Background: an optimization exercise with open tools, aiming at small area and a short achievable clock period. Do not read the settings as production practice. Only simulation tests tie the RTL to the original design; equivalence was not proved. The series may have gaps, and a smaller design here may also do less where the tests do not look.

==> flow/design.v <==
`timescale 1ns / 100ps
module ALU(
	input wire signed [31:0] A,
	input wire signed [31:0] B,
	input wire [3:0] OP,
	output reg [31:0] C
	);
    always @(*) begin
        case (OP)
			4'b0000: begin
				C=A+B;
			end
			4'b1000: begin
				C=A-B;
			end
			4'b0111: begin
				C = A&B;
			end
			4'b0110: begin
				C = A|B;
			end
			4'b0100: begin
				C = A^B;
			end
			4'b0101: begin
				C = A >> B[4:0];
			end
			4'b1101: begin
				C = A >>> B[4:0];
			end
			4'b0001: begin
				C = A << B[4:0];
			end
			4'b0010: begin
				C = (A < B) ? 1 : 0;
			end
			4'b0011: begin
				C = ({1'b0, A} < {1'b0, B}) ? 1 : 0;
			end
			4'b1110: begin
				C = A * B;
			end
			4'b1111: begin
				if (B == 0)
					C = A;
				else if (B == -1)
					C = 0;
				else
					C = A % B;
			end
			4'b1100: begin
				C = (A % 2 == 0) ? 1 : 0;
			end
			4'b1001: begin
				C = B;
			end
			default: begin
				C=0;
			end
		endcase
    end
endmodule
`timescale 1ns / 100ps
module BCOND(
	input wire signed [31:0] A,
	input wire signed [31:0] B,
	output reg [2:0] Cout
	);
    always @(*) begin
		Cout[2] = (A == B) ? 1 : 0;
		Cout[1] = (A > B) ? 1 : 0;
		Cout[0] = ({1'b0, A} > {1'b0, B}) ? 1 : 0;
    end
endmodule
module CTRL (
    input wire [31:0] INST,
    input wire [2:0] bCond,
	output reg RegWE,
    output reg [3:0] ALUOP,
    output reg ALUsrcA,
    output reg ALUsrcB, 
    output reg [2:0] Immsrc,
    output reg MemWE,
    output reg MemLD,
    output reg PCsrc, 
    output reg isBranch,
    output reg [3:0] byteEnable
    );
    reg [6:0] OPCODE;
    always @(*) begin
        OPCODE = INST[6:0];
        byteEnable = 4'b0000;
        case (OPCODE)
			7'b0110011: begin
                RegWE = 1;
                ALUOP = {1'b0, INST[14:12]};
                if (INST[14:12] == 3'b000 || INST[14:12] == 3'b101)
                    ALUOP[3] = INST[30];
                ALUsrcA = 1;
                ALUsrcB = 1;
                Immsrc = 3'b000;  
                MemWE = 0;
                MemLD = 0;
                PCsrc = 1;
                isBranch = 0;
            end
            7'b0010011: begin
                RegWE = 1;
                ALUOP = {1'b0, INST[14:12]};
                if (INST[14:12] == 3'b101)
                    ALUOP[3] = INST[30];
                ALUsrcA = 1;
                ALUsrcB = 0;
                Immsrc = 3'b000;
                MemWE = 0;
                MemLD = 0;
                PCsrc = 1;
                isBranch = 0;
            end
			7'b0001011: begin
                RegWE = 1;
                ALUOP = {INST[14:12], INST[25]};
                ALUsrcA = 1;
                ALUsrcB = 1;
                Immsrc = 0;  
                MemWE = 0;
                MemLD = 0;
                PCsrc = 1;
                isBranch = 0;
            end
            7'b0100011: begin
                RegWE = 0; 
                ALUOP = 4'b0000;
                ALUsrcA = 1;
                ALUsrcB = 0;
                Immsrc = 3'b001;
                MemWE = 1;
                MemLD = 0;
                PCsrc = 1;
                isBranch = 0;
                case (INST[13:12])
                    2'b00: byteEnable = 4'b0001;
                    2'b01: byteEnable = 4'b0011;
                    2'b10: byteEnable = 4'b1111;
                    default: byteEnable = 4'b0000;
                endcase
            end
            7'b0000011: begin
                RegWE = 1; 
                ALUOP = 4'b0000;
                ALUsrcA = 1;
                ALUsrcB = 0;
                Immsrc = 3'b000;
                MemWE = 0;
                MemLD = 1;
                PCsrc = 1;
                isBranch = 0;
                case (INST[13:12])
                    2'b00: byteEnable = 4'b0001;
                    2'b01: byteEnable = 4'b0011;
                    2'b10: byteEnable = 4'b1111;
                    default: byteEnable = 4'b0000;
                endcase
            end
            7'b1100111: begin
                RegWE = 1; 
                ALUOP = 4'b0000;
                ALUsrcA = 1;
                ALUsrcB = 0;
                Immsrc = 3'b000;
                MemWE = 0;
                MemLD = 0;
                PCsrc = 0;
                isBranch = 0;
            end
            7'b1100011: begin
                RegWE = 0; 
                ALUOP = 4'b0000;
                ALUsrcA = 0;
                ALUsrcB = 0;
                Immsrc = 3'b010;
                MemWE = 0;
                MemLD = 0;
                PCsrc = 1;
                case (INST[14:12])
                    3'b000: isBranch = (bCond[2] == 1'b1);
                    3'b001: isBranch = (bCond[2] == 1'b0);
                    3'b100: isBranch = (bCond[1] == 1'b0 & bCond[2] == 1'b0);
                    3'b101: isBranch = (bCond[1] == 1'b1 | bCond[2] == 1'b1);
                    3'b110: isBranch = (bCond[0] == 1'b0 & bCond[2] == 1'b0);
                    3'b111: isBranch = (bCond[0] == 1'b1 | bCond[2] == 1'b1);
                    default: isBranch = 0;
                endcase
            end
            7'b1101111: begin
                RegWE = 1; 
                ALUOP = 4'b0000;
                ALUsrcA = 0;
                ALUsrcB = 0;
                Immsrc = 3'b011;
                MemWE = 0;
                MemLD = 0;
                PCsrc = 0;
                isBranch = 0;
            end
            7'b0110111: begin
                RegWE = 1; 
                ALUOP = 4'b1001;
                ALUsrcA = 1;
                ALUsrcB = 0;
                Immsrc = 3'b100;
                MemWE = 0;
                MemLD = 0;
                PCsrc = 1;
                isBranch = 0;
            end
            7'b0010111: begin
                RegWE = 1; 
                ALUOP = 4'b0000;
                ALUsrcA = 0;
                ALUsrcB = 0;
                Immsrc = 3'b100;
                MemWE = 0;
                MemLD = 0;
                PCsrc = 1;
                isBranch = 0;
            end
			default: begin
				RegWE = 0;
                ALUOP = 4'b0000;
                ALUsrcA = 1;
                ALUsrcB = 1;
                Immsrc = 3'b000;
                MemWE = 0;
                MemLD = 0;
                PCsrc = 1;
                isBranch = 0;
			end
		endcase
    end
endmodule
module RISCV_TOP (
	input wire CLK,
	input wire RSTn,
	output wire I_MEM_CSN,
	input wire [31:0] I_MEM_DI, 
	output reg [11:0] I_MEM_ADDR, 
	output wire D_MEM_CSN,
	input wire [31:0] D_MEM_DI,
	output wire [31:0] D_MEM_DOUT,
	output wire [11:0] D_MEM_ADDR, 
	output wire D_MEM_WEN,
	output wire [3:0] D_MEM_BE,
	output wire RF_WE,
	output wire [4:0] RF_RA1,
	output wire [4:0] RF_RA2,
	output wire [4:0] RF_WA1,
	input wire [31:0] RF_RD1,
	input wire [31:0] RF_RD2,
	output wire [31:0] RF_WD,
	output wire HALT,                    
	output reg [31:0] NUM_INST,          
	output wire [31:0] OUTPUT_PORT       
	);
	assign OUTPUT_PORT = RF_WD;
	always @ (posedge CLK) begin
		if (!RSTn) NUM_INST <= 32'd0;
		else NUM_INST <= NUM_INST + 1;
	end
	reg [11:0] PC;
	reg [31:0] oldInst;
	wire [11:0] PCplusFour;
	wire [19:0] PC_unused;
	reg [11:0] PC_next;
	wire [3:0] ALUOP;
	wire [31:0] ALUout;
	wire ALUsrcA;
	wire ALUsrcB;
	wire [2:0] Immsrc;
	wire MemWE;
	wire MemLD;
	reg signed [31:0] regWriteData;
	assign I_MEM_CSN = ~RSTn;
	assign D_MEM_CSN = ~RSTn;
	assign RF_RA2 = I_MEM_DI[24:20];
	assign RF_RA1 = I_MEM_DI[19:15];
	assign RF_WA1 = I_MEM_DI[11:7]; 
	assign RF_WD = regWriteData;
	assign D_MEM_WEN = ~MemWE;
	reg signed [31:0] ALUoperandA;
	reg signed [31:0] ALUoperandB;
	reg signed [31:0] immed;
	wire [3:0] byteEnable;
	reg haltReg;
	wire haltNow;
	wire PCsrc;
	wire isBranch;
	assign D_MEM_BE = byteEnable;
	assign D_MEM_DOUT = RF_RD2;
	assign D_MEM_ADDR = ALUout;
	assign haltNow = (oldInst == 32'h00c00093 && I_MEM_DI == 32'h00008067);
	assign HALT = haltReg | haltNow;
	wire [2:0] bCond;
	wire [2:0] whatBranch;
	ALU pcPlusFour (
		.A(4),
		.B({{20{1'b0}}, PC}),
		.OP(4'b0000),
		.C({PC_unused, PCplusFour})
	);
	ALU alu (
		.A(ALUoperandA),
		.B(ALUoperandB),
		.OP(ALUOP),
		.C(ALUout)
	);
	BCOND bcond (
		.A(RF_RD1),
		.B(RF_RD2),
		.Cout(bCond)
	);
	CTRL control (
		.INST(I_MEM_DI),
		.bCond(bCond),
		.RegWE(RF_WE),
		.ALUOP(ALUOP),
		.ALUsrcA(ALUsrcA),
		.ALUsrcB(ALUsrcB),
		.Immsrc(Immsrc),
		.MemWE(MemWE),
		.MemLD(MemLD),
		.PCsrc(PCsrc),
		.isBranch(isBranch),
		.byteEnable(byteEnable)
	);
	always @ (posedge CLK) begin
		if (!RSTn) begin
			PC <= 12'd0;
			haltReg <= 1'b0;
		end
		else begin
			PC <= PC_next;
			if (haltNow) haltReg <= 1'b1;
		end
		oldInst <= I_MEM_DI;
	end
	always @(*) begin
		PC_next = (isBranch | !PCsrc) ? {ALUout[31:1], 1'b0} : PCplusFour;
		I_MEM_ADDR = PC;
		case (Immsrc) 
			3'b000: immed = {{20{I_MEM_DI[31]}}, I_MEM_DI[31:20]};  
			3'b001: immed = {{20{I_MEM_DI[31]}}, I_MEM_DI[31:25], I_MEM_DI[11:7]};  
			3'b010:	immed = {{19{I_MEM_DI[31]}}, I_MEM_DI[31], I_MEM_DI[7], I_MEM_DI[30:25], I_MEM_DI[11:8], 1'b0};  
			3'b011:	immed = {{12{I_MEM_DI[31]}}, I_MEM_DI[31], I_MEM_DI[19:12], I_MEM_DI[20], I_MEM_DI[30:21], 1'b0};  
			3'b100:	immed = {I_MEM_DI[31:12], {12{1'b0}}};  
			default: immed = {{20{I_MEM_DI[31]}}, I_MEM_DI[31:20]};  
		endcase
		ALUoperandA = (ALUsrcA) ? RF_RD1 : PC;
		ALUoperandB = (ALUsrcB) ? RF_RD2 : immed;
		if (MemLD) begin
			case (I_MEM_DI[14:12])
				3'b000: regWriteData = {{24{D_MEM_DI[7]}}, D_MEM_DI[7:0]};  
				3'b001: regWriteData = {{16{D_MEM_DI[15]}}, D_MEM_DI[15:0]};  
				3'b010: regWriteData = D_MEM_DI;  
				3'b100: regWriteData = {{24{1'b0}}, D_MEM_DI[7:0]};  
				3'b101: regWriteData = {{16{1'b0}}, D_MEM_DI[15:0]};  
				default: regWriteData = D_MEM_DI;
			endcase
		end
		else if (!PCsrc)  
			regWriteData = PCplusFour;
		else if (I_MEM_DI[6:0] == 7'b1100011)
			regWriteData = (isBranch) ? 1 : 0;   
		else
			regWriteData = ALUout;
	end
endmodule
==> flow/run.sh <==
#!/bin/bash
# synth_recipe.tcl (not shown) runs the flow's synth.tcl, then flattens the netlist and writes it again
# the make line also repeats each setting of config.mk as NAME=value (left out here)
make -C /OpenROAD-flow-scripts/flow DESIGN_CONFIG=/design/flow/config.mk WORK_HOME=/design/flow/orfs CLKGATE_MAP_FILE= SYNTH_SCRIPT=/design/flow/synth_recipe.tcl finish
==> flow/config.mk <==
export PLATFORM = sky130hd
export DESIGN_NAME = RISCV_TOP
export DESIGN_NICKNAME = RISCV_TOP
export VERILOG_FILES = /design/flow/design.v
export SDC_FILE = /design/flow/constraint.sdc
export NUM_CORES = 4
export LEC_CHECK = 0
export CAP_MARGIN = 20
export CORE_MARGIN = 2
export CORE_UTILIZATION = 40
export SLEW_MARGIN = 20
==> flow/constraint.sdc <==
create_clock -name core_clock -period 200.0 [get_ports {CLK}]
set_input_delay 40.0000 -clock core_clock [delete_from_list [all_inputs] [get_ports {CLK}]]
set_output_delay 40.0000 -clock core_clock [all_outputs]
set_load 0.01 [all_outputs]
==> qor.csv, run 1 <==
stage,metric,value,unit
synth,synth_top_area_cell,ha_1,
critical_path,cpPeakStageDelay,0.92,ns
grt,antenna_found_initial,23,
sta,slew_violations,0,
sta,timing.setup.tns,0,ns
synth,synth-seq-cells,76,
synth,synthSimpleGateAreaFrac,0.2409,
synth,synth_top_area_share,0.1615,
placement,dpl.hpwl,276400,um
synth,synth_area_per_cell,6.931,sq um
synth,ys_seq_area_frac,0.02400,
clocking,numCtsBuffers,9,
critical_path,start_kind,primary input,
run_status,status,timing/DRC/antenna clean,
critical_path,worstPathRequired,160.00,ns
final_layout,nets,10553,
sta,slew-limit-headroom,0.1417,
final_layout,multi_input_comb_area,56900,sq um
synth,syn_area,63390,sq um
critical_path,cp_common_cell,a21oi_1,
sta,hold_slack,0.4671,ns
clocking,holdBufCountCts,0,
==> run 1: worst paths after layout <==
| path | endpoint | slack [ns] | depth (start not counted) |
|---|---|---|---|
| hold / removal | NUM_INST[0]$_SDFF_PN0_ | 0.47 | 1 |
| setup / recovery | OUTPUT_PORT[29] | 10.0 | 374 |
| setup reg to reg | PC[11]$_SDFF_PN0_ | 94.33 | 364 |
| hold reg to reg | NUM_INST[0]$_SDFF_PN0_ | 0.47 | 1 |
==> run 1: state kept, by name, indices dropped and copies added (netlist names) <==
register and count:
NUM_INST 32, oldInst 32, PC 11, haltReg 1
==> run 1: layout by cell type (no fill, tap or decap), types with 51 or more instances in the layout <==
| cell | instances |
|---|---|
| and3_1 | 64 |
| or3_1 | 84 |
| ha_1 | 818 |
| nand2b_1 | 82 |
| xor2_1 | 179 |
| o22ai_1 | 77 |
| a21oi_1 | 656 |
| nand3_1 | 187 |
| nand4_1 | 108 |
| nor2b_1 | 89 |
| nand2_1 | 1148 |
| dfxtp_1 | 76 |
| a21o_1 | 194 |
| a31oi_1 | 122 |
| o21ai_0 | 498 |
| mux2i_1 | 78 |
| inv_1 | 776 |
| o221ai_1 | 52 |
| nor3_1 | 228 |
| nor2_1 | 1053 |
| clkdlybuf4s50_1 | 304 |
| o21a_1 | 170 |
| xnor2_1 | 350 |
| or2_2 | 51 |
| o31ai_1 | 58 |
| fa_1 | 411 |
| a221oi_1 | 62 |
| buf_4 | 216 |
| and2_1 | 51 |
| o211ai_1 | 84 |
| a211oi_1 | 67 |
==> run 1: per-stage QoR <==
stage / std cells / area, sq um
after floorplan: 9146 / 63390
after global placement: 11255 / 68730
after detailed placement: 11255 / 68750
after CTS: 11271 / 69040
after global routing: 11271 / 69060
final: 11284 / 69090
==> run 1: layout make-up <==
class	count	area share
multi-input combinational	7774	0.8235
timing repair buffer	522	0.06809
inverter	811	0.04408
tap	2072	0.03752
sequential	76	0.02202
clock buffer	9	0.003260
clock inverter	7	0.001014
antenna	13	0.0004708
==> run 1: metal layers <==
layer	routed length, um	GRT usage	up-vias	share of wire
met1	134200	0.5224	35663	0.39
met3	42470	0.1127	1190	0.12
met4	24960	0.2374	16	0.072
li1	-	-	32265	-
met5	106	0	-	0.00030
met2	146100	0.6226	4860	0.42
==> run 1: critical path, delay by kind of cell <==
kind | cells | cell delay (ns)
and+or+nand+nor | 118 | 35.35
AOI/OAI and AO/OA | 199 | 57.30
buffers and inverters | 20 | 5.36
xor gates and xnor gates | 1 | 0.11
muxes | 4 | 0.81
adders and majority gates | 32 | 10.84
==> run 1: logic make-up after synthesis <==
family                     after synthesis
AOI/OAI and AO/OA                     2526
and+or+nand+nor                       3345
other                                    1
muxes                                  129
adders and majority gates             1229
DFF                                     76
buffers and inverters                 1296
xor gates and xnor gates               544
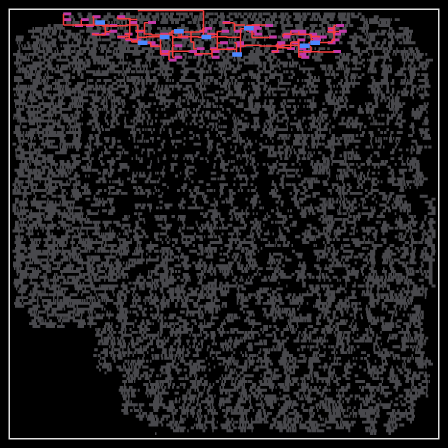
Run 1: routed clock nets over the placement
Key: cells driving clock nets = blue [count 9]; flip-flops = magenta [count 76]; clock wires = red [length 1170 um]
There are 10 routed clock nets.

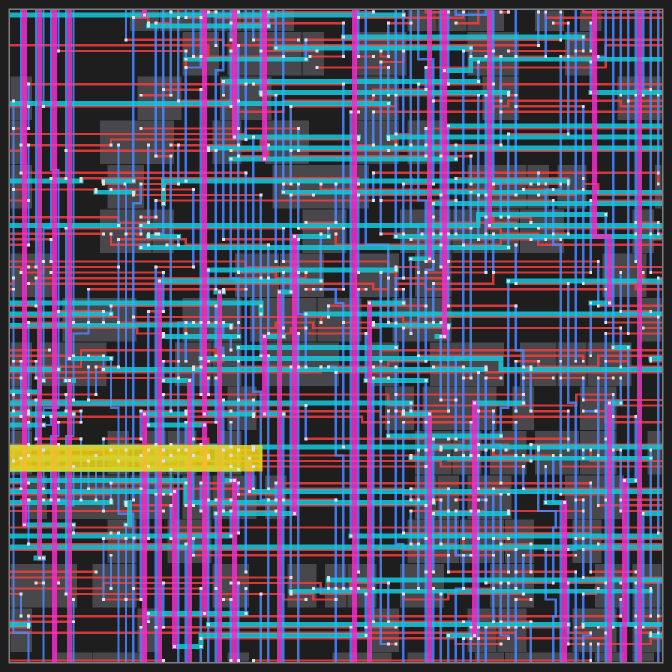
Run 1: close-up of the layout
Window x 282 to 322, y 81 to 121 um. Cells in gray, sequential cells in the stronger gray; small squares are vias.
Key: met2 = blue; met4 = magenta; met3 = cyan; met1 = red; met5 = yellow
102 logic cells have their middle in the window. Sequential cells in the window: 0. Most frequent: nor2_1 (10), a21oi_1 (8).

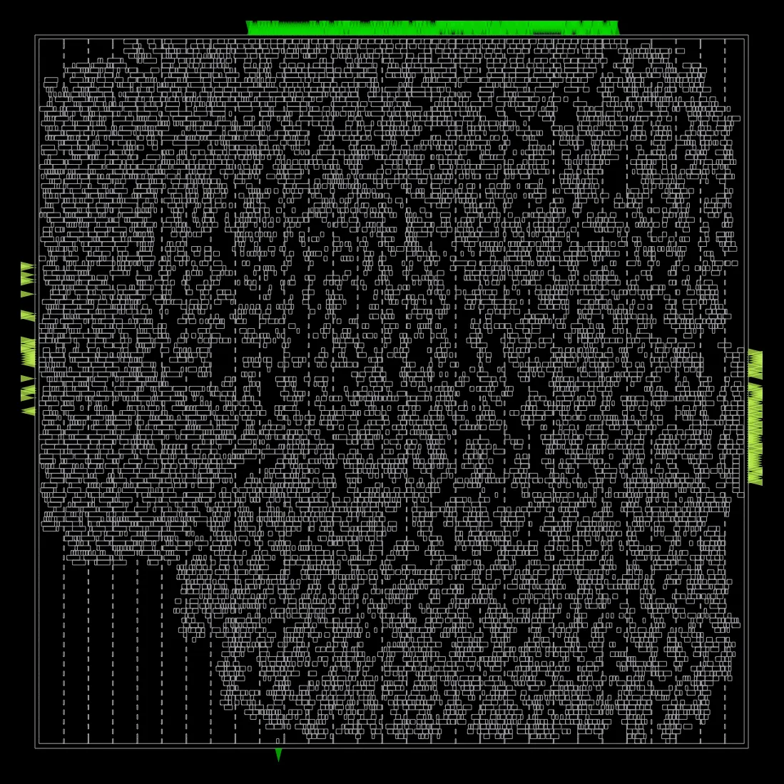
Run 1: placement view
Seq cells: 76
fillers: 16489
core area: 157800 sq um
Tapcell Cnt: 2072

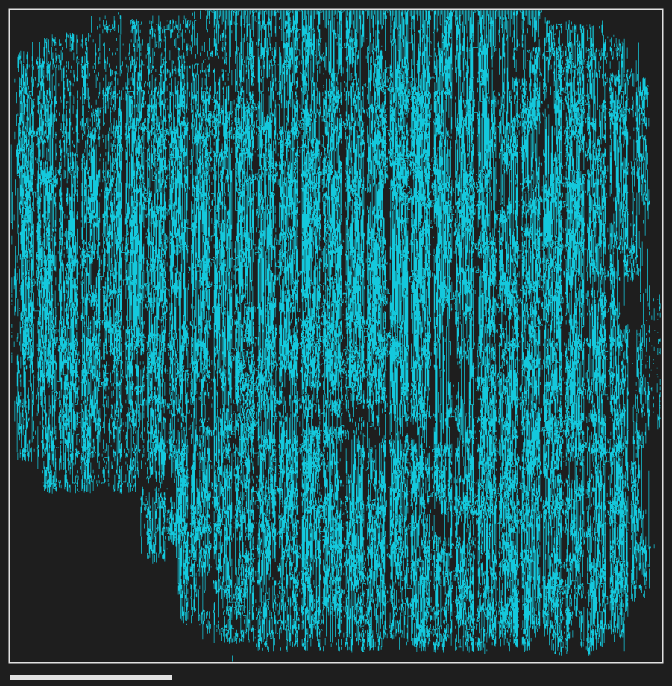
Run 1: metal 2
Scale bar: 100 um.
The wires run mostly vertical. 8976 nets have wire on it. The layer holds 42% of the routed length. The longest straight run is 135 um. The layer carries 146 mm of wire.
final wirelength: 347900 um
met2 usage: 0.6226
vias: 73994

--- run 2 (changed files replaced; the others as in run 1) ---
==> flow/design.v <==
module MULDIV (
	input  wire [31:0] A,
	input  wire [31:0] B,
	input  wire        MUL,
	output wire [31:0] C
	);
	wire [31:0] absA = A[31] ? (32'd0 - A) : A;
	wire [31:0] absB = B[31] ? (32'd0 - B) : B;
	wire [31:0] bhz;
	assign bhz[31] = 1'b1;
	genvar j;
	generate
		for (j = 30; j >= 0; j = j - 1) begin : g_bhz
			assign bhz[j] = bhz[j+1] & ~absB[j+1];
		end
	endgenerate
	wire [31:0] rows [0:31];
	generate
		for (j = 0; j < 32; j = j + 1) begin : g_row
			wire [j:0] x;
			wire [j:0] y;
			wire [j:0] s;
			wire       co;
			wire       sel;
			if (j == 0) begin : g_first
				assign x = MUL ? 1'b0 : absA[31];
			end else begin : g_next
				assign x = {rows[j-1][j-1:0], MUL ? 1'b0 : absA[31-j]};
			end
			assign y = MUL ? (A[j:0] & {(j+1){B[31-j]}}) : ~absB[j:0];
			RADD #(.W(j+1)) add (.x(x), .y(y), .cin(~MUL), .s(s), .co(co));
			assign sel = MUL | (co & bhz[j]);
			if (j == 31) begin : g_last
				assign rows[j] = sel ? s : x;
			end else begin : g_pad
				assign rows[j] = {{(31-j){1'b0}}, sel ? s : x};
			end
		end
	endgenerate
	wire neg = ~MUL & A[31];
	assign C = neg ? (32'd0 - rows[31]) : rows[31];
endmodule
module RADD #(parameter W = 8) (
	input  wire [W-1:0] x,
	input  wire [W-1:0] y,
	input  wire         cin,
	output wire [W-1:0] s,
	output wire         co
	);
	localparam L = (W <= 2) ? 1 : (W <= 4) ? 2 : (W <= 8) ? 3 : (W <= 16) ? 4 : 5;
	wire [W-1:0] p = x ^ y;
	wire [W-1:0] g0 = x & y;
	wire [W-1:0] gl [0:L];
	wire [W-1:0] pl [0:L];
	assign gl[0] = {g0[W-1:1], g0[0] | (p[0] & cin)};
	assign pl[0] = p;
	genvar l, i;
	generate
		for (l = 0; l < L; l = l + 1) begin : g_lvl
			for (i = 0; i < W; i = i + 1) begin : g_bit
				if ((i >> l) & 1) begin : g_comb
					localparam integer K = ((i >> l) << l) - 1;
					assign gl[l+1][i] = gl[l][i] | (pl[l][i] & gl[l][K]);
					assign pl[l+1][i] = pl[l][i] & pl[l][K];
				end else begin : g_pass
					assign gl[l+1][i] = gl[l][i];
					assign pl[l+1][i] = pl[l][i];
				end
			end
		end
	endgenerate
	wire [W-1:0] c = gl[L];    
	generate
		if (W == 1) begin : g_s1
			assign s = p ^ cin;
		end else begin : g_sn
			assign s = p ^ {c[W-2:0], cin};
		end
	endgenerate
	assign co = c[W-1];
endmodule
module RISCV_TOP (
	input wire CLK,
	input wire RSTn,
	output wire I_MEM_CSN,
	input wire [31:0] I_MEM_DI, 
	output wire [11:0] I_MEM_ADDR, 
	output wire D_MEM_CSN,
	input wire [31:0] D_MEM_DI,
	output wire [31:0] D_MEM_DOUT,
	output wire [11:0] D_MEM_ADDR, 
	output wire D_MEM_WEN,
	output wire [3:0] D_MEM_BE,
	output wire RF_WE,
	output wire [4:0] RF_RA1,
	output wire [4:0] RF_RA2,
	output wire [4:0] RF_WA1,
	input wire [31:0] RF_RD1,
	input wire [31:0] RF_RD2,
	output wire [31:0] RF_WD,
	output wire HALT,                    
	output reg [31:0] NUM_INST,          
	output wire [31:0] OUTPUT_PORT       
	);
	wire [31:0] I = I_MEM_DI;
	wire [2:0] f3 = I[14:12];
	reg [11:1] PC;           
	reg haltReg;
	reg prevHaltA;           
	reg [11:1] PC_next;
	always @ (posedge CLK) begin
		if (!RSTn) NUM_INST <= 32'd0;
		else NUM_INST <= NUM_INST + 1;
	end
	wire haltNow = prevHaltA && (I == 32'h00008067);
	always @ (posedge CLK) begin
		if (!RSTn) begin
			PC <= 11'd0;
			haltReg <= 1'b0;
		end
		else begin
			PC <= PC_next;
			if (haltNow) haltReg <= 1'b1;
		end
		prevHaltA <= (I == 32'h00c00093);
	end
	assign HALT = haltReg | haltNow;
	assign I_MEM_CSN = ~RSTn;
	assign D_MEM_CSN = ~RSTn;
	assign I_MEM_ADDR = {PC, 1'b0};
	assign RF_RA1 = I[19:15];
	assign RF_RA2 = I[24:20];
	assign RF_WA1 = I[11:7];
	assign D_MEM_DOUT = RF_RD2;
	assign OUTPUT_PORT = RF_WD;
	wire [6:0] opc = I[6:0];
	wire isR    = (opc == 7'b0110011);
	wire isI    = (opc == 7'b0010011);
	wire isC    = (opc == 7'b0001011);
	wire isLD   = (opc == 7'b0000011);
	wire isST   = (opc == 7'b0100011);
	wire isBR   = (opc == 7'b1100011);
	wire isJAL  = (opc == 7'b1101111);
	wire isJALR = (opc == 7'b1100111);
	wire isLUI  = (opc == 7'b0110111);
	wire isAUI  = (opc == 7'b0010111);
	assign RF_WE = isR | isI | isC | isLD | isJALR | isJAL | isLUI | isAUI;
	assign D_MEM_WEN = ~isST;
	assign D_MEM_BE = (f3[1:0] == 2'b00) ? 4'b0001 :
	                  (f3[1:0] == 2'b01) ? 4'b0011 :
	                  (f3[1:0] == 2'b10) ? 4'b1111 : 4'b0000;
	reg [3:0] op;
	always @(*) begin
		if (isR)       op = {((f3 == 3'b000) || (f3 == 3'b101)) & I[30], f3};
		else if (isI)  op = {(f3 == 3'b101) & I[30], f3};
		else if (isC)  op = {f3, I[25]};
		else if (isLUI) op = 4'b1001;
		else           op = 4'b0000;
	end
	wire [31:0] immI = {{20{I[31]}}, I[31:20]};
	wire [31:0] immS = {{20{I[31]}}, I[31:25], I[11:7]};
	wire [11:0] immB = {I[7], I[30:25], I[11:8], 1'b0};
	wire [11:0] immJ = {I[20], I[30:21], 1'b0};
	wire [31:0] immU = {I[31:12], 12'd0};
	wire useImm = isI | isLD | isJALR | isST | isLUI;
	wire [31:0] B = useImm ? (isST ? immS : (isLUI ? immU : immI)) : RF_RD2;
	wire [31:0] A = RF_RD1;
	wire sub = (op == 4'b1000) | (op == 4'b0010) | (op == 4'b0011) | isBR;
	wire [32:0] sum = {1'b0, A} + {1'b0, B ^ {32{sub}}} + {32'd0, sub};
	wire eq  = (A == B);
	wire ltu = ~sum[32];
	wire lt  = (A[31] ^ B[31]) ? A[31] : sum[31];
	wire [4:0] sh = B[4:0];
	wire shl = (op == 4'b0001);
	reg [31:0] shin;
	reg [31:0] shout;
	integer k;
	always @(*) begin
		for (k = 0; k < 32; k = k + 1) shin[k] = shl ? A[31-k] : A[k];
	end
	wire [63:0] shr = {{32{op[3] & A[31]}}, shin} >> sh;
	always @(*) begin
		for (k = 0; k < 32; k = k + 1) shout[k] = shl ? shr[31-k] : shr[k];
	end
	wire [31:0] md;
	MULDIV muldiv (.A(RF_RD1), .B(RF_RD2), .MUL(~I[25]), .C(md));
	wire isMD = isC & (f3 == 3'b111);
	reg [31:0] alu;
	always @(*) begin
		case (op)
			4'b0000, 4'b1000: alu = sum[31:0];
			4'b0111: alu = A & B;
			4'b0110: alu = A | B;
			4'b0100: alu = A ^ B;
			4'b0001, 4'b0101, 4'b1101: alu = shout;
			4'b0010: alu = {31'd0, lt};
			4'b0011: alu = {31'd0, ltu};
			4'b1100: alu = {31'd0, ~A[0]};
			4'b1001: alu = B;
			default: alu = 32'd0;
		endcase
	end
	wire [11:0] pc = {PC, 1'b0};
	wire [11:0] pc4 = pc + 12'd4;
	wire [11:0] tgt = pc + (isJAL ? immJ : immB);
	reg taken;
	always @(*) begin
		case (f3)
			3'b000: taken = eq;
			3'b001: taken = ~eq;
			3'b100: taken = lt;
			3'b101: taken = ~lt;
			3'b110: taken = ltu;
			3'b111: taken = ~ltu;
			default: taken = 1'b0;
		endcase
	end
	wire usePC = isBR | isJAL;
	wire [31:0] res0 = usePC ? {20'd0, tgt} : (isAUI ? {immU[31:12], pc} : alu);
	wire [31:0] res  = isMD ? md : res0;
	assign D_MEM_ADDR = res[11:0];
	always @(*) begin
		if (isJAL | (isBR & taken)) PC_next = tgt[11:1];
		else if (isJALR)           PC_next = sum[11:1];
		else                       PC_next = pc4[11:1];
	end
	reg [31:0] ld;
	always @(*) begin
		case (f3)
			3'b000: ld = {{24{D_MEM_DI[7]}}, D_MEM_DI[7:0]};
			3'b001: ld = {{16{D_MEM_DI[15]}}, D_MEM_DI[15:0]};
			3'b100: ld = {24'd0, D_MEM_DI[7:0]};
			3'b101: ld = {16'd0, D_MEM_DI[15:0]};
			default: ld = D_MEM_DI;
		endcase
	end
	assign RF_WD = isLD ? ld :
	               (isJAL | isJALR) ? {20'd0, pc4} :
	               isBR ? {31'd0, taken} : res;
endmodule
==> flow/config.mk <==
export PLATFORM = sky130hd
export DESIGN_NAME = RISCV_TOP
export DESIGN_NICKNAME = RISCV_TOP
export VERILOG_FILES = /design/flow/design.v
export SDC_FILE = /design/flow/constraint.sdc
export NUM_CORES = 4
export LEC_CHECK = 0
export ABC_AREA = 1
export CAP_MARGIN = 20
export CORE_MARGIN = 2
export CORE_UTILIZATION = 60
export SLEW_MARGIN = 20
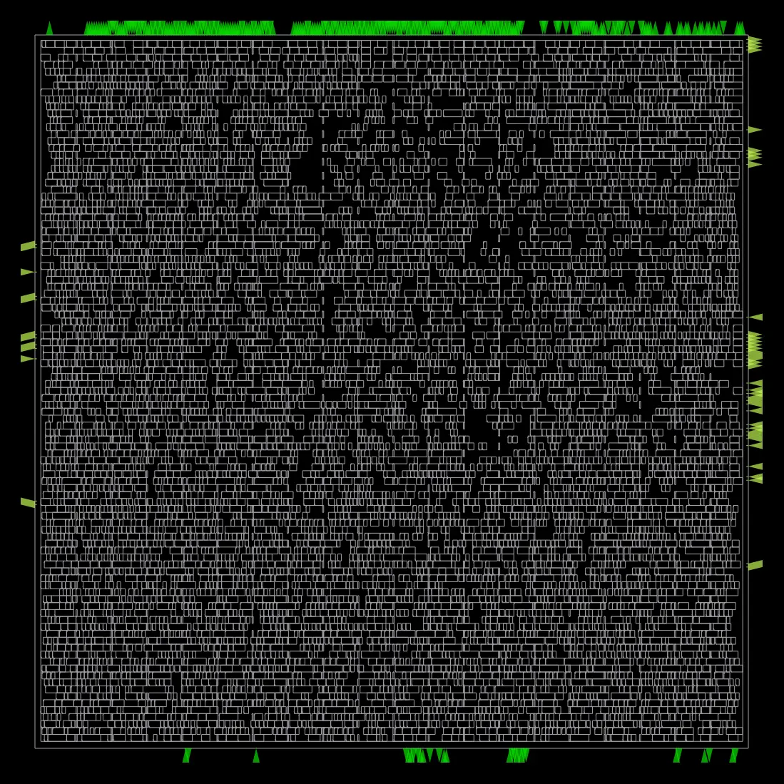
Run 2: placement view
core area: 75570 sq um
sequential cell area share: 0.01860
fillers: 7487
cell row count: 101

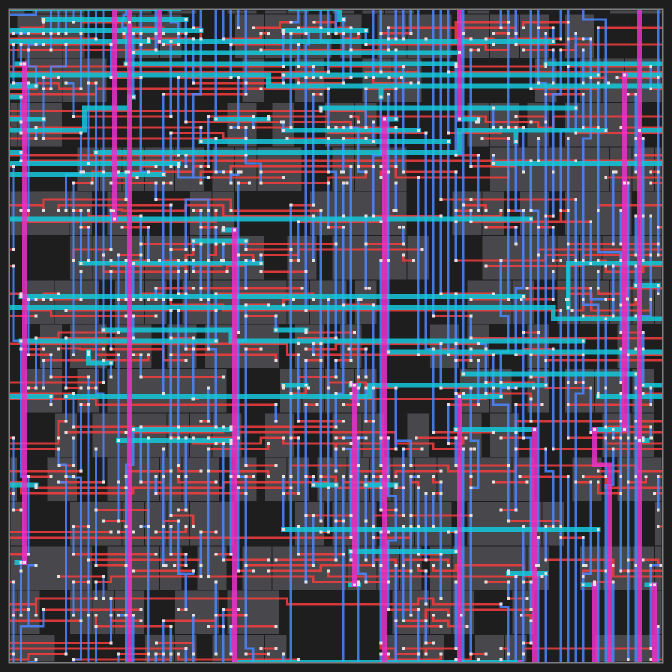
Run 2: close-up of the layout
Window x 190 to 230, y 50 to 90 um. Cells in gray, sequential cells in the stronger gray; small squares are vias.
Key: met4 = magenta; met1 = red; met3 = cyan; met2 = blue
Sequential cells in the window: 0. 188 logic cells have their middle in the window. Most frequent: nand2_1 (49), inv_1 (29), o21ai_0 (25).

==> run 2 against run 1 <==
Clock skew hardly changed. Area after synthesis is 28% lower. Via count is 28% lower. Wire length decreased by 45%. Hold slack better by 0.0057 ns. Register-to-register slack improved by 100 ns. Largest cell class unchanged.
==> qor.csv, run 2 <==
stage,metric,value,unit
run_status,status,timing/DRC/antenna clean,
final_layout,reg_top3,"NUM_INST (32), PC (11)",
synth,yosysWarnings,35,
synth,synth_top_area_cell,ha_1,
synth,synth_area_per_cell,6.027,sq um
sta,slew-limit-headroom,0.1905,
min_path,hold-path-endpoint,NUM_INST[6]$_SDFF_PN0_,
critical_path,start_kind,primary input,
critical_path,crit_buf_inv,51,
sta,slew_violations,0,
grt,antenna_found_initial,10,
final_layout,nets,8401,
clocking,numCtsBuffers,5,
critical_path,reg2reg_slack,196.69,ns
synth,synth_top_area_share,0.1584,
final_layout,final_common_cell,nand2_1,
synth,synthSimpleGateAreaFrac,0.3024,
critical_path,rr_worst_depth,16,
synth,syn_area,45560,sq um
min_path,holdPathStages,1,
critical_path,cpPeakStageDelay,0.61,ns
critical_path,crit_cells,710,
final_layout,largest_reg_flops,32,
critical_path,timing.rr.end,NUM_INST[25]$_SDFF_PN0_,
sta,hold_slack,0.4728,ns
synth,synth-seq-cells,45,
sta,min_period,189.35,ns
sta,clock_skew,0.008886,ns
placement,dpl.hpwl,143900,um
synth,ys_seq_area_frac,0.01977,
clocking,holdBufCountCts,0,
critical_path,critPathTopFamily,compound AO/OA/AOI/OAI gates,
final_layout,final_cell_mix,"1727 x nand2_1, 816 x inv_1, 638 x o21ai_0",
final_layout,stdcell_area,48440,sq um
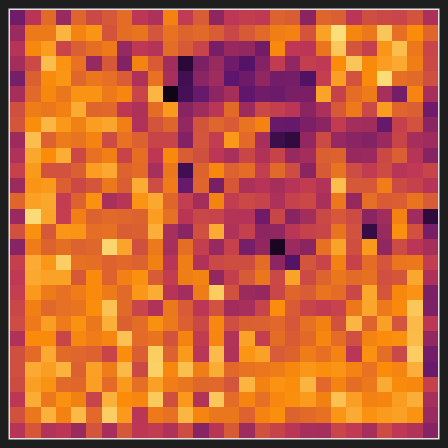
Run 2: placement density heat map
28 x 28 tiles, from black (low) to pale yellow (high), 0 to 100% covered.
The fullest tile reaches 93%. The emptiest ninth of the die: top middle. The mean over all tiles is 60%.

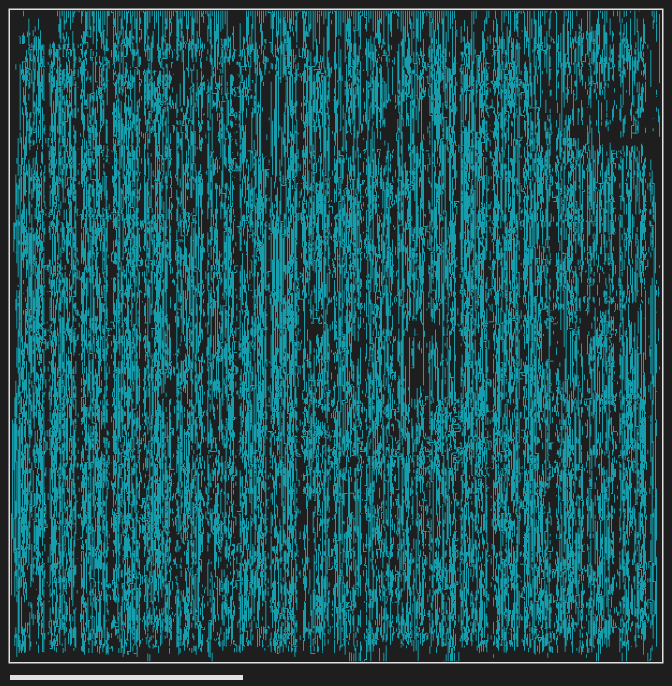
Run 2: metal 2
Scale bar: 100 um.
final wirelength: 190900 um
vias: 53154
met2 usage: 0.7174

[run 2: cell count changes in the layout (fill, tap and decap cells not counted), sizes merged, moves of 184 or more]
| cell | previous run | this run |
|---|---|---|
| nor2 | 1068 | 562 |
| nand2 | 1149 | 1843 |
| o21ai | 529 | 935 |
| fa | 411 | 161 |
| nor3 | 236 | 52 |
| xnor2 | 365 | 152 |
| nand3 | 191 | 422 |
| ha | 818 | 577 |
[run 2: metal layers]
layer,global-route usage,part of all wire,up-vias
met5,0,0.00033,-
li1,-,-,24797
met4,0.2452,0.062,10
met3,0.1303,0.14,721
met2,0.7174,0.42,3321
met1,0.6141,0.38,24305
[run 2: final cells by class]
type                    instances  area [sq um]  share of cell area
multi-input cells            6121         38530              0.7955
repair buffers                446          4106             0.08477
inverters                     910          3490             0.07204
well taps                     978          1224             0.02526
flip-flops and latches         45         900.9             0.01860
clock buffers                   5         125.1            0.002583
clock inverters                 3         21.27           0.0004391
repair inverters                4         20.02           0.0004133
diodes                          8         20.02           0.0004133
[run 2: kinds of logic (layout without fill, tap and decap cells)]
kind of cell | count (synthesis) | after routing
buffers and inverters | 1397 | 1368
and+or+nand+nor | 3137 | 3140
adders and majority gates | 738 | 738
xor gates and xnor gates | 337 | 337
muxes | 9 | 9
AOI/OAI and AO/OA | 1896 | 1896
DFF | 45 | 45
other | 1 | 9
[run 2: repair_timing]
action,in CTS,in global routing
setup endpoints to repair,0,76
buffers inserted,0,9
gates resized for setup,0,31
[run 2: metrics by stage]
step | std cells
2_1_floorplan | 7560
3_3_place_gp | 8488
3_5_place_dp | 8488
4_1_cts | 8496
5_1_grt | 8514
6_report | 8520
==> run 3, diff against run 2 <==
--- a/flow/design.v
+++ b/flow/design.v
@@ -7,11 +7,22 @@
 	wire [31:0] absA = A[31] ? (32'd0 - A) : A;
-	wire [31:0] absB = B[31] ? (32'd0 - B) : B;
-	wire [31:0] bhz;
-	assign bhz[31] = 1'b1;
+	wire sB = B[31];
+	wire [31:0] hz;    
+	wire [31:0] ho;    
+	wire [31:0] lz;    
+	assign hz[31] = 1'b1;
+	assign ho[31] = 1'b1;
+	assign lz[0] = ~B[0];
 	genvar j;
 	generate
-		for (j = 30; j >= 0; j = j - 1) begin : g_bhz
-			assign bhz[j] = bhz[j+1] & ~absB[j+1];
+		for (j = 30; j >= 0; j = j - 1) begin : g_hz
+			assign hz[j] = hz[j+1] & ~B[j+1];
+			assign ho[j] = ho[j+1] & B[j+1];
+		end
+		for (j = 1; j < 32; j = j + 1) begin : g_lz
+			assign lz[j] = lz[j-1] & ~B[j];
 		end
 	endgenerate
+	wire [31:0] bfit = sB ? (ho & ~lz) : hz;    
+	wire [31:0] yd = ~(B ^ {32{sB}});           
+	wire cind = ~MUL & ~sB;
 	wire [31:0] rows [0:31];
@@ -29,5 +40,5 @@
 			end
-			assign y = MUL ? (A[j:0] & {(j+1){B[31-j]}}) : ~absB[j:0];
-			RADD #(.W(j+1)) add (.x(x), .y(y), .cin(~MUL), .s(s), .co(co));
-			assign sel = MUL | (co & bhz[j]);
+			assign y = MUL ? (A[j:0] & {(j+1){B[31-j]}}) : yd[j:0];
+			RADD #(.W(j+1), .ARCH(0)) add (.x(x), .y(y), .cin(cind), .s(s), .co(co));
+			assign sel = MUL | (co & bfit[j]);
 			if (j == 31) begin : g_last
@@ -42,3 +53,3 @@
 endmodule
-module RADD #(parameter W = 8) (
+module RADD #(parameter W = 8, parameter ARCH = 0) (
 	input  wire [W-1:0] x,
@@ -52,23 +63,102 @@
 	wire [W-1:0] g0 = x & y;
-	wire [W-1:0] gl [0:L];
-	wire [W-1:0] pl [0:L];
-	assign gl[0] = {g0[W-1:1], g0[0] | (p[0] & cin)};
-	assign pl[0] = p;
+	wire [W-1:0] c;    
 	genvar l, i;
 	generate
-		for (l = 0; l < L; l = l + 1) begin : g_lvl
-			for (i = 0; i < W; i = i + 1) begin : g_bit
-				if ((i >> l) & 1) begin : g_comb
-					localparam integer K = ((i >> l) << l) - 1;
-					assign gl[l+1][i] = gl[l][i] | (pl[l][i] & gl[l][K]);
-					assign pl[l+1][i] = pl[l][i] & pl[l][K];
-				end else begin : g_pass
-					assign gl[l+1][i] = gl[l][i];
-					assign pl[l+1][i] = pl[l][i];
-				end
-			end
-		end
-	endgenerate
-	wire [W-1:0] c = gl[L];    
-	generate
+		if (ARCH == 0 || (ARCH == 3 && W <= 4)) begin : g_skl
+			wire [W-1:0] gl [0:L];
+			wire [W-1:0] pl [0:L];
+			assign gl[0] = {g0[W-1:1], g0[0] | (p[0] & cin)};
+			assign pl[0] = p;
+			for (l = 0; l < L; l = l + 1) begin : g_lvl
+				for (i = 0; i < W; i = i + 1) begin : g_bit
+					if ((i >> l) & 1) begin : g_comb
+						localparam integer K = ((i >> l) << l) - 1;
+						assign gl[l+1][i] = gl[l][i] | (pl[l][i] & gl[l][K]);
+						assign pl[l+1][i] = pl[l][i] & pl[l][K];
+					end else begin : g_pass
+						assign gl[l+1][i] = gl[l][i];
+						assign pl[l+1][i] = pl[l][i];
+					end
+				end
+			end
+			assign c = gl[L];
+		end else if (ARCH == 1) begin : g_bk
+			wire [W-1:0] gu [0:L];
+			wire [W-1:0] pu [0:L];
+			wire [W-1:0] gd [0:L];
+			assign gu[0] = {g0[W-1:1], g0[0] | (p[0] & cin)};
+			assign pu[0] = p;
+			for (l = 0; l < L; l = l + 1) begin : g_up
+				for (i = 0; i < W; i = i + 1) begin : g_bit
+					if (((i + 1) % (2 << l)) == 0) begin : g_comb
+						assign gu[l+1][i] = gu[l][i] | (pu[l][i] & gu[l][i - (1 << l)]);
+						assign pu[l+1][i] = pu[l][i] & pu[l][i - (1 << l)];
+					end else begin : g_pass
+						assign gu[l+1][i] = gu[l][i];
+						assign pu[l+1][i] = pu[l][i];
+					end
+				end
+			end
+			assign gd[L] = gu[L];
+			for (l = L - 1; l >= 0; l = l - 1) begin : g_dn
+				for (i = 0; i < W; i = i + 1) begin : g_bit
+					if (((i + 1) % (2 << l)) == (1 << l) && i >= (2 << l)) begin : g_comb
+						assign gd[l][i] = gd[l+1][i] | (pu[l][i] & gd[l+1][i - (1 << l)]);
+					end else begin : g_pass
+						assign gd[l][i] = gd[l+1][i];
+					end
+				end
+			end
+			assign c = gd[0];
+		end else if (ARCH == 2) begin : g_rc
+			assign c[0] = g0[0] | (p[0] & cin);
+			for (i = 1; i < W; i = i + 1) begin : g_bit
+				assign c[i] = g0[i] | (p[i] & c[i-1]);
+			end
+		end else begin : g_sparse
+			localparam NG = (W + 3) / 4;
+			localparam LG = (NG <= 2) ? 1 : (NG <= 4) ? 2 : 3;
+			wire [NG-1:0] GG, GP;
+			for (i = 0; i < NG; i = i + 1) begin : g_grp
+				localparam integer LO = 4 * i;
+				localparam integer HI = (4 * i + 3 < W) ? 4 * i + 3 : W - 1;
+				wire [HI-LO:0] gg, gp;
+				assign gg[0] = (i == 0) ? (g0[0] | (p[0] & cin)) : g0[LO];
+				assign gp[0] = p[LO];
+				genvar b;
+				for (b = 1; b <= HI - LO; b = b + 1) begin : g_b
+					assign gg[b] = g0[LO+b] | (p[LO+b] & gg[b-1]);
+					assign gp[b] = p[LO+b] & gp[b-1];
+				end
+				assign GG[i] = gg[HI-LO];
+				assign GP[i] = gp[HI-LO];
+			end
+			wire [NG-1:0] gl [0:LG];
+			wire [NG-1:0] pl [0:LG];
+			assign gl[0] = GG;
+			assign pl[0] = GP;
+			for (l = 0; l < LG; l = l + 1) begin : g_lvl
+				for (i = 0; i < NG; i = i + 1) begin : g_bit
+					if ((i >> l) & 1) begin : g_comb
+						localparam integer K = ((i >> l) << l) - 1;
+						assign gl[l+1][i] = gl[l][i] | (pl[l][i] & gl[l][K]);
+						assign pl[l+1][i] = pl[l][i] & pl[l][K];
+					end else begin : g_pass
+						assign gl[l+1][i] = gl[l][i];
+						assign pl[l+1][i] = pl[l][i];
+					end
+				end
+			end
+			wire [NG-1:0] GC = gl[LG];
+			for (i = 0; i < NG; i = i + 1) begin : g_in
+				localparam integer LO = 4 * i;
+				localparam integer HI = (4 * i + 3 < W) ? 4 * i + 3 : W - 1;
+				wire ci = (i == 0) ? cin : GC[i-1];
+				genvar b;
+				assign c[LO] = g0[LO] | (p[LO] & ci);
+				for (b = LO + 1; b <= HI; b = b + 1) begin : g_b
+					assign c[b] = g0[b] | (p[b] & c[b-1]);
+				end
+			end
+		end
 		if (W == 1) begin : g_s1
@@ -219,4 +309,3 @@
 	wire [31:0] res0 = usePC ? {20'd0, tgt} : (isAUI ? {immU[31:12], pc} : alu);
-	wire [31:0] res  = isMD ? md : res0;
-	assign D_MEM_ADDR = res[11:0];
+	assign D_MEM_ADDR = isMD ? md[11:0] : res0[11:0];
 	always @(*) begin
@@ -236,5 +325,6 @@
 	end
-	assign RF_WD = isLD ? ld :
-	               (isJAL | isJALR) ? {20'd0, pc4} :
-	               isBR ? {31'd0, taken} : res;
+	wire [31:0] wd0 = isLD ? ld :
+	                  (isJAL | isJALR) ? {20'd0, pc4} :
+	                  isBR ? {31'd0, taken} : res0;
+	assign RF_WD = isMD ? md : wd0;
 endmodule
--- a/flow/config.mk
+++ b/flow/config.mk
@@ -10,3 +10,4 @@
 export CORE_MARGIN = 2
-export CORE_UTILIZATION = 60
+export CORE_UTILIZATION = 50
 export SLEW_MARGIN = 20
+export SYNTH_HIERARCHICAL = 1
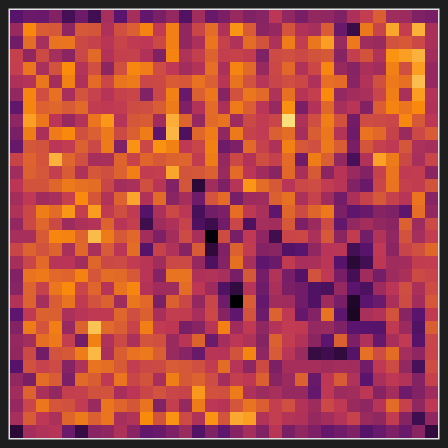
Run 3: placement density heat map
33 x 33 tiles, from black (low) to pale yellow (high), 0 to 100% covered.
post-layout util: 0.5330
core area: 106900 sq um
Initial Util: 0.5032

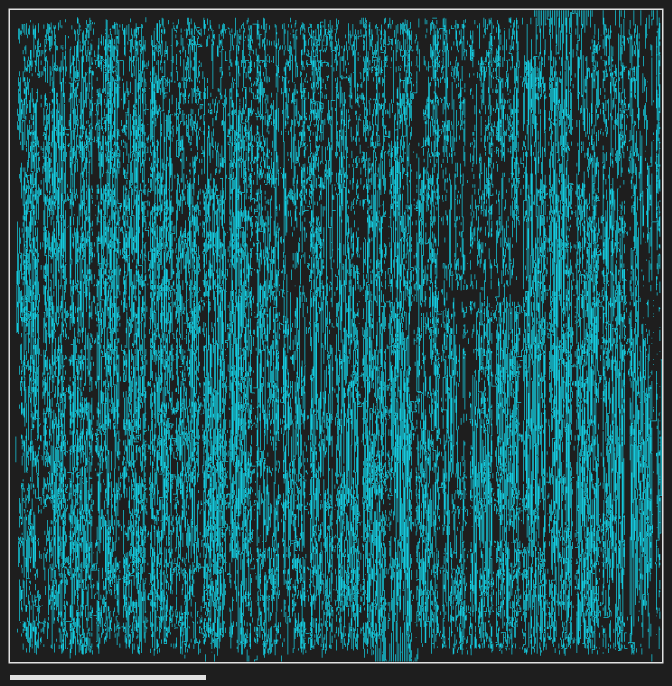
Run 3: metal 2
Scale bar: 100 um.
The layer holds 43% of the routed length. The wires run mostly vertical. 8103 nets have wire on it. The longest straight run is 119 um. The layer carries 98.2 mm of wire.

==> run 3 against run 2 <==
Still clean. Global-route usage shrank 7.5 points. Final cell count is 28% higher. Hold slack got worse by 0.011 ns. Critical path depth is 252 lower. Largest cell class unchanged.
==> qor.csv, run 3 <==
stage,metric,value,unit
final_layout,final_cell_mix,"2677 x nand2_1, 1304 x inv_1, 828 x nand3_1",
final_layout,nets,10328,
critical_path,rr_worst_depth,21,
sta,timing.setup.tns,0,ns
critical_path,cpPeakStageDelay,0.85,ns
synth,yosysWarnings,41,
final_layout,top_register,NUM_INST,
final_layout,multi_input_comb_area,45110,sq um
run_status,status,timing/DRC/antenna clean,
synth,synth-seq-cells,45,
routing,routed_wl,228600,um
critical_path,start_kind,primary input,
final_layout,reg_top3,"NUM_INST (32), PC (11)",
clocking,post_cts_buffers,0,
synth,synth_area_per_cell,5.675,sq um
critical_path,reg2reg_slack,196.84,ns
clocking,htree_levels,2,
sta,min_period,155.17,ns
sta,slew-limit-headroom,0.1917,
final_layout,final_common_cell,nand2_1,
placement,placed_cells,10855,
final_layout,instances_no_fill,10866,
clocking,holdBufCountCts,0,
final_layout,final-seq-area,900.9,sq um
critical_path,timing.rr.end,NUM_INST[30]$_SDFF_PN0_,
synth,ys_seq_area_frac,0.01675,
die,fp-row-count,120,
critical_path,cp_common_cell,nand2_1,
critical_path,worstPathRequired,160.00,ns
final_layout,largest_reg_flops,32,
routing,routed-via-count,62161,
synth,synth_top_area_share,0.1868,
clocking,numCtsBuffers,5,
placement,dpl.hpwl,181000,um
synth,synthFlopType,dfxtp_1,
synth,syn_area,53800,sq um
sta,slew_violations,0,
grt,antenna_found_initial,4,
final_layout,n_fill_cell,11583,
synth,synth_top_area_cell,nand2_1,
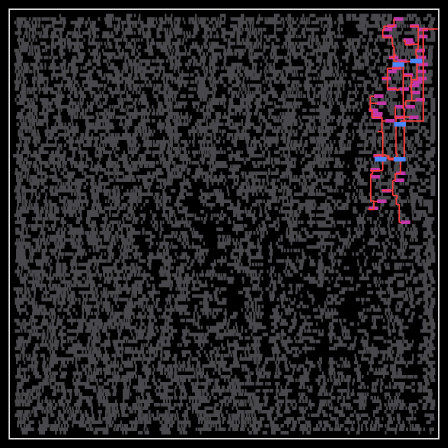
Run 3: routed clock nets over the placement
clock latency on the worst-skew pair: 0.30 ns

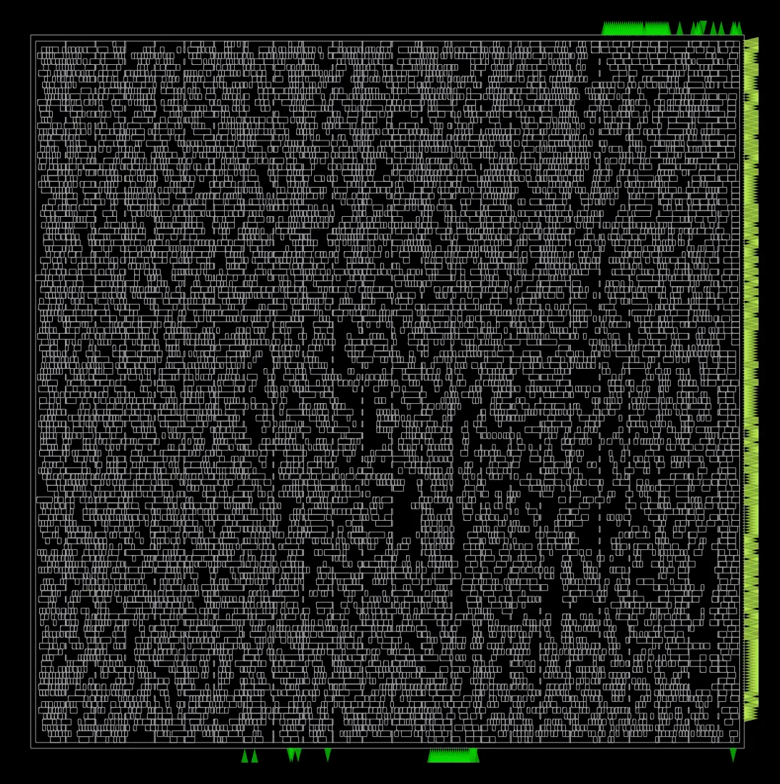
Run 3: placement view
Tapcell Cnt: 1403
Seq cells: 45

[run 3: critical path: cells and delay by family]
family | cells | cell delay [ns]
and+or+nand+nor | 309 | 33.85
buffers and inverters | 63 | 14.15
AOI/OAI and AO/OA | 47 | 14.23
muxes | 1 | 0.30
xor gates and xnor gates | 1 | 0.14
adders and majority gates | 37 | 12.22
[run 3: how the worst min path moves through the flow]
stage                               startpoint  cells past startpoint              endpoint
after CTS                 haltReg$_SDFFE_PN0P_                      2  haltReg$_SDFFE_PN0P_
after global placement    haltReg$_SDFFE_PN0P_                      2  haltReg$_SDFFE_PN0P_
after detailed placement  haltReg$_SDFFE_PN0P_                      2  haltReg$_SDFFE_PN0P_
after global routing      haltReg$_SDFFE_PN0P_                      2  haltReg$_SDFFE_PN0P_
after floorplan           haltReg$_SDFFE_PN0P_                      2  haltReg$_SDFFE_PN0P_
final                     haltReg$_SDFFE_PN0P_                      2  haltReg$_SDFFE_PN0P_
[run 3: layout make-up]
class,count,share of cell area
Antenna cell,3,0.0001317
Clock buffer,5,0.002196
Clock inverter,3,0.0004391
Inverter,1385,0.09147
Multi-Input combinational cell,7610,0.7916
Sequential cell,45,0.01581
Tap cell,1403,0.03081
Timing Repair Buffer,412,0.06754
[run 3: logic make-up (layout without fill, tap and decap cells)]
family / count (synthesis) / in the layout
compound gates: 1594 / 1594
xor+xnor: 289 / 289
fa+ha+maj: 739 / 739
buf+inv: 1825 / 1805
flops: 45 / 45
mux: 2 / 2
other cells: 1 / 4
simple gates: 4985 / 4985
[run 3: through the flow]
| step | util | hold WS [ns] | area [sq um] |
|---|---|---|---|
| 4_1_cts | 0.5330 | 0.4597 | 56980 |
| 5_1_grt | 0.5330 | 0.4798 | 56980 |
| 2_1_floorplan | - | 0.4359 | 53800 |
| 6_report | 0.5330 | 0.4616 | 56980 |
| 3_3_place_gp | 0.5315 | 0.4435 | 56820 |
| 3_5_place_dp | 0.5316 | 0.4493 | 56830 |
[run 3: per-layer routing]
metal | GRT usage | wire, um | vias to the layer above
li1 | - | - | 30287
met1 | 0.5147 | 94310 | 28367
met2 | 0.6342 | 98160 | 2930
met3 | 0.05675 | 20420 | 575
met4 | 0.2298 | 15680 | 2
met5 | 0 | 19 | -
[run 3: modules after synthesis, one instance, submodules excluded, a selection]
| module | flip-flops and latches | area [sq um] | copies in the design |
|---|---|---|---|
| MULDIV | 0 | 15090 | 1 |
| RISCV_TOP | 45 | 12880 | 1 |
==> run 4, diff against run 3 <==
--- a/flow/design.v
+++ b/flow/design.v
@@ -27,3 +27,8 @@
 	wire cind = ~MUL & ~sB;
-	wire [31:0] rows [0:31];
+	wire [31:0] ydm = yd & {32{~MUL}};
+	wire [31:0] bkm = {32{MUL}} & {B[0], B[1], B[2], B[3], B[4], B[5], B[6], B[7],
+		B[8], B[9], B[10], B[11], B[12], B[13], B[14], B[15], B[16], B[17], B[18],
+		B[19], B[20], B[21], B[22], B[23], B[24], B[25], B[26], B[27], B[28], B[29],
+		B[30], B[31]};    
+	wire [31:0] rw [0:31];
 	generate
@@ -31,18 +36,15 @@
 			wire [j:0] x;
-			wire [j:0] y;
-			wire [j:0] s;
-			wire       co;
-			wire       sel;
+			wire [j:0] o;
+			wire xin = ~MUL & absA[31-j];
 			if (j == 0) begin : g_first
-				assign x = MUL ? 1'b0 : absA[31];
+				assign x = xin;
 			end else begin : g_next
-				assign x = {rows[j-1][j-1:0], MUL ? 1'b0 : absA[31-j]};
+				assign x = {rw[j-1][j-1:0], xin};
 			end
-			assign y = MUL ? (A[j:0] & {(j+1){B[31-j]}}) : yd[j:0];
-			RADD #(.W(j+1), .ARCH(0)) add (.x(x), .y(y), .cin(cind), .s(s), .co(co));
-			assign sel = MUL | (co & bfit[j]);
+			RROW #(.W(j+1)) row (.x(x), .a(A[j:0]), .bkm(bkm[j]), .ydm(ydm[j:0]),
+				.mul(MUL), .cin(cind), .fit(bfit[j]), .o(o));
 			if (j == 31) begin : g_last
-				assign rows[j] = sel ? s : x;
+				assign rw[j] = o;
 			end else begin : g_pad
-				assign rows[j] = {{(31-j){1'b0}}, sel ? s : x};
+				assign rw[j] = {{(31-j){1'b0}}, o};
 			end
@@ -50,4 +52,61 @@
 	endgenerate
+	wire [31:0] r = rw[31];
 	wire neg = ~MUL & A[31];
-	assign C = neg ? (32'd0 - rows[31]) : rows[31];
+	assign C = neg ? (32'd0 - r) : r;
+endmodule
+module RROW #(parameter W = 8) (
+	input  wire [W-1:0] x,
+	input  wire [W-1:0] a,
+	input  wire         bkm,
+	input  wire [W-1:0] ydm,
+	input  wire         mul,
+	input  wire         cin,
+	input  wire         fit,
+	output wire [W-1:0] o
+	);
+	localparam L = (W <= 2) ? 1 : (W <= 4) ? 2 : (W <= 8) ? 3 : (W <= 16) ? 4 : 5;
+	wire [W-1:0] y = (a & {W{bkm}}) | ydm;
+	wire [W-1:0] p = x ^ y;
+	wire [W-1:0] g0 = x & y;
+	wire [W-1:0] c;    
+	wire [W-1:0] gu [0:L];
+	wire [W-1:0] pu [0:L];
+	wire [W-1:0] gd [0:L];
+	assign gu[0] = {g0[W-1:1], g0[0] | (p[0] & cin)};
+	assign pu[0] = p;
+	genvar l, i;
+	generate
+		for (l = 0; l < L; l = l + 1) begin : g_up
+			for (i = 0; i < W; i = i + 1) begin : g_bit
+				if (((i + 1) % (2 << l)) == 0) begin : g_comb
+					assign gu[l+1][i] = gu[l][i] | (pu[l][i] & gu[l][i - (1 << l)]);
+					assign pu[l+1][i] = pu[l][i] & pu[l][i - (1 << l)];
+				end else begin : g_pass
+					assign gu[l+1][i] = gu[l][i];
+					assign pu[l+1][i] = pu[l][i];
+				end
+			end
+		end
+		assign gd[L] = gu[L];
+		for (l = L - 1; l >= 0; l = l - 1) begin : g_dn
+			for (i = 0; i < W; i = i + 1) begin : g_bit
+				if (((i + 1) % (2 << l)) == (1 << l) && i >= (2 << l)) begin : g_comb
+					assign gd[l][i] = gd[l+1][i] | (pu[l][i] & gd[l+1][i - (1 << l)]);
+				end else begin : g_pass
+					assign gd[l][i] = gd[l+1][i];
+				end
+			end
+		end
+		if (W == 1) begin : g_s1
+			assign c = gd[0];
+			wire [W-1:0] s = p ^ cin;
+			wire sel = mul | (c[W-1] & fit);
+			assign o = sel ? s : x;
+		end else begin : g_sn
+			assign c = gd[0];
+			wire [W-1:0] s = p ^ {c[W-2:0], cin};
+			wire sel = mul | (c[W-1] & fit);
+			assign o = sel ? s : x;
+		end
+	endgenerate
 endmodule
@@ -171,2 +230,34 @@
 endmodule
+module RCA #(parameter W = 8) (
+	input  wire [W-1:0] a,
+	input  wire [W-1:0] b,
+	input  wire         cin,
+	output wire [W-1:0] s,
+	output wire         co
+	);
+	wire [W:0] c;
+	assign c[0] = cin;
+	genvar i;
+	generate
+		for (i = 0; i < W; i = i + 1) begin : g_bit
+			assign s[i] = a[i] ^ b[i] ^ c[i];
+			assign c[i+1] = (a[i] & b[i]) | (c[i] & (a[i] ^ b[i]));
+		end
+	endgenerate
+	assign co = c[W];
+endmodule
+module RINC #(parameter W = 8) (
+	input  wire [W-1:0] a,
+	output wire [W-1:0] s
+	);
+	wire [W:0] c;
+	assign c[0] = 1'b1;
+	genvar i;
+	generate
+		for (i = 0; i < W; i = i + 1) begin : g_bit
+			assign s[i] = a[i] ^ c[i];
+			assign c[i+1] = a[i] & c[i];
+		end
+	endgenerate
+endmodule
 module RISCV_TOP (
@@ -200,5 +291,7 @@
 	reg [11:1] PC_next;
+	wire [31:0] numInc;
+	RINC #(.W(32)) numinc (.a(NUM_INST), .s(numInc));
 	always @ (posedge CLK) begin
 		if (!RSTn) NUM_INST <= 32'd0;
-		else NUM_INST <= NUM_INST + 1;
+		else NUM_INST <= numInc;
 	end
@@ -258,4 +351,6 @@
 	wire sub = (op == 4'b1000) | (op == 4'b0010) | (op == 4'b0011) | isBR;
-	wire [32:0] sum = {1'b0, A} + {1'b0, B ^ {32{sub}}} + {32'd0, sub};
-	wire eq  = (A == B);
+	wire [32:0] sum;
+	RCA #(.W(32)) mainadd (.a(A), .b(B ^ {32{sub}}), .cin(sub), .s(sum[31:0]), .co(sum[32]));
+	wire [31:0] axb = A ^ B;
+	wire eq  = ~|axb;
 	wire ltu = ~sum[32];
@@ -283,3 +378,3 @@
 			4'b0110: alu = A | B;
-			4'b0100: alu = A ^ B;
+			4'b0100: alu = axb;
 			4'b0001, 4'b0101, 4'b1101: alu = shout;
@@ -293,4 +388,9 @@
 	wire [11:0] pc = {PC, 1'b0};
-	wire [11:0] pc4 = pc + 12'd4;
-	wire [11:0] tgt = pc + (isJAL ? immJ : immB);
+	wire [11:0] pc4;
+	wire [11:0] tgt;
+	wire tgtc;
+	assign pc4[1:0] = pc[1:0];
+	RINC #(.W(10)) pcinc (.a(pc[11:2]), .s(pc4[11:2]));
+	RCA #(.W(11)) pcadd (.a(pc[11:1]), .b(isJAL ? immJ[11:1] : immB[11:1]), .cin(1'b0), .s(tgt[11:1]), .co(tgtc));
+	assign tgt[0] = 1'b0;
 	reg taken;
--- a/flow/config.mk
+++ b/flow/config.mk
@@ -10,3 +10,3 @@
 export CORE_MARGIN = 2
-export CORE_UTILIZATION = 50
+export CORE_UTILIZATION = 55
 export SLEW_MARGIN = 20
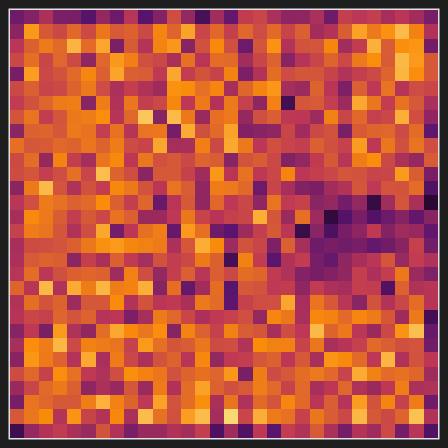
Run 4: placement density heat map
30 x 30 tiles, from black (low) to pale yellow (high), 0 to 100% covered.
Initial Util: 0.5555
core area: 86890 sq um

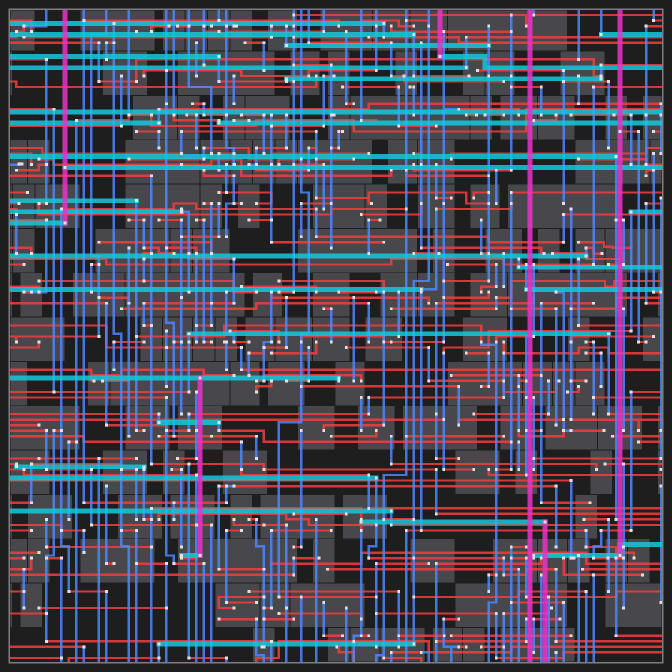
Run 4: close-up of the layout
Window x 205 to 245, y 55 to 95 um. Cells in gray, sequential cells in the stronger gray; small squares are vias.
Key: met2 = blue; met4 = magenta; met1 = red; met3 = cyan
Sequential cells in the window: 0. 137 logic cells have their middle in the window. Most frequent: inv_1 (26), nand2_1 (19), nand2_2 (16).

==> run 4 against run 3 <==
Still clean on timing, DRC and antenna. Non-clock buffer count increased by 17. Sequential share of layout area increased by 0.16 points. Clock skew decreased by 0.0025 ns.
==> qor.csv, run 4 <==
stage,metric,value,unit
grt,track_usage,0.4258,
critical_path,cpMaxStageDelayCell,nor2_1,
placement,post-place-ws,53.13,ns
final_layout,reg_top3,"NUM_INST (32), PC (11)",
sta,fin_crit_sh,0.7383,
sta,timing.setup.tns,0,ns
placement,gp_congestion,1.065,
placement,dpl.hpwl,151200,um
clocking,post_cts_buffers,0,
sta,min_period,147.66,ns
final_layout,instances_no_fill,8599,
sta,worst_pin_slew,1.124,ns
synth,synth_area_per_cell,6.545,sq um
critical_path,cp_common_cell,nand2_1,
min_path,min_from,haltReg$_SDFFE_PN0P_,
synth,synthCells,7374,
critical_path,worstPathRequired,160.00,ns
routing,vias_per_cell,6.019,
routing,wl_met3,21700,um
critical_path,cpPeakStageDelay,0.89,ns
min_path,worst_hold_path_type,flip-flop to flip-flop,
synth,syn_area,48270,sq um
final_layout,largest_reg_flops,32,
critical_path,start_kind,primary input,
final_layout,final_cell_mix,"1578 x nand2_1, 975 x inv_1, 737 x nand3_1",
flow_run,drv_cap,0,
run_status,status,timing/DRC/antenna clean,
clocking,numCtsBuffers,5,
clocking,ctsResizeCount,0,
critical_path,worstPathMaxFanout,47,
sta,fmax,0.006772,GHz
sta,slew-limit-headroom,0.2510,
routing,wl_met2,81490,um
die,die_y,300.2,um
clocking,cts_buffer_depth,2,
final_layout,stdcell_area,51700,sq um
clocking,holdBufCountCts,0,
die,fp-row-count,108,
sta,slew_violations,0,
critical_path,path_class,primary input to primary output,
die,die_w,300.2,um
clocking,htree_levels,2,
routing,wl_met1,79150,um
final_layout,final_common_cell,nand2_1,
placement,placed_cells,8584,
final_layout,n_fill_cell,8680,
synth,yosysWarnings,41,
final_layout,top_register,NUM_INST,
final_layout,nets,8474,
placement,placed_area,51540,sq um
routing,topRoutingLayerUsed,met5,
grt,antenna_found_initial,7,
clocking,cts.sinks,45,
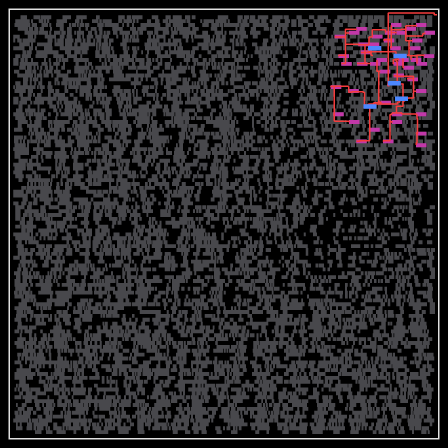
Run 4: routed clock nets over the placement
Key: flip-flops = magenta [count 45]; clock wires = red [length 723 um]; cells driving clock nets = blue [count 5]
There are 6 routed clock nets. Position of the flops: top right.
clock latency on the worst-skew pair: 0.29 ns
Setup Skew: 0.005714 ns

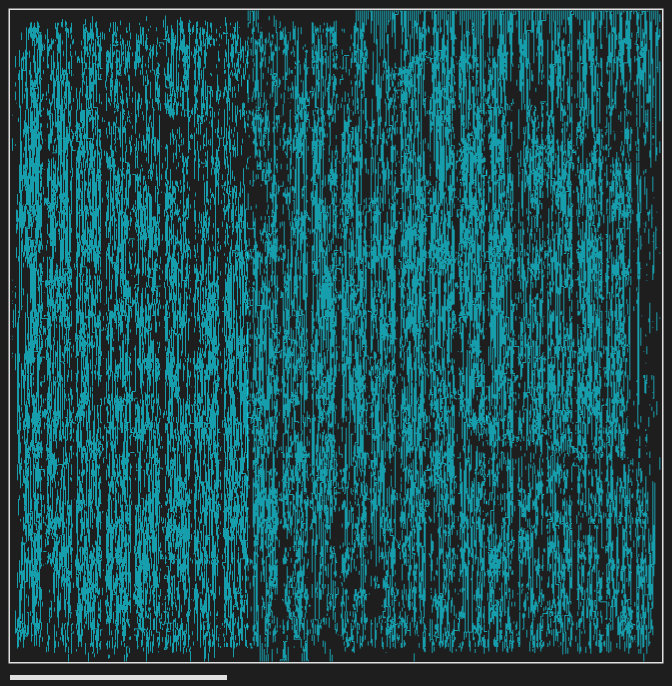
Run 4: metal 2
Scale bar: 100 um.
met2 usage: 0.6408
final wirelength: 196200 um
vias: 51756

==> run 4: changes by cell type in the layout (fill, tap and decap cells not counted), sizes merged, moves of 27 or more <==
cell and delta:
a21oi +76, o21ai -537, nor2 -135, fa +185, nand2 -1137, and2 -127, a21o +393, nand3 -106
buf +27, a31oi -43, inv -356, mux2 +56, or2 -195, nor3 -41
==> run 4: stage by stage <==
stage	hold WS (ns)	util
floorplan	0.4359	-
global placement	0.4450	0.5931
detailed placement	0.4524	0.5931
CTS	0.4647	0.5948
global route	0.5158	0.5950
finish	0.4679	0.5951
==> run 4: worst max-delay path, delay by kind of cell <==
family | cells | cell delay [ns]
AO/OA/AOI/OAI | 36 | 9.62
XOR/XNOR | 1 | 0.15
adder cells (fa/ha/maj) | 52 | 20.54
buffers and inverters | 67 | 7.97
multiplexers | 9 | 3.09
AND/OR/NAND/NOR | 266 | 25.99
==> run 4: final timing paths <==
path	slack, ns	end	depth (start not counted)
hold / removal	0.47	haltReg$_SDFFE_PN0P_	2
setup / recovery	52.34	RF_WD[30]	431
setup reg to reg	193.86	NUM_INST[31]$_SDFF_PN0_	35
hold reg to reg	0.47	haltReg$_SDFFE_PN0P_	2
==> run 4: per-layer routing <==
metal	up-vias	global-route usage
li1	24133	-
met1	24233	0.5670
met2	2758	0.6408
met3	626	0.08490
met4	6	0.2432
met5	-	0
==> run 4: final cells by class <==
type,instances,area [sq um],area share
multi-input combinational,5929,41400,0.8007
sequential,45,900.9,0.01742
clock inverter,3,22.52,0.0004356
timing repair buffer,429,3924,0.07589
inverter,1027,3870,0.07485
antenna,6,15.01,0.0002904
tap,1155,1445,0.02795
clock buffer,5,125.1,0.002420
==> run 5, diff against run 4 <==
--- a/flow/design.v
+++ b/flow/design.v
@@ -331,5 +331,6 @@
 	assign D_MEM_WEN = ~isST;
-	assign D_MEM_BE = (f3[1:0] == 2'b00) ? 4'b0001 :
-	                  (f3[1:0] == 2'b01) ? 4'b0011 :
-	                  (f3[1:0] == 2'b10) ? 4'b1111 : 4'b0000;
+	wire isMem = isLD | isST;
+	assign D_MEM_BE = {4{isMem}} & ((f3[1:0] == 2'b00) ? 4'b0001 :
+	                                (f3[1:0] == 2'b01) ? 4'b0011 :
+	                                (f3[1:0] == 2'b10) ? 4'b1111 : 4'b0000);
 	reg [3:0] op;
--- a/flow/config.mk
+++ b/flow/config.mk
@@ -10,3 +10,3 @@
 export CORE_MARGIN = 2
-export CORE_UTILIZATION = 55
+export CORE_UTILIZATION = 65
 export SLEW_MARGIN = 20
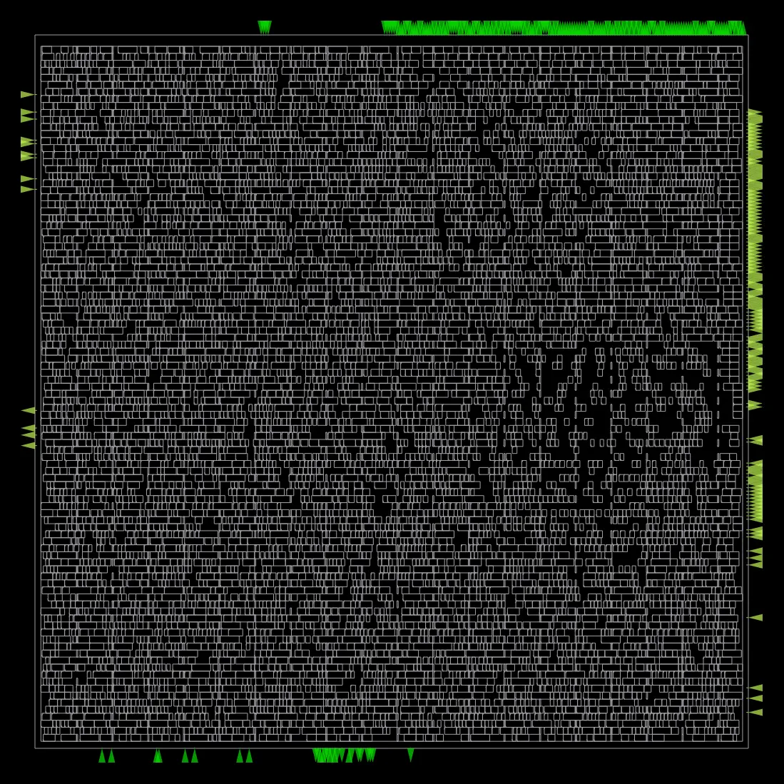
Run 5: placement view
fillers: 6602
Tapcell Cnt: 959
sequential cell area share: 0.01752

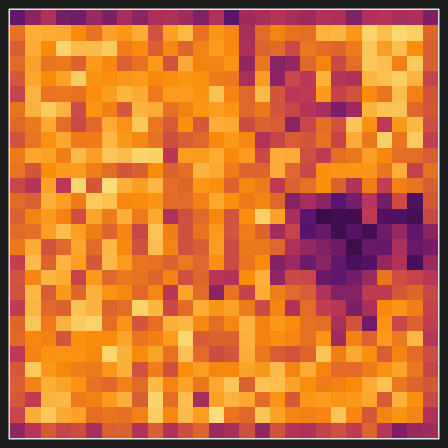
Run 5: placement density heat map
28 x 28 tiles, from black (low) to pale yellow (high), 0 to 100% covered.
33% of the tiles are over 75% full. The emptiest ninth of the die: right middle. The fullest tile reaches 93%. The mean over all tiles is 66%.
Initial Util: 0.6588
post-layout util: 0.7023
core area: 73210 sq um

==> run 5 against run 4 <==
Still clean on timing, DRC and antenna. Non-clock buffer count fell by 2. Critical path depth rose by 8. First-iteration DRC count rose by 24%. Sequential share of layout area barely moved. Area after synthesis barely moved. Final cell count fell by 2.6%. Setup slack improved by 0.41 ns. Core utilization rose by 11 points. Critical path type unchanged. Largest cell class unchanged. Highest routed layer unchanged.
==> qor.csv, run 5 <==
stage,metric,value,unit
final_layout,reg_top3,"NUM_INST (32), PC (11)",
placement,dpl.hpwl,143500,um
critical_path,path_class,primary input to primary output,
min_path,hold-path-endpoint,haltReg$_SDFFE_PN0P_,
final_layout,largest_reg_flops,32,
die,die_w,276.4,um
routing,routed_wl,188500,um
run_status,status,timing/DRC/antenna clean,
critical_path,reg2reg_slack,193.86,ns
sta,timing.setup.tns,0,ns
min_path,min_from,haltReg$_SDFFE_PN0P_,
grt,antenna_found_initial,3,
critical_path,worstPathMaxFanout,47,
clocking,htree_levels,2,
critical_path,timing.rr.end,NUM_INST[30]$_SDFF_PN0_,
sta,fmax,0.006791,GHz
min_path,holdPathStages,2,
synth,synth_area_per_cell,6.562,sq um
sta,hold_slack,0.4562,ns
final_layout,nets,8445,
critical_path,cpMaxStageDelayCell,o21bai_4,
flow_run,drv_cap,0,
clocking,insertion_delay,0.29,ns
placement,gp_congestion,1.069,
clocking,holdBufCountCts,0,
clocking,ctsResizeCount,0,
critical_path,cp_common_cell,nand2_1,
sta,worst_pin_slew,1.122,ns
sta,slew_violations,0,
clocking,cts_buffer_depth,2,
final_layout,multi_input_comb_area,41320,sq um
sta,fin_crit_sh,0.7363,
synth,yosysWarnings,41,
final_layout,final-seq-area,900.9,sq um
min_path,worst_hold_path_type,flip-flop to flip-flop,
synth,syn_area,48230,sq um
synth,synthCells,7349,
die,die_y,276.4,um
clocking,cts.sinks,45,
critical_path,start_kind,primary input,
clocking,numCtsBuffers,5,
final_layout,top_register,NUM_INST,
final_layout,final_common_cell,nand2_1,
routing,vias_per_cell,6.280,
final_layout,final_cell_mix,"1576 x nand2_1, 981 x inv_1, 738 x nand3_1",
critical_path,cpPeakStageDelay,0.86,ns
sta,clock_skew,0.007222,ns
grt,track_usage,0.4799,
die,fp-row-count,99,
critical_path,worstPathRequired,160.00,ns
critical_path,rr_worst_depth,32,
sta,min_period,147.25,ns
clocking,post_cts_buffers,0,
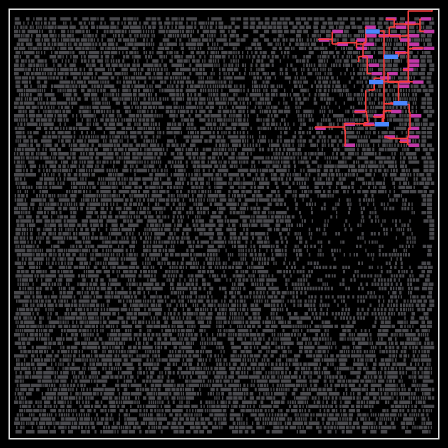
Run 5: routed clock nets over the placement
Key: clock wires = red [length 616 um]; cells driving clock nets = blue [count 5]; flip-flops = magenta [count 45]
There are 6 routed clock nets.

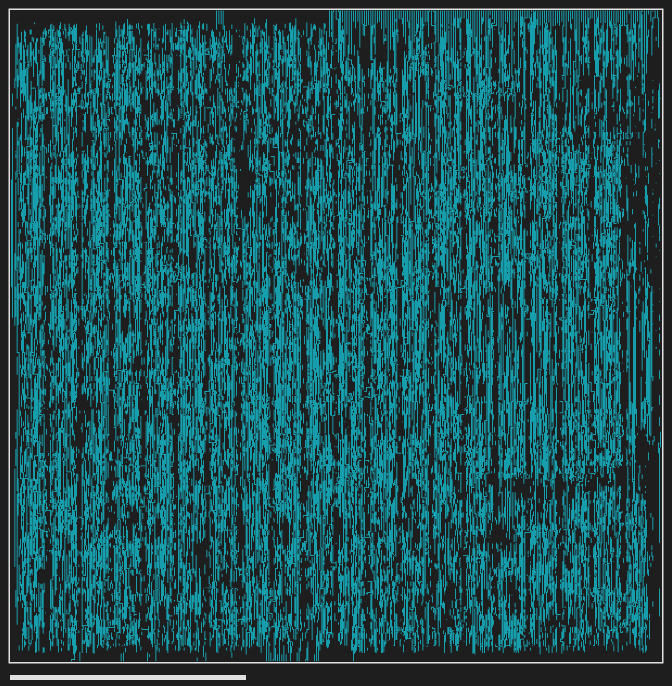
Run 5: metal 2
Scale bar: 100 um.
met2 usage: 0.7095
vias: 52573

## run 5: critical path, delay by kind of cell
kind                       cells  cell delay [ns]
xor gates and xnor gates       1             0.19
and+or+nand+nor              278            27.03
adders and majority gates     50            19.61
muxes                          9             3.11
AOI/OAI and AO/OA             37             9.81
buffers and inverters         64             7.26
## run 5: final cells by class
class                           instances  area share
Antenna cell                            4   0.0001947
Tap cell                              959     0.02334
Multi-Input combinational cell       5894      0.8037
Sequential cell                        45     0.01752
Timing Repair Buffer                  427     0.07652
Inverter                             1035     0.07576
Clock inverter                          3   0.0004867
Clock buffer                            5    0.002434
## run 5: stage by stage
step / cells / worst slack (ns) / cell area, sq um / util
finish: 8372 / 52.75 / 51410 / 0.7023
global route: 8368 / 47.11 / 51400 / 0.7021
CTS: 8368 / 53.60 / 51400 / 0.7021
detailed placement: 8360 / 53.73 / 51250 / 0.7000
global placement: 8360 / 55.58 / 51250 / 0.7000
floorplan: 7350 / 64.67 / 48230 / -
## run 5: how the worst max path moves through the flow
stage | from | endpoint | slack (ns) | cells past startpoint
4_1_cts | RF_RD2[30] | OUTPUT_PORT[30] | 53.60 | 445
3_5_place_dp | RF_RD2[30] | OUTPUT_PORT[30] | 53.73 | 445
3_3_place_gp | RF_RD2[30] | RF_WD[30] | 55.58 | 434
2_1_floorplan | I_MEM_DI[25] | RF_WD[30] | 64.67 | 380
6_report | RF_RD2[30] | OUTPUT_PORT[30] | 52.75 | 439
5_1_grt | RF_RD2[30] | OUTPUT_PORT[30] | 47.11 | 451
## run 5: metal layers
metal | vias to the layer above | GRT usage | routed length, um
met5 | - | 0 | 13
met4 | 2 | 0.3367 | 16330
met3 | 944 | 0.1365 | 26660
met2 | 3387 | 0.7095 | 76160
met1 | 24105 | 0.6013 | 69380
li1 | 24135 | - | -
==> run 6, diff against run 5 <==
==> flow/flow/run.sh (new file) <==
#!/bin/bash
# The standard layout, with timing repair aiming for extra setup slack so
# that the resizer also speeds up the (already passing) critical path.
set -euo pipefail
bash standard.sh SETUP_SLACK_MARGIN=65 finish > orfs_make.log 2>&1
==> flow/standard.sh (new file) <==
#!/bin/bash
# synth_recipe.tcl (not shown) runs the flow's synth.tcl, then flattens the netlist and writes it again
# the make line also repeats each setting of config.mk as NAME=value (left out here)
make -C /OpenROAD-flow-scripts/flow DESIGN_CONFIG=/design/flow/config.mk WORK_HOME=/design/flow/orfs CLKGATE_MAP_FILE= SYNTH_SCRIPT=/design/flow/synth_recipe.tcl "${@:-finish}"
removed: flow/run.sh
==> run 6 against run 5 <==
The run now fails in global routing (5_1_grt). Synthesized cell count is the same. Area after synthesis is the same.
==> qor.csv, run 6 <==
stage,metric,value,unit
run_status,status,aborted with a tool error,
run_status,failing_step,global routing (5_1_grt),
run_status,stop_error,[ERROR GRT-0232] Routing congestion too high. Check the congestion heatmap in the GUI.,
synth,yosysWarnings,41,
synth,syn_area,48230,sq um
clocking,cts.sinks,45,
grt,grt-ovfl-total,1055,
clocking,numCtsBuffers,5,
die,io_pins,306,
die,fp-row-count,99,
die,die_w,276.4,um
clocking,cts_buffer_depth,2,
die,initial_utilization,0.6588,
placement,gp_congestion,1.077,
placement,io_buffers,304,
placement,placed_cells,8363,
sta,crit_endpoint,OUTPUT_PORT[28],
synth,synth_area_per_cell,6.562,sq um
die,die_y,276.4,um
grt,grt_max_degree,56,
sta,worst-ep-kind,output port,
clocking,htree_levels,2,
clocking,cts-root-buf,clkbuf_16,
placement,dpl.hpwl,145300,um
synth,synthCells,7349,
grt,track_usage,0.8961,
-- run 6: how the worst max path moves through the flow --
| stage | slack, ns | startpoint | to | cells after the start |
|---|---|---|---|---|
| floorplan | 65.71 | I_MEM_DI[25] | RF_WD[30] | 380 |
| global placement | 55.21 | I_MEM_DI[25] | RF_WD[25] | 430 |
| detailed placement | 53.52 | I_MEM_DI[25] | OUTPUT_PORT[30] | 432 |
| CTS | 63.20 | RF_RD2[27] | OUTPUT_PORT[20] | 417 |
-- run 6: repair_timing --
item,in CTS
buffers inserted,147
endpoints found under the setup margin,76
gates cloned,38
pin swaps,81
resized for setup,405
hold buffers,0
-- run 6: layer usage --
metal	GRT overflow	track usage
met4	262	0.9057
met2	581	1.009
met5	11	0.6642
met1	116	0.8725
met3	85	0.8112
-- run 6: metrics by stage --
step / utilization / hold slack, ns / instance area, sq um / worst slack [ns]
floorplan: - / 0.4359 / 48230 / 65.71
global placement: 0.7001 / 0.4442 / 51250 / 55.21
detailed placement: 0.7001 / 0.4511 / 51250 / 53.52
CTS: 0.7448 / 0.4609 / 54530 / 63.20
==> run 7, diff against run 6 <==
--- a/flow/design.v
+++ b/flow/design.v
@@ -6,3 +6,29 @@
 	);
-	wire [31:0] absA = A[31] ? (32'd0 - A) : A;
+	genvar gl, gi;
+	wire [31:0] aaU [0:5];
+	wire [31:0] aaD [0:5];
+	assign aaU[0] = {A[30:0], 1'b0};
+	generate
+		for (gl = 0; gl < 5; gl = gl + 1) begin : g_aau
+			for (gi = 0; gi < 32; gi = gi + 1) begin : g_bit
+				if (((gi + 1) % (2 << gl)) == 0) begin : g_comb
+					assign aaU[gl+1][gi] = aaU[gl][gi] | aaU[gl][gi - (1 << gl)];
+				end else begin : g_pass
+					assign aaU[gl+1][gi] = aaU[gl][gi];
+				end
+			end
+		end
+		assign aaD[5] = aaU[5];
+		for (gl = 4; gl >= 0; gl = gl - 1) begin : g_aad
+			for (gi = 0; gi < 32; gi = gi + 1) begin : g_bit
+				if (((gi + 1) % (2 << gl)) == (1 << gl) && gi >= (2 << gl)) begin : g_comb
+					assign aaD[gl][gi] = aaD[gl+1][gi] | aaD[gl+1][gi - (1 << gl)];
+				end else begin : g_pass
+					assign aaD[gl][gi] = aaD[gl+1][gi];
+				end
+			end
+		end
+	endgenerate
+	wire [31:0] aaL = aaD[0];
+	wire [31:0] absA = A ^ ({32{A[31]}} & aaL);
 	wire sB = B[31];
@@ -54,3 +80,28 @@
 	wire neg = ~MUL & A[31];
-	assign C = neg ? (32'd0 - r) : r;
+	wire [31:0] rrU [0:5];
+	wire [31:0] rrD [0:5];
+	assign rrU[0] = {r[30:0], 1'b0};
+	generate
+		for (gl = 0; gl < 5; gl = gl + 1) begin : g_rru
+			for (gi = 0; gi < 32; gi = gi + 1) begin : g_bit
+				if (((gi + 1) % (2 << gl)) == 0) begin : g_comb
+					assign rrU[gl+1][gi] = rrU[gl][gi] | rrU[gl][gi - (1 << gl)];
+				end else begin : g_pass
+					assign rrU[gl+1][gi] = rrU[gl][gi];
+				end
+			end
+		end
+		assign rrD[5] = rrU[5];
+		for (gl = 4; gl >= 0; gl = gl - 1) begin : g_rrd
+			for (gi = 0; gi < 32; gi = gi + 1) begin : g_bit
+				if (((gi + 1) % (2 << gl)) == (1 << gl) && gi >= (2 << gl)) begin : g_comb
+					assign rrD[gl][gi] = rrD[gl+1][gi] | rrD[gl+1][gi - (1 << gl)];
+				end else begin : g_pass
+					assign rrD[gl][gi] = rrD[gl+1][gi];
+				end
+			end
+		end
+	endgenerate
+	wire [31:0] rrL = rrD[0];
+	assign C = r ^ ({32{neg}} & rrL);
 endmodule
==> flow/flow/run.sh (replaced) <==
#!/bin/bash
# The standard layout, except that the ports are buffered with the smallest
# buffer (buf_1) instead of the delay buffer buffer_ports picks by default.
set -euo pipefail
bash standard.sh "BUFFER_PORTS_ARGS=-buffer_cell sky130_fd_sc_hd__buf_1" finish > orfs_make.log 2>&1
--- a/flow/config.mk
+++ b/flow/config.mk
@@ -10,3 +10,3 @@
 export CORE_MARGIN = 2
-export CORE_UTILIZATION = 65
+export CORE_UTILIZATION = 55
 export SLEW_MARGIN = 20
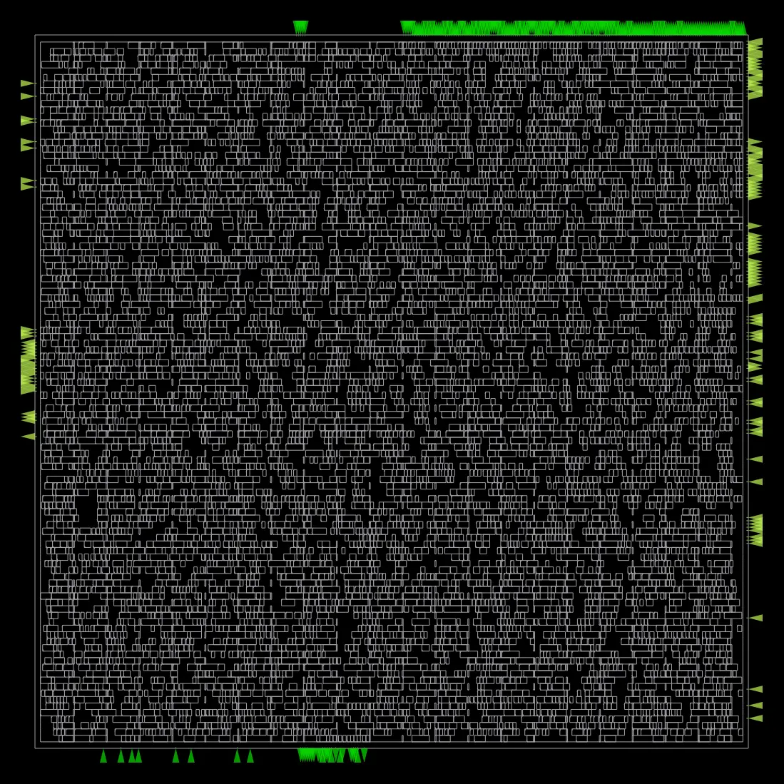
Run 7: placement view
core area: 86620 sq um
final cell count without fillers: 8542
fillers: 8847
sequential cell area share: 0.01813

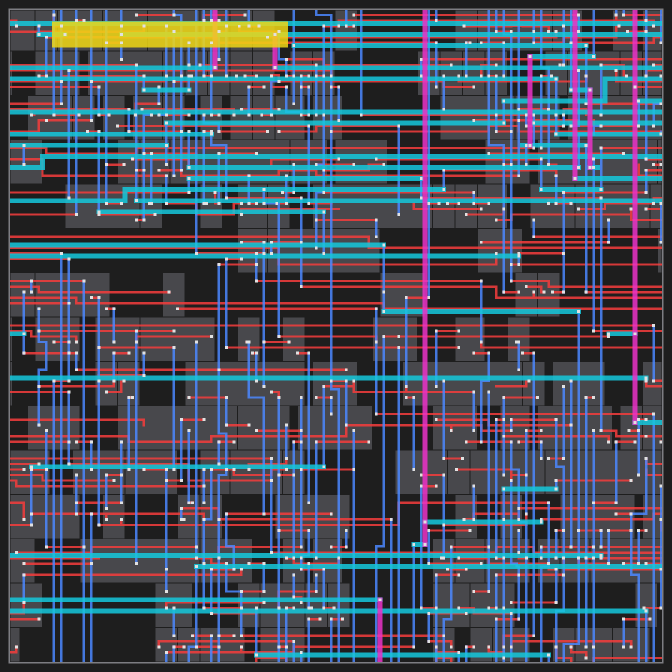
Run 7: close-up of the layout
Window x 205 to 245, y 55 to 95 um. Cells in gray, sequential cells in the stronger gray; small squares are vias.
Key: met1 = red; met4 = magenta; met5 = yellow; met3 = cyan; met2 = blue
143 logic cells have their middle in the window. Most frequent: inv_1 (32), nand2_1 (22), ha_1 (13). Sequential cells in the window: 0.

==> run 7 against run 6 <==
The run now finishes clean. Synthesized cell count shrank 0.53%. Area after synthesis decreased by 0.45%.
==> qor.csv, run 7 <==
stage,metric,value,unit
placement,dpl.hpwl,149500,um
routing,vias_per_cell,5.969,
placement,post-place-ws,54.58,ns
sta,timing.setup.tns,0,ns
sta,finalSetupViolations,0,
sta,hold_slack,0.4650,ns
critical_path,path_class,primary input to primary output,
critical_path,start_kind,primary input,
sta,clock_skew,0.006918,ns
final_layout,top_register,NUM_INST,
min_path,worst_hold_path_type,flip-flop to flip-flop,
clocking,insertion_delay,0.29,ns
critical_path,worstPathMaxFanout,55,
routing,drt_iter0_drc,5866,
synth,synthCells,7310,
grt,antenna_found_initial,11,
die,die_y,299.4,um
final_layout,largest_reg_flops,32,
flow_run,drv_cap,0,
run_status,status,timing/DRC/antenna clean,
final_layout,final_common_cell,nand2_1,
sta,fin_crit_sh,0.7307,
synth,synth_area_per_cell,6.568,sq um
sta,slew_violations,0,
synth,yosysWarnings,41,
clocking,cts-root-buf,clkbuf_16,
clocking,numCtsBuffers,5,
die,io_pins,306,
final_layout,reg_top3,"NUM_INST (32), PC (11)",
sta,fmax,0.006842,GHz
clocking,cts.sinks,45,
critical_path,cp_common_cell,nand2_1,
final_layout,nets,8416,
critical_path,cpMaxStageDelayCell,o21bai_4,
critical_path,cpPeakStageDelay,0.82,ns
synth,syn_area,48010,sq um
clocking,htree_levels,2,
critical_path,worstPathRequired,160.00,ns
die,die_w,299.4,um
die,fp-row-count,108,
grt,grt_max_degree,56,
clocking,cts_buffer_depth,2,
grt,grt-ovfl-total,0,
sta,finalWorstSetupSlack,53.85,ns
placement,gp_congestion,1.018,
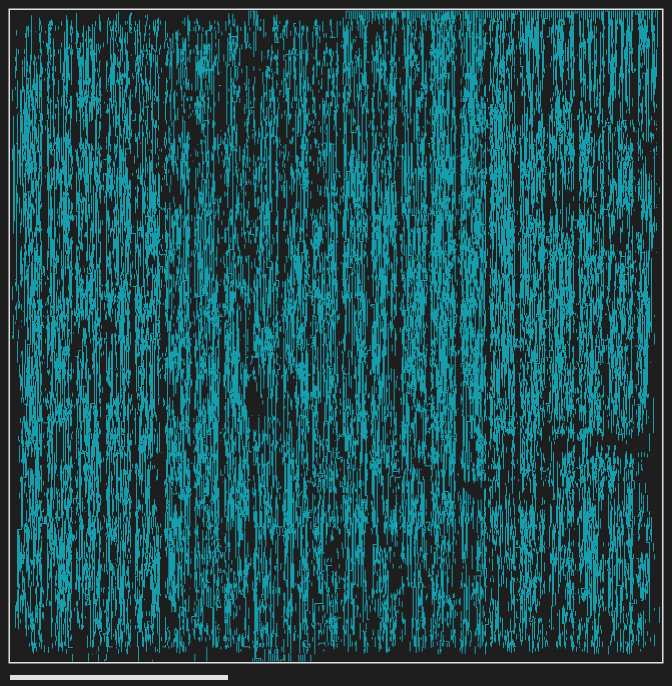
Run 7: metal 2
Scale bar: 100 um.
final wirelength: 194700 um
vias: 50985
met2 usage: 0.6307

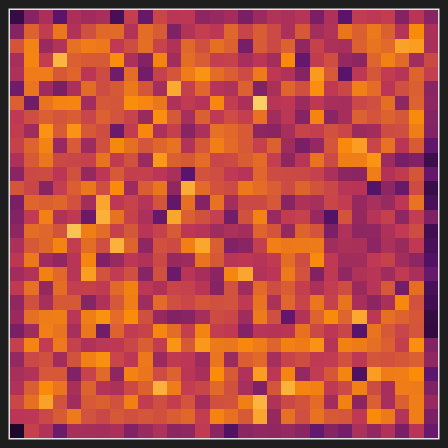
Run 7: placement density heat map
30 x 30 tiles, from black (low) to pale yellow (high), 0 to 100% covered.
post-layout util: 0.5737
Initial Util: 0.5543

## run 7: cell type report
type	count	area [sq um]	area share
multi-input cells	5862	41130	0.8278
inverters	1028	3867	0.07783
repair buffers	439	2182	0.04391
well taps	1155	1445	0.02908
flip-flops and latches	45	900.9	0.01813
clock buffers	5	125.1	0.002518
clock inverters	3	25.02	0.0005036
diodes	5	12.51	0.0002518
## run 7: critical path, delay by kind of cell
family          cells  cell delay, ns
simple gates      292           28.41
fa+ha+maj          48           18.81
mux                 9            3.30
buf+inv            59            6.43
xor+xnor            1            0.17
compound gates     34            8.59
## run 7: layer usage
layer	wire, um	share of wire	global-route usage
met5	103	0.00053	0
met2	80050	0.41	0.6307
met3	22790	0.12	0.08980
met4	13140	0.067	0.2263
met1	78630	0.40	0.5708
## run 7: worst paths after layout
| path | from | depth (start not counted) | to | slack, ns |
|---|---|---|---|---|
| max | RF_RD2[30] | 443 | RF_WD[30] | 53.85 |
| min | haltReg$_SDFFE_PN0P_ | 2 | haltReg$_SDFFE_PN0P_ | 0.47 |
| max reg2reg | NUM_INST[0]$_SDFF_PN0_ | 35 | NUM_INST[31]$_SDFF_PN0_ | 193.85 |
| min reg2reg | haltReg$_SDFFE_PN0P_ | 2 | haltReg$_SDFFE_PN0P_ | 0.47 |
## run 7: per-stage QoR
stage                     instances  instance area (sq um)
after floorplan                7311                  48010
after global placement         8527                  49510
after detailed placement       8527                  49510
after CTS                      8535                  49660
after global routing           8538                  49680
final                          8542                  49690
==> run 8, diff against run 7 <==
--- a/flow/design.v
+++ b/flow/design.v
@@ -119,4 +119,10 @@
 	wire [W-1:0] y = (a & {W{bkm}}) | ydm;
-	wire [W-1:0] p = x ^ y;
-	wire [W-1:0] g0 = x & y;
+	wire [W-1:0] p;
+	wire [W-1:0] g0;
+	genvar q;
+	generate
+		for (q = 0; q < W; q = q + 1) begin : g_pg
+			PG pg (.x(x[q]), .y(y[q]), .p(p[q]), .g(g0[q]));
+		end
+	endgenerate
 	wire [W-1:0] c;    
@@ -171,4 +177,10 @@
 	localparam L = (W <= 2) ? 1 : (W <= 4) ? 2 : (W <= 8) ? 3 : (W <= 16) ? 4 : 5;
-	wire [W-1:0] p = x ^ y;
-	wire [W-1:0] g0 = x & y;
+	wire [W-1:0] p;
+	wire [W-1:0] g0;
+	genvar q;
+	generate
+		for (q = 0; q < W; q = q + 1) begin : g_pg
+			PG pg (.x(x[q]), .y(y[q]), .p(p[q]), .g(g0[q]));
+		end
+	endgenerate
 	wire [W-1:0] c;    
@@ -281,2 +293,11 @@
 endmodule
+module PG (
+	input  wire x,
+	input  wire y,
+	output wire p,
+	output wire g
+	);
+	assign p = x ^ y;
+	assign g = x & y;
+endmodule
 module RCA #(parameter W = 8) (
==> flow/run.sh (new file) <==
#!/bin/bash
# synth_recipe.tcl (not shown) runs the flow's synth.tcl, then flattens the netlist and writes it again
# the make line also repeats each setting of config.mk as NAME=value (left out here)
make -C /OpenROAD-flow-scripts/flow DESIGN_CONFIG=/design/flow/config.mk WORK_HOME=/design/flow/orfs CLKGATE_MAP_FILE= SYNTH_SCRIPT=/design/flow/synth_recipe.tcl finish
--- a/flow/config.mk
+++ b/flow/config.mk
@@ -10,3 +10,3 @@
 export CORE_MARGIN = 2
-export CORE_UTILIZATION = 55
+export CORE_UTILIZATION = 60
 export SLEW_MARGIN = 20
removed: flow/flow/run.sh
removed: flow/standard.sh
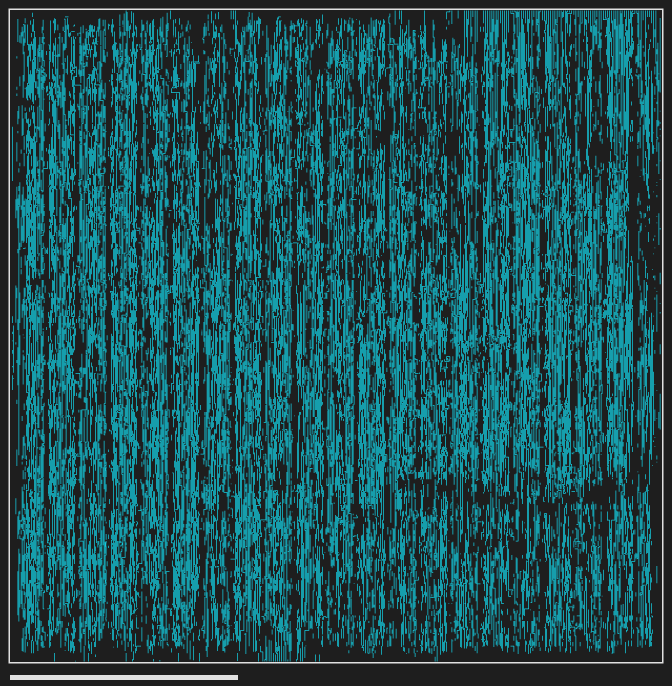
Run 8: metal 2
Scale bar: 100 um.
The layer holds 41% of the routed length. 6528 nets have wire on it. The layer carries 76.8 mm of wire. The wires run mostly vertical.

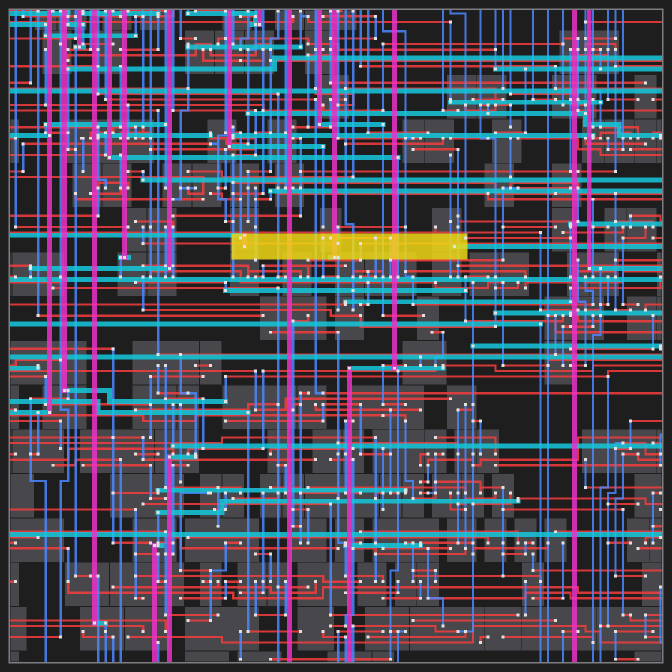
Run 8: close-up of the layout
Window x 194 to 234, y 51 to 91 um. Cells in gray, sequential cells in the stronger gray; small squares are vias.
Key: met1 = red; met2 = blue; met5 = yellow; met3 = cyan; met4 = magenta
126 logic cells have their middle in the window. Most frequent: nand3_1 (52), nand2_1 (30), ha_1 (12). Sequential cells in the window: 0.

==> run 8 against run 7 <==
Non-clock buffer count down 10. Sequential share of layout area about the same. Largest cell class unchanged. Fmax up 1.4%. Final area up 2.3%. First-iteration DRC count down 2.0%.
==> qor.csv, run 8 <==
stage,metric,value,unit
sta,fmax,0.006941,GHz
min_path,holdPathStages,2,
final_layout,nets,8502,
routing,routed-via-count,52022,
sta,worst_pin_slew,1.169,ns
grt,track_usage,0.4471,
critical_path,rr_worst_depth,35,
sta,fin_crit_sh,0.7204,
clocking,cts-root-buf,clkbuf_16,
final_layout,instances_no_fill,8446,
critical_path,reg2reg_slack,193.89,ns
routing,vias_per_cell,6.159,
clocking,cts.sinks,45,
routing,routed_wl,189300,um
final_layout,top_register,NUM_INST,
sta,timing.setup.tns,0,ns
grt,grt-ovfl-total,0,
grt,antenna_found_initial,6,
critical_path,cp_common_cell,nand2_1,
final_layout,final_cell_mix,"1614 x nand2_1, 938 x ha_1, 760 x nand3_1",
clocking,htree_levels,2,
final_layout,multi_input_comb_area,41990,sq um
die,coreArea,78740,sq um
run_status,status,timing/DRC/antenna clean,
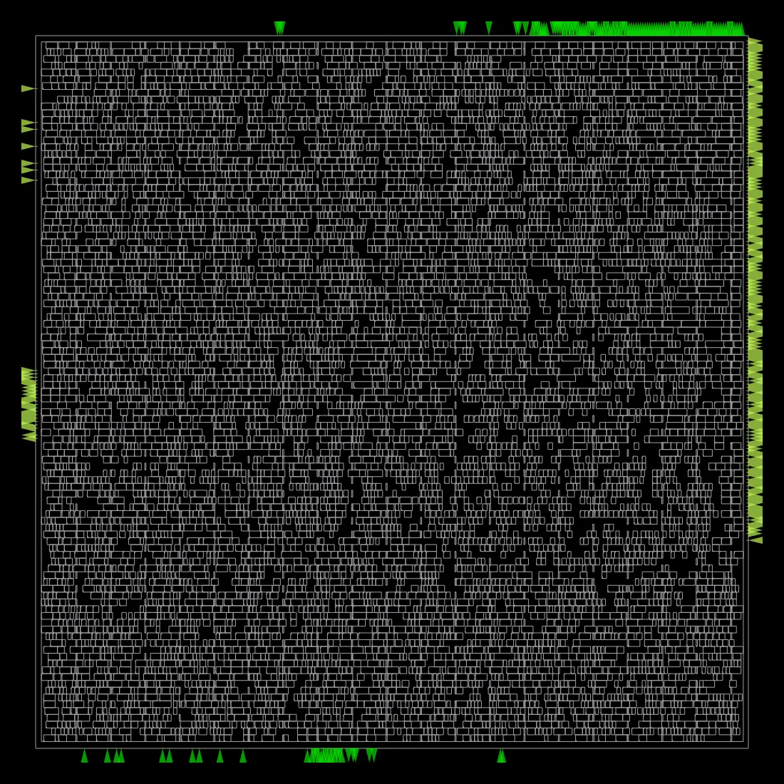
Run 8: placement view
Tapcell Cnt: 1050
sequential cell area share: 0.01772
post-layout util: 0.6456

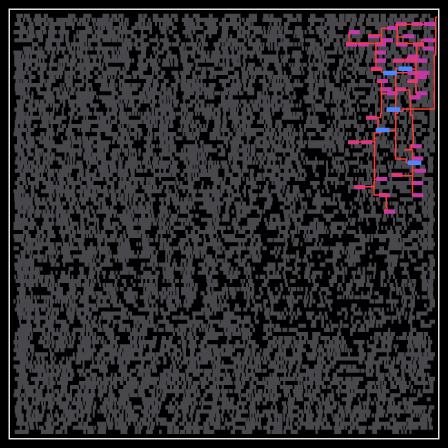
Run 8: routed clock nets over the placement
Key: cells driving clock nets = blue [count 5]; clock wires = red [length 692 um]; flip-flops = magenta [count 45]
Position of the flops: top right.
Setup Skew: 0.01046 ns

-- run 8: through the flow --
stage / worst slack (ns) / util
floorplan: 67.82 / -
global placement: 57.29 / 0.6433
detailed placement: 56.56 / 0.6434
CTS: 56.49 / 0.6454
global route: 50.03 / 0.6455
finish: 55.92 / 0.6456
-- run 8: how the worst max path moves through the flow --
| stage | slack [ns] | from | to | cells after the start |
|---|---|---|---|---|
| 3_3_place_gp | 57.29 | RF_RD1[15] | OUTPUT_PORT[30] | 502 |
| 4_1_cts | 56.49 | RF_RD2[31] | OUTPUT_PORT[30] | 511 |
| 5_1_grt | 50.03 | RF_RD2[31] | RF_WD[30] | 511 |
| 3_5_place_dp | 56.56 | RF_RD2[31] | OUTPUT_PORT[30] | 514 |
| 2_1_floorplan | 67.82 | I_MEM_DI[25] | RF_WD[30] | 445 |
| 6_report | 55.92 | RF_RD2[31] | OUTPUT_PORT[30] | 508 |
-- run 8: worst max-delay path: cells and delay by family --
family                     cells  cell delay, ns
AOI/OAI and AO/OA             23            3.70
xor gates and xnor gates       1            0.19
adders and majority gates     76           17.48
buffers and inverters         37            5.03
muxes                          9            3.70
and+or+nand+nor              362           33.57
-- run 8: layer usage --
layer	global-route usage	up-vias	wire [um]
li1	-	24813	-
met2	0.6656	2891	76780
met1	0.5880	23671	76470
met4	0.2679	6	13790
met3	0.09768	641	22270
met5	0	-	31
-- run 8: cell type report --
type,instances,area share
Antenna cell,4,0.0001969
Clock buffer,5,0.002461
Clock inverter,3,0.0004922
Inverter,677,0.05016
Multi-Input combinational cell,6233,0.8260
Sequential cell,45,0.01772
Tap cell,1050,0.02584
Timing Repair Buffer,429,0.07713
==> run 9, diff against run 8 <==
--- a/flow/design.v
+++ b/flow/design.v
@@ -169,126 +169,2 @@
 endmodule
-module RADD #(parameter W = 8, parameter ARCH = 0) (
-	input  wire [W-1:0] x,
-	input  wire [W-1:0] y,
-	input  wire         cin,
-	output wire [W-1:0] s,
-	output wire         co
-	);
-	localparam L = (W <= 2) ? 1 : (W <= 4) ? 2 : (W <= 8) ? 3 : (W <= 16) ? 4 : 5;
-	wire [W-1:0] p;
-	wire [W-1:0] g0;
-	genvar q;
-	generate
-		for (q = 0; q < W; q = q + 1) begin : g_pg
-			PG pg (.x(x[q]), .y(y[q]), .p(p[q]), .g(g0[q]));
-		end
-	endgenerate
-	wire [W-1:0] c;    
-	genvar l, i;
-	generate
-		if (ARCH == 0 || (ARCH == 3 && W <= 4)) begin : g_skl
-			wire [W-1:0] gl [0:L];
-			wire [W-1:0] pl [0:L];
-			assign gl[0] = {g0[W-1:1], g0[0] | (p[0] & cin)};
-			assign pl[0] = p;
-			for (l = 0; l < L; l = l + 1) begin : g_lvl
-				for (i = 0; i < W; i = i + 1) begin : g_bit
-					if ((i >> l) & 1) begin : g_comb
-						localparam integer K = ((i >> l) << l) - 1;
-						assign gl[l+1][i] = gl[l][i] | (pl[l][i] & gl[l][K]);
-						assign pl[l+1][i] = pl[l][i] & pl[l][K];
-					end else begin : g_pass
-						assign gl[l+1][i] = gl[l][i];
-						assign pl[l+1][i] = pl[l][i];
-					end
-				end
-			end
-			assign c = gl[L];
-		end else if (ARCH == 1) begin : g_bk
-			wire [W-1:0] gu [0:L];
-			wire [W-1:0] pu [0:L];
-			wire [W-1:0] gd [0:L];
-			assign gu[0] = {g0[W-1:1], g0[0] | (p[0] & cin)};
-			assign pu[0] = p;
-			for (l = 0; l < L; l = l + 1) begin : g_up
-				for (i = 0; i < W; i = i + 1) begin : g_bit
-					if (((i + 1) % (2 << l)) == 0) begin : g_comb
-						assign gu[l+1][i] = gu[l][i] | (pu[l][i] & gu[l][i - (1 << l)]);
-						assign pu[l+1][i] = pu[l][i] & pu[l][i - (1 << l)];
-					end else begin : g_pass
-						assign gu[l+1][i] = gu[l][i];
-						assign pu[l+1][i] = pu[l][i];
-					end
-				end
-			end
-			assign gd[L] = gu[L];
-			for (l = L - 1; l >= 0; l = l - 1) begin : g_dn
-				for (i = 0; i < W; i = i + 1) begin : g_bit
-					if (((i + 1) % (2 << l)) == (1 << l) && i >= (2 << l)) begin : g_comb
-						assign gd[l][i] = gd[l+1][i] | (pu[l][i] & gd[l+1][i - (1 << l)]);
-					end else begin : g_pass
-						assign gd[l][i] = gd[l+1][i];
-					end
-				end
-			end
-			assign c = gd[0];
-		end else if (ARCH == 2) begin : g_rc
-			assign c[0] = g0[0] | (p[0] & cin);
-			for (i = 1; i < W; i = i + 1) begin : g_bit
-				assign c[i] = g0[i] | (p[i] & c[i-1]);
-			end
-		end else begin : g_sparse
-			localparam NG = (W + 3) / 4;
-			localparam LG = (NG <= 2) ? 1 : (NG <= 4) ? 2 : 3;
-			wire [NG-1:0] GG, GP;
-			for (i = 0; i < NG; i = i + 1) begin : g_grp
-				localparam integer LO = 4 * i;
-				localparam integer HI = (4 * i + 3 < W) ? 4 * i + 3 : W - 1;
-				wire [HI-LO:0] gg, gp;
-				assign gg[0] = (i == 0) ? (g0[0] | (p[0] & cin)) : g0[LO];
-				assign gp[0] = p[LO];
-				genvar b;
-				for (b = 1; b <= HI - LO; b = b + 1) begin : g_b
-					assign gg[b] = g0[LO+b] | (p[LO+b] & gg[b-1]);
-					assign gp[b] = p[LO+b] & gp[b-1];
-				end
-				assign GG[i] = gg[HI-LO];
-				assign GP[i] = gp[HI-LO];
-			end
-			wire [NG-1:0] gl [0:LG];
-			wire [NG-1:0] pl [0:LG];
-			assign gl[0] = GG;
-			assign pl[0] = GP;
-			for (l = 0; l < LG; l = l + 1) begin : g_lvl
-				for (i = 0; i < NG; i = i + 1) begin : g_bit
-					if ((i >> l) & 1) begin : g_comb
-						localparam integer K = ((i >> l) << l) - 1;
-						assign gl[l+1][i] = gl[l][i] | (pl[l][i] & gl[l][K]);
-						assign pl[l+1][i] = pl[l][i] & pl[l][K];
-					end else begin : g_pass
-						assign gl[l+1][i] = gl[l][i];
-						assign pl[l+1][i] = pl[l][i];
-					end
-				end
-			end
-			wire [NG-1:0] GC = gl[LG];
-			for (i = 0; i < NG; i = i + 1) begin : g_in
-				localparam integer LO = 4 * i;
-				localparam integer HI = (4 * i + 3 < W) ? 4 * i + 3 : W - 1;
-				wire ci = (i == 0) ? cin : GC[i-1];
-				genvar b;
-				assign c[LO] = g0[LO] | (p[LO] & ci);
-				for (b = LO + 1; b <= HI; b = b + 1) begin : g_b
-					assign c[b] = g0[b] | (p[b] & c[b-1]);
-				end
-			end
-		end
-		if (W == 1) begin : g_s1
-			assign s = p ^ cin;
-		end else begin : g_sn
-			assign s = p ^ {c[W-2:0], cin};
-		end
-	endgenerate
-	assign co = c[W-1];
-endmodule
 module PG (
==> flow/flow/run.sh (new file) <==
#!/bin/bash
# The standard layout, except that the ports are buffered with the smallest
# buffer (buf_1) instead of the delay buffer buffer_ports picks by default.
set -euo pipefail
bash standard.sh "BUFFER_PORTS_ARGS=-buffer_cell sky130_fd_sc_hd__buf_1" finish > orfs_make.log 2>&1
==> flow/standard.sh (new file) <==
#!/bin/bash
# synth_recipe.tcl (not shown) runs the flow's synth.tcl, then flattens the netlist and writes it again
# the make line also repeats each setting of config.mk as NAME=value (left out here)
make -C /OpenROAD-flow-scripts/flow DESIGN_CONFIG=/design/flow/config.mk WORK_HOME=/design/flow/orfs CLKGATE_MAP_FILE= SYNTH_SCRIPT=/design/flow/synth_recipe.tcl "${@:-finish}"
removed: flow/run.sh
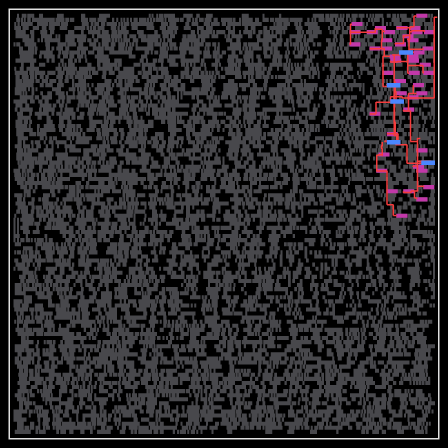
Run 9: routed clock nets over the placement
Key: cells driving clock nets = blue [count 5]; clock wires = red [length 703 um]; flip-flops = magenta [count 45]
Position of the flops: top right. There are 6 routed clock nets.
Setup Skew: 0.005986 ns
clock latency on the worst-skew pair: 0.30 ns

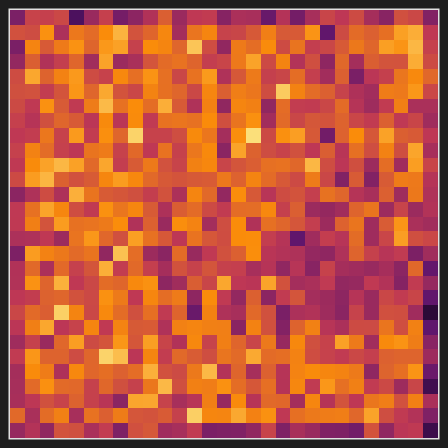
Run 9: placement density heat map
29 x 29 tiles, from black (low) to pale yellow (high), 0 to 100% covered.
post-layout util: 0.6223
core area: 78740 sq um

==> run 9 against run 8 <==
Still clean. Final area fell by 3.6%. Count of clock-buffer cells in the layout did not move. Via count fell by 0.50%. Synthesized cell count did not move. Clock skew fell by 0.0045 ns. Sequential share of layout area rose by 0.066 points. Register-to-register slack barely moved. Final cell count did not move. Fmax rose by 0.18%.
==> qor.csv, run 9 <==
stage,metric,value,unit
clocking,cts.sinks,45,
critical_path,cpPeakStageDelay,0.50,ns
run_status,status,timing/DRC/antenna clean,
sta,timing.setup.tns,0,ns
sta,fmax,0.006953,GHz
synth,synthCells,7319,
final_layout,reg_top3,"NUM_INST (32), PC (11)",
grt,antenna_found_initial,9,
sta,finalSetupViolations,0,
final_layout,final_common_cell,nand2_1,
final_layout,top_register,NUM_INST,
min_path,min_from,haltReg$_SDFFE_PN0P_,
final_layout,largest_reg_flops,32,
min_path,worst_hold_path_type,flip-flop to flip-flop,
routing,routed_wl,185700,um
critical_path,cpMaxStageDelayCell,mux2_1,
final_layout,final-seq-area,900.9,sq um
synth,yosysWarnings,41,
synth,syn_area,47510,sq um
clocking,numCtsBuffers,5,
synth,synth_area_per_cell,6.491,sq um
routing,drt_iter0_drc,5709,
min_path,hold-path-endpoint,haltReg$_SDFFE_PN0P_,
die,die_w,285.4,um
die,die_y,285.4,um
placement,io_buffers,304,
critical_path,worstPathRequired,160.00,ns
clocking,htree_levels,2,
critical_path,reg2reg_from,NUM_INST[0]$_SDFF_PN0_,
critical_path,start_kind,primary input,
critical_path,reg2reg_slack,193.88,ns
flow_run,drv_cap,0,
sta,fin_crit_sh,0.7191,
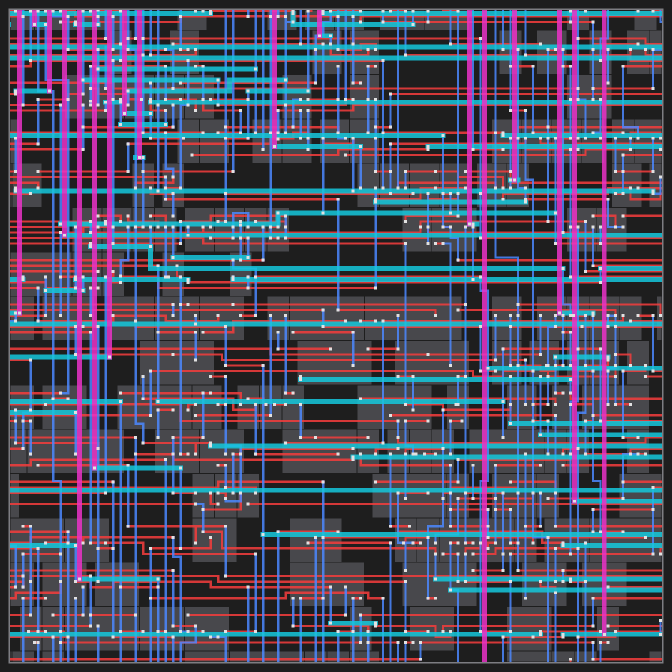
Run 9: close-up of the layout
Window x 194 to 234, y 51 to 91 um. Cells in gray, sequential cells in the stronger gray; small squares are vias.

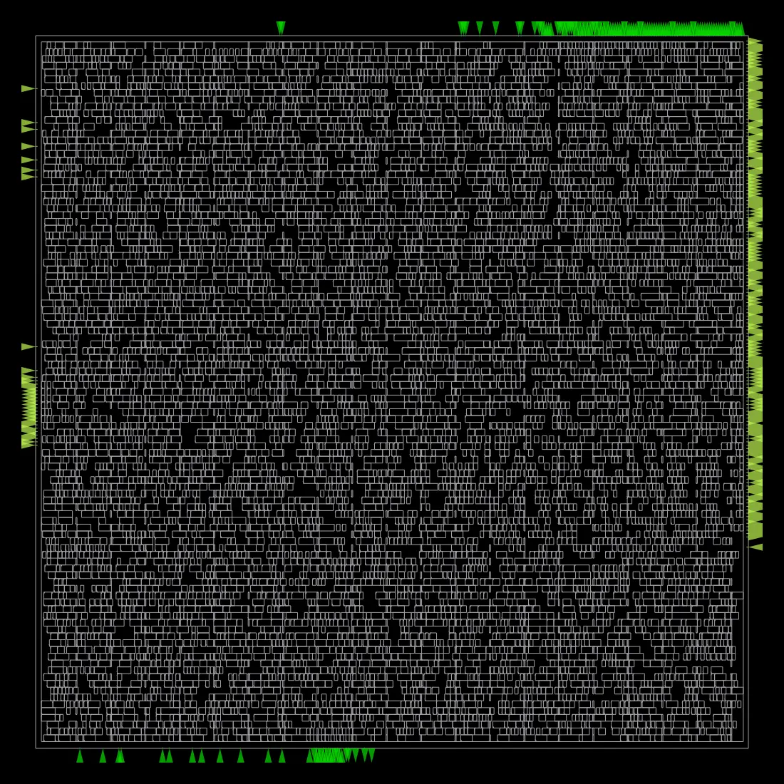
Run 9: placement view
final cell count without fillers: 8446
cell row count: 103

-- run 9: changes by cell type in the layout (fill, tap and decap cells not counted), sizes merged --
cell	before	now
buf	137	409
clkbuf	5	24
clkdlybuf4s50	292	0
diode	4	5
-- run 9: worst max-delay path by stage --
stage	from	to	cells past startpoint
5_1_grt	RF_RD2[31]	RF_WD[30]	500
4_1_cts	RF_RD2[31]	RF_WD[30]	507
3_5_place_dp	RF_RD2[31]	RF_WD[30]	507
2_1_floorplan	I_MEM_DI[25]	RF_WD[30]	445
3_3_place_gp	RF_RD2[31]	RF_WD[30]	507
6_report	RF_RD2[31]	RF_WD[30]	503
-- run 9: layout make-up --
type / count / area share
inverters: 677 / 0.05204
diodes: 5 / 0.0002553
well taps: 1050 / 0.02681
multi-input cells: 6233 / 0.8567
clock buffers: 5 / 0.002553
flip-flops and latches: 45 / 0.01838
clock inverters: 3 / 0.0005107
repair buffers: 428 / 0.04277
-- run 9: per-stage QoR --
| stage | utilization | setup WS (ns) | hold WS, ns | instance area [sq um] |
|---|---|---|---|---|
| global placement | 0.6202 | 58.46 | 0.4441 | 48830 |
| finish | 0.6223 | 56.18 | 0.4592 | 49000 |
| detailed placement | 0.6202 | 56.79 | 0.4524 | 48830 |
| global route | 0.6222 | 49.96 | 0.4979 | 49000 |
| floorplan | - | 67.82 | 0.4359 | 47510 |
| CTS | 0.6221 | 56.70 | 0.4621 | 48980 |
-- run 9: critical path, delay by kind of cell --
| kind | cells | cell delay, ns |
|---|---|---|
| multiplexers | 9 | 3.63 |
| AO/OA/AOI/OAI | 24 | 4.06 |
| buffers and inverters | 36 | 4.35 |
| adder cells (fa/ha/maj) | 75 | 17.07 |
| XOR/XNOR | 1 | 0.16 |
| AND/OR/NAND/NOR | 358 | 34.27 |
-- run 9: per-layer routing --
layer,global-route usage,wire length (um),share of wire
met1,0.5771,75510,0.41
met2,0.6653,76150,0.41
met3,0.09288,21640,0.12
met4,0.2457,12330,0.066
met5,0,54,0.00029

separate check: timing with driven ports:
In the flow no input, the clock included, has a driving cell. The finished layouts below were timed again as built, in two steps.
Step 1 (the two cells are an assumption about what drives the block):
set clk [get_ports {CLK}]
set_driving_cell -lib_cell sky130_fd_sc_hd__clkbuf_16 $clk
set_driving_cell -lib_cell sky130_fd_sc_hd__buf_2 [delete_from_list [all_inputs] $clk]
Step 2, shift: input delay + t, output delay - t, t = (earliest + latest rising clock arrival at the registers) / 2. This alone moves slack from input paths to output paths.
Three values: ideal, step 1, step 2; two values: the first two.
| run | t, ns | slack for setup (ns) | worst hold slack (ns) | worst register clock-pin slew, ns | cell pins on the clock port's net |
|---|---|---|---|---|---|
| run 1 | 0.394 | 9.996 / 9.930 / 9.930 | 0.467 / 0.467 / 0.467 | 0.07 / 0.07 | 1 |
| run 2 | 0.332 | 10.653 / 10.632 / 10.632 | 0.473 / 0.473 / 0.473 | 0.07 / 0.07 | 1 |
| run 3 | 0.339 | 44.828 / 44.799 / 44.799 | 0.462 / 0.462 / 0.462 | 0.07 / 0.07 | 1 |
| run 4 | 0.329 | 52.340 / 52.313 / 52.313 | 0.468 / 0.468 / 0.468 | 0.07 / 0.07 | 1 |
| run 5 | 0.326 | 52.745 / 52.717 / 52.717 | 0.456 / 0.456 / 0.456 | 0.07 / 0.07 | 1 |
| run 7 | 0.333 | 53.850 / 53.827 / 53.827 | 0.465 / 0.465 / 0.465 | 0.08 / 0.08 | 1 |
| run 8 | 0.331 | 55.925 / 55.905 / 55.905 | 0.455 / 0.455 / 0.455 | 0.07 / 0.07 | 1 |
| run 9 | 0.333 | 56.176 / 56.153 / 56.153 | 0.459 / 0.459 / 0.459 | 0.07 / 0.07 | 1 |
After both steps setup and hold are still met in every run listed. For run 1, which loses most, drivers alone change the setup slack by -0.066 ns; drivers and shift together by -0.066 ns.
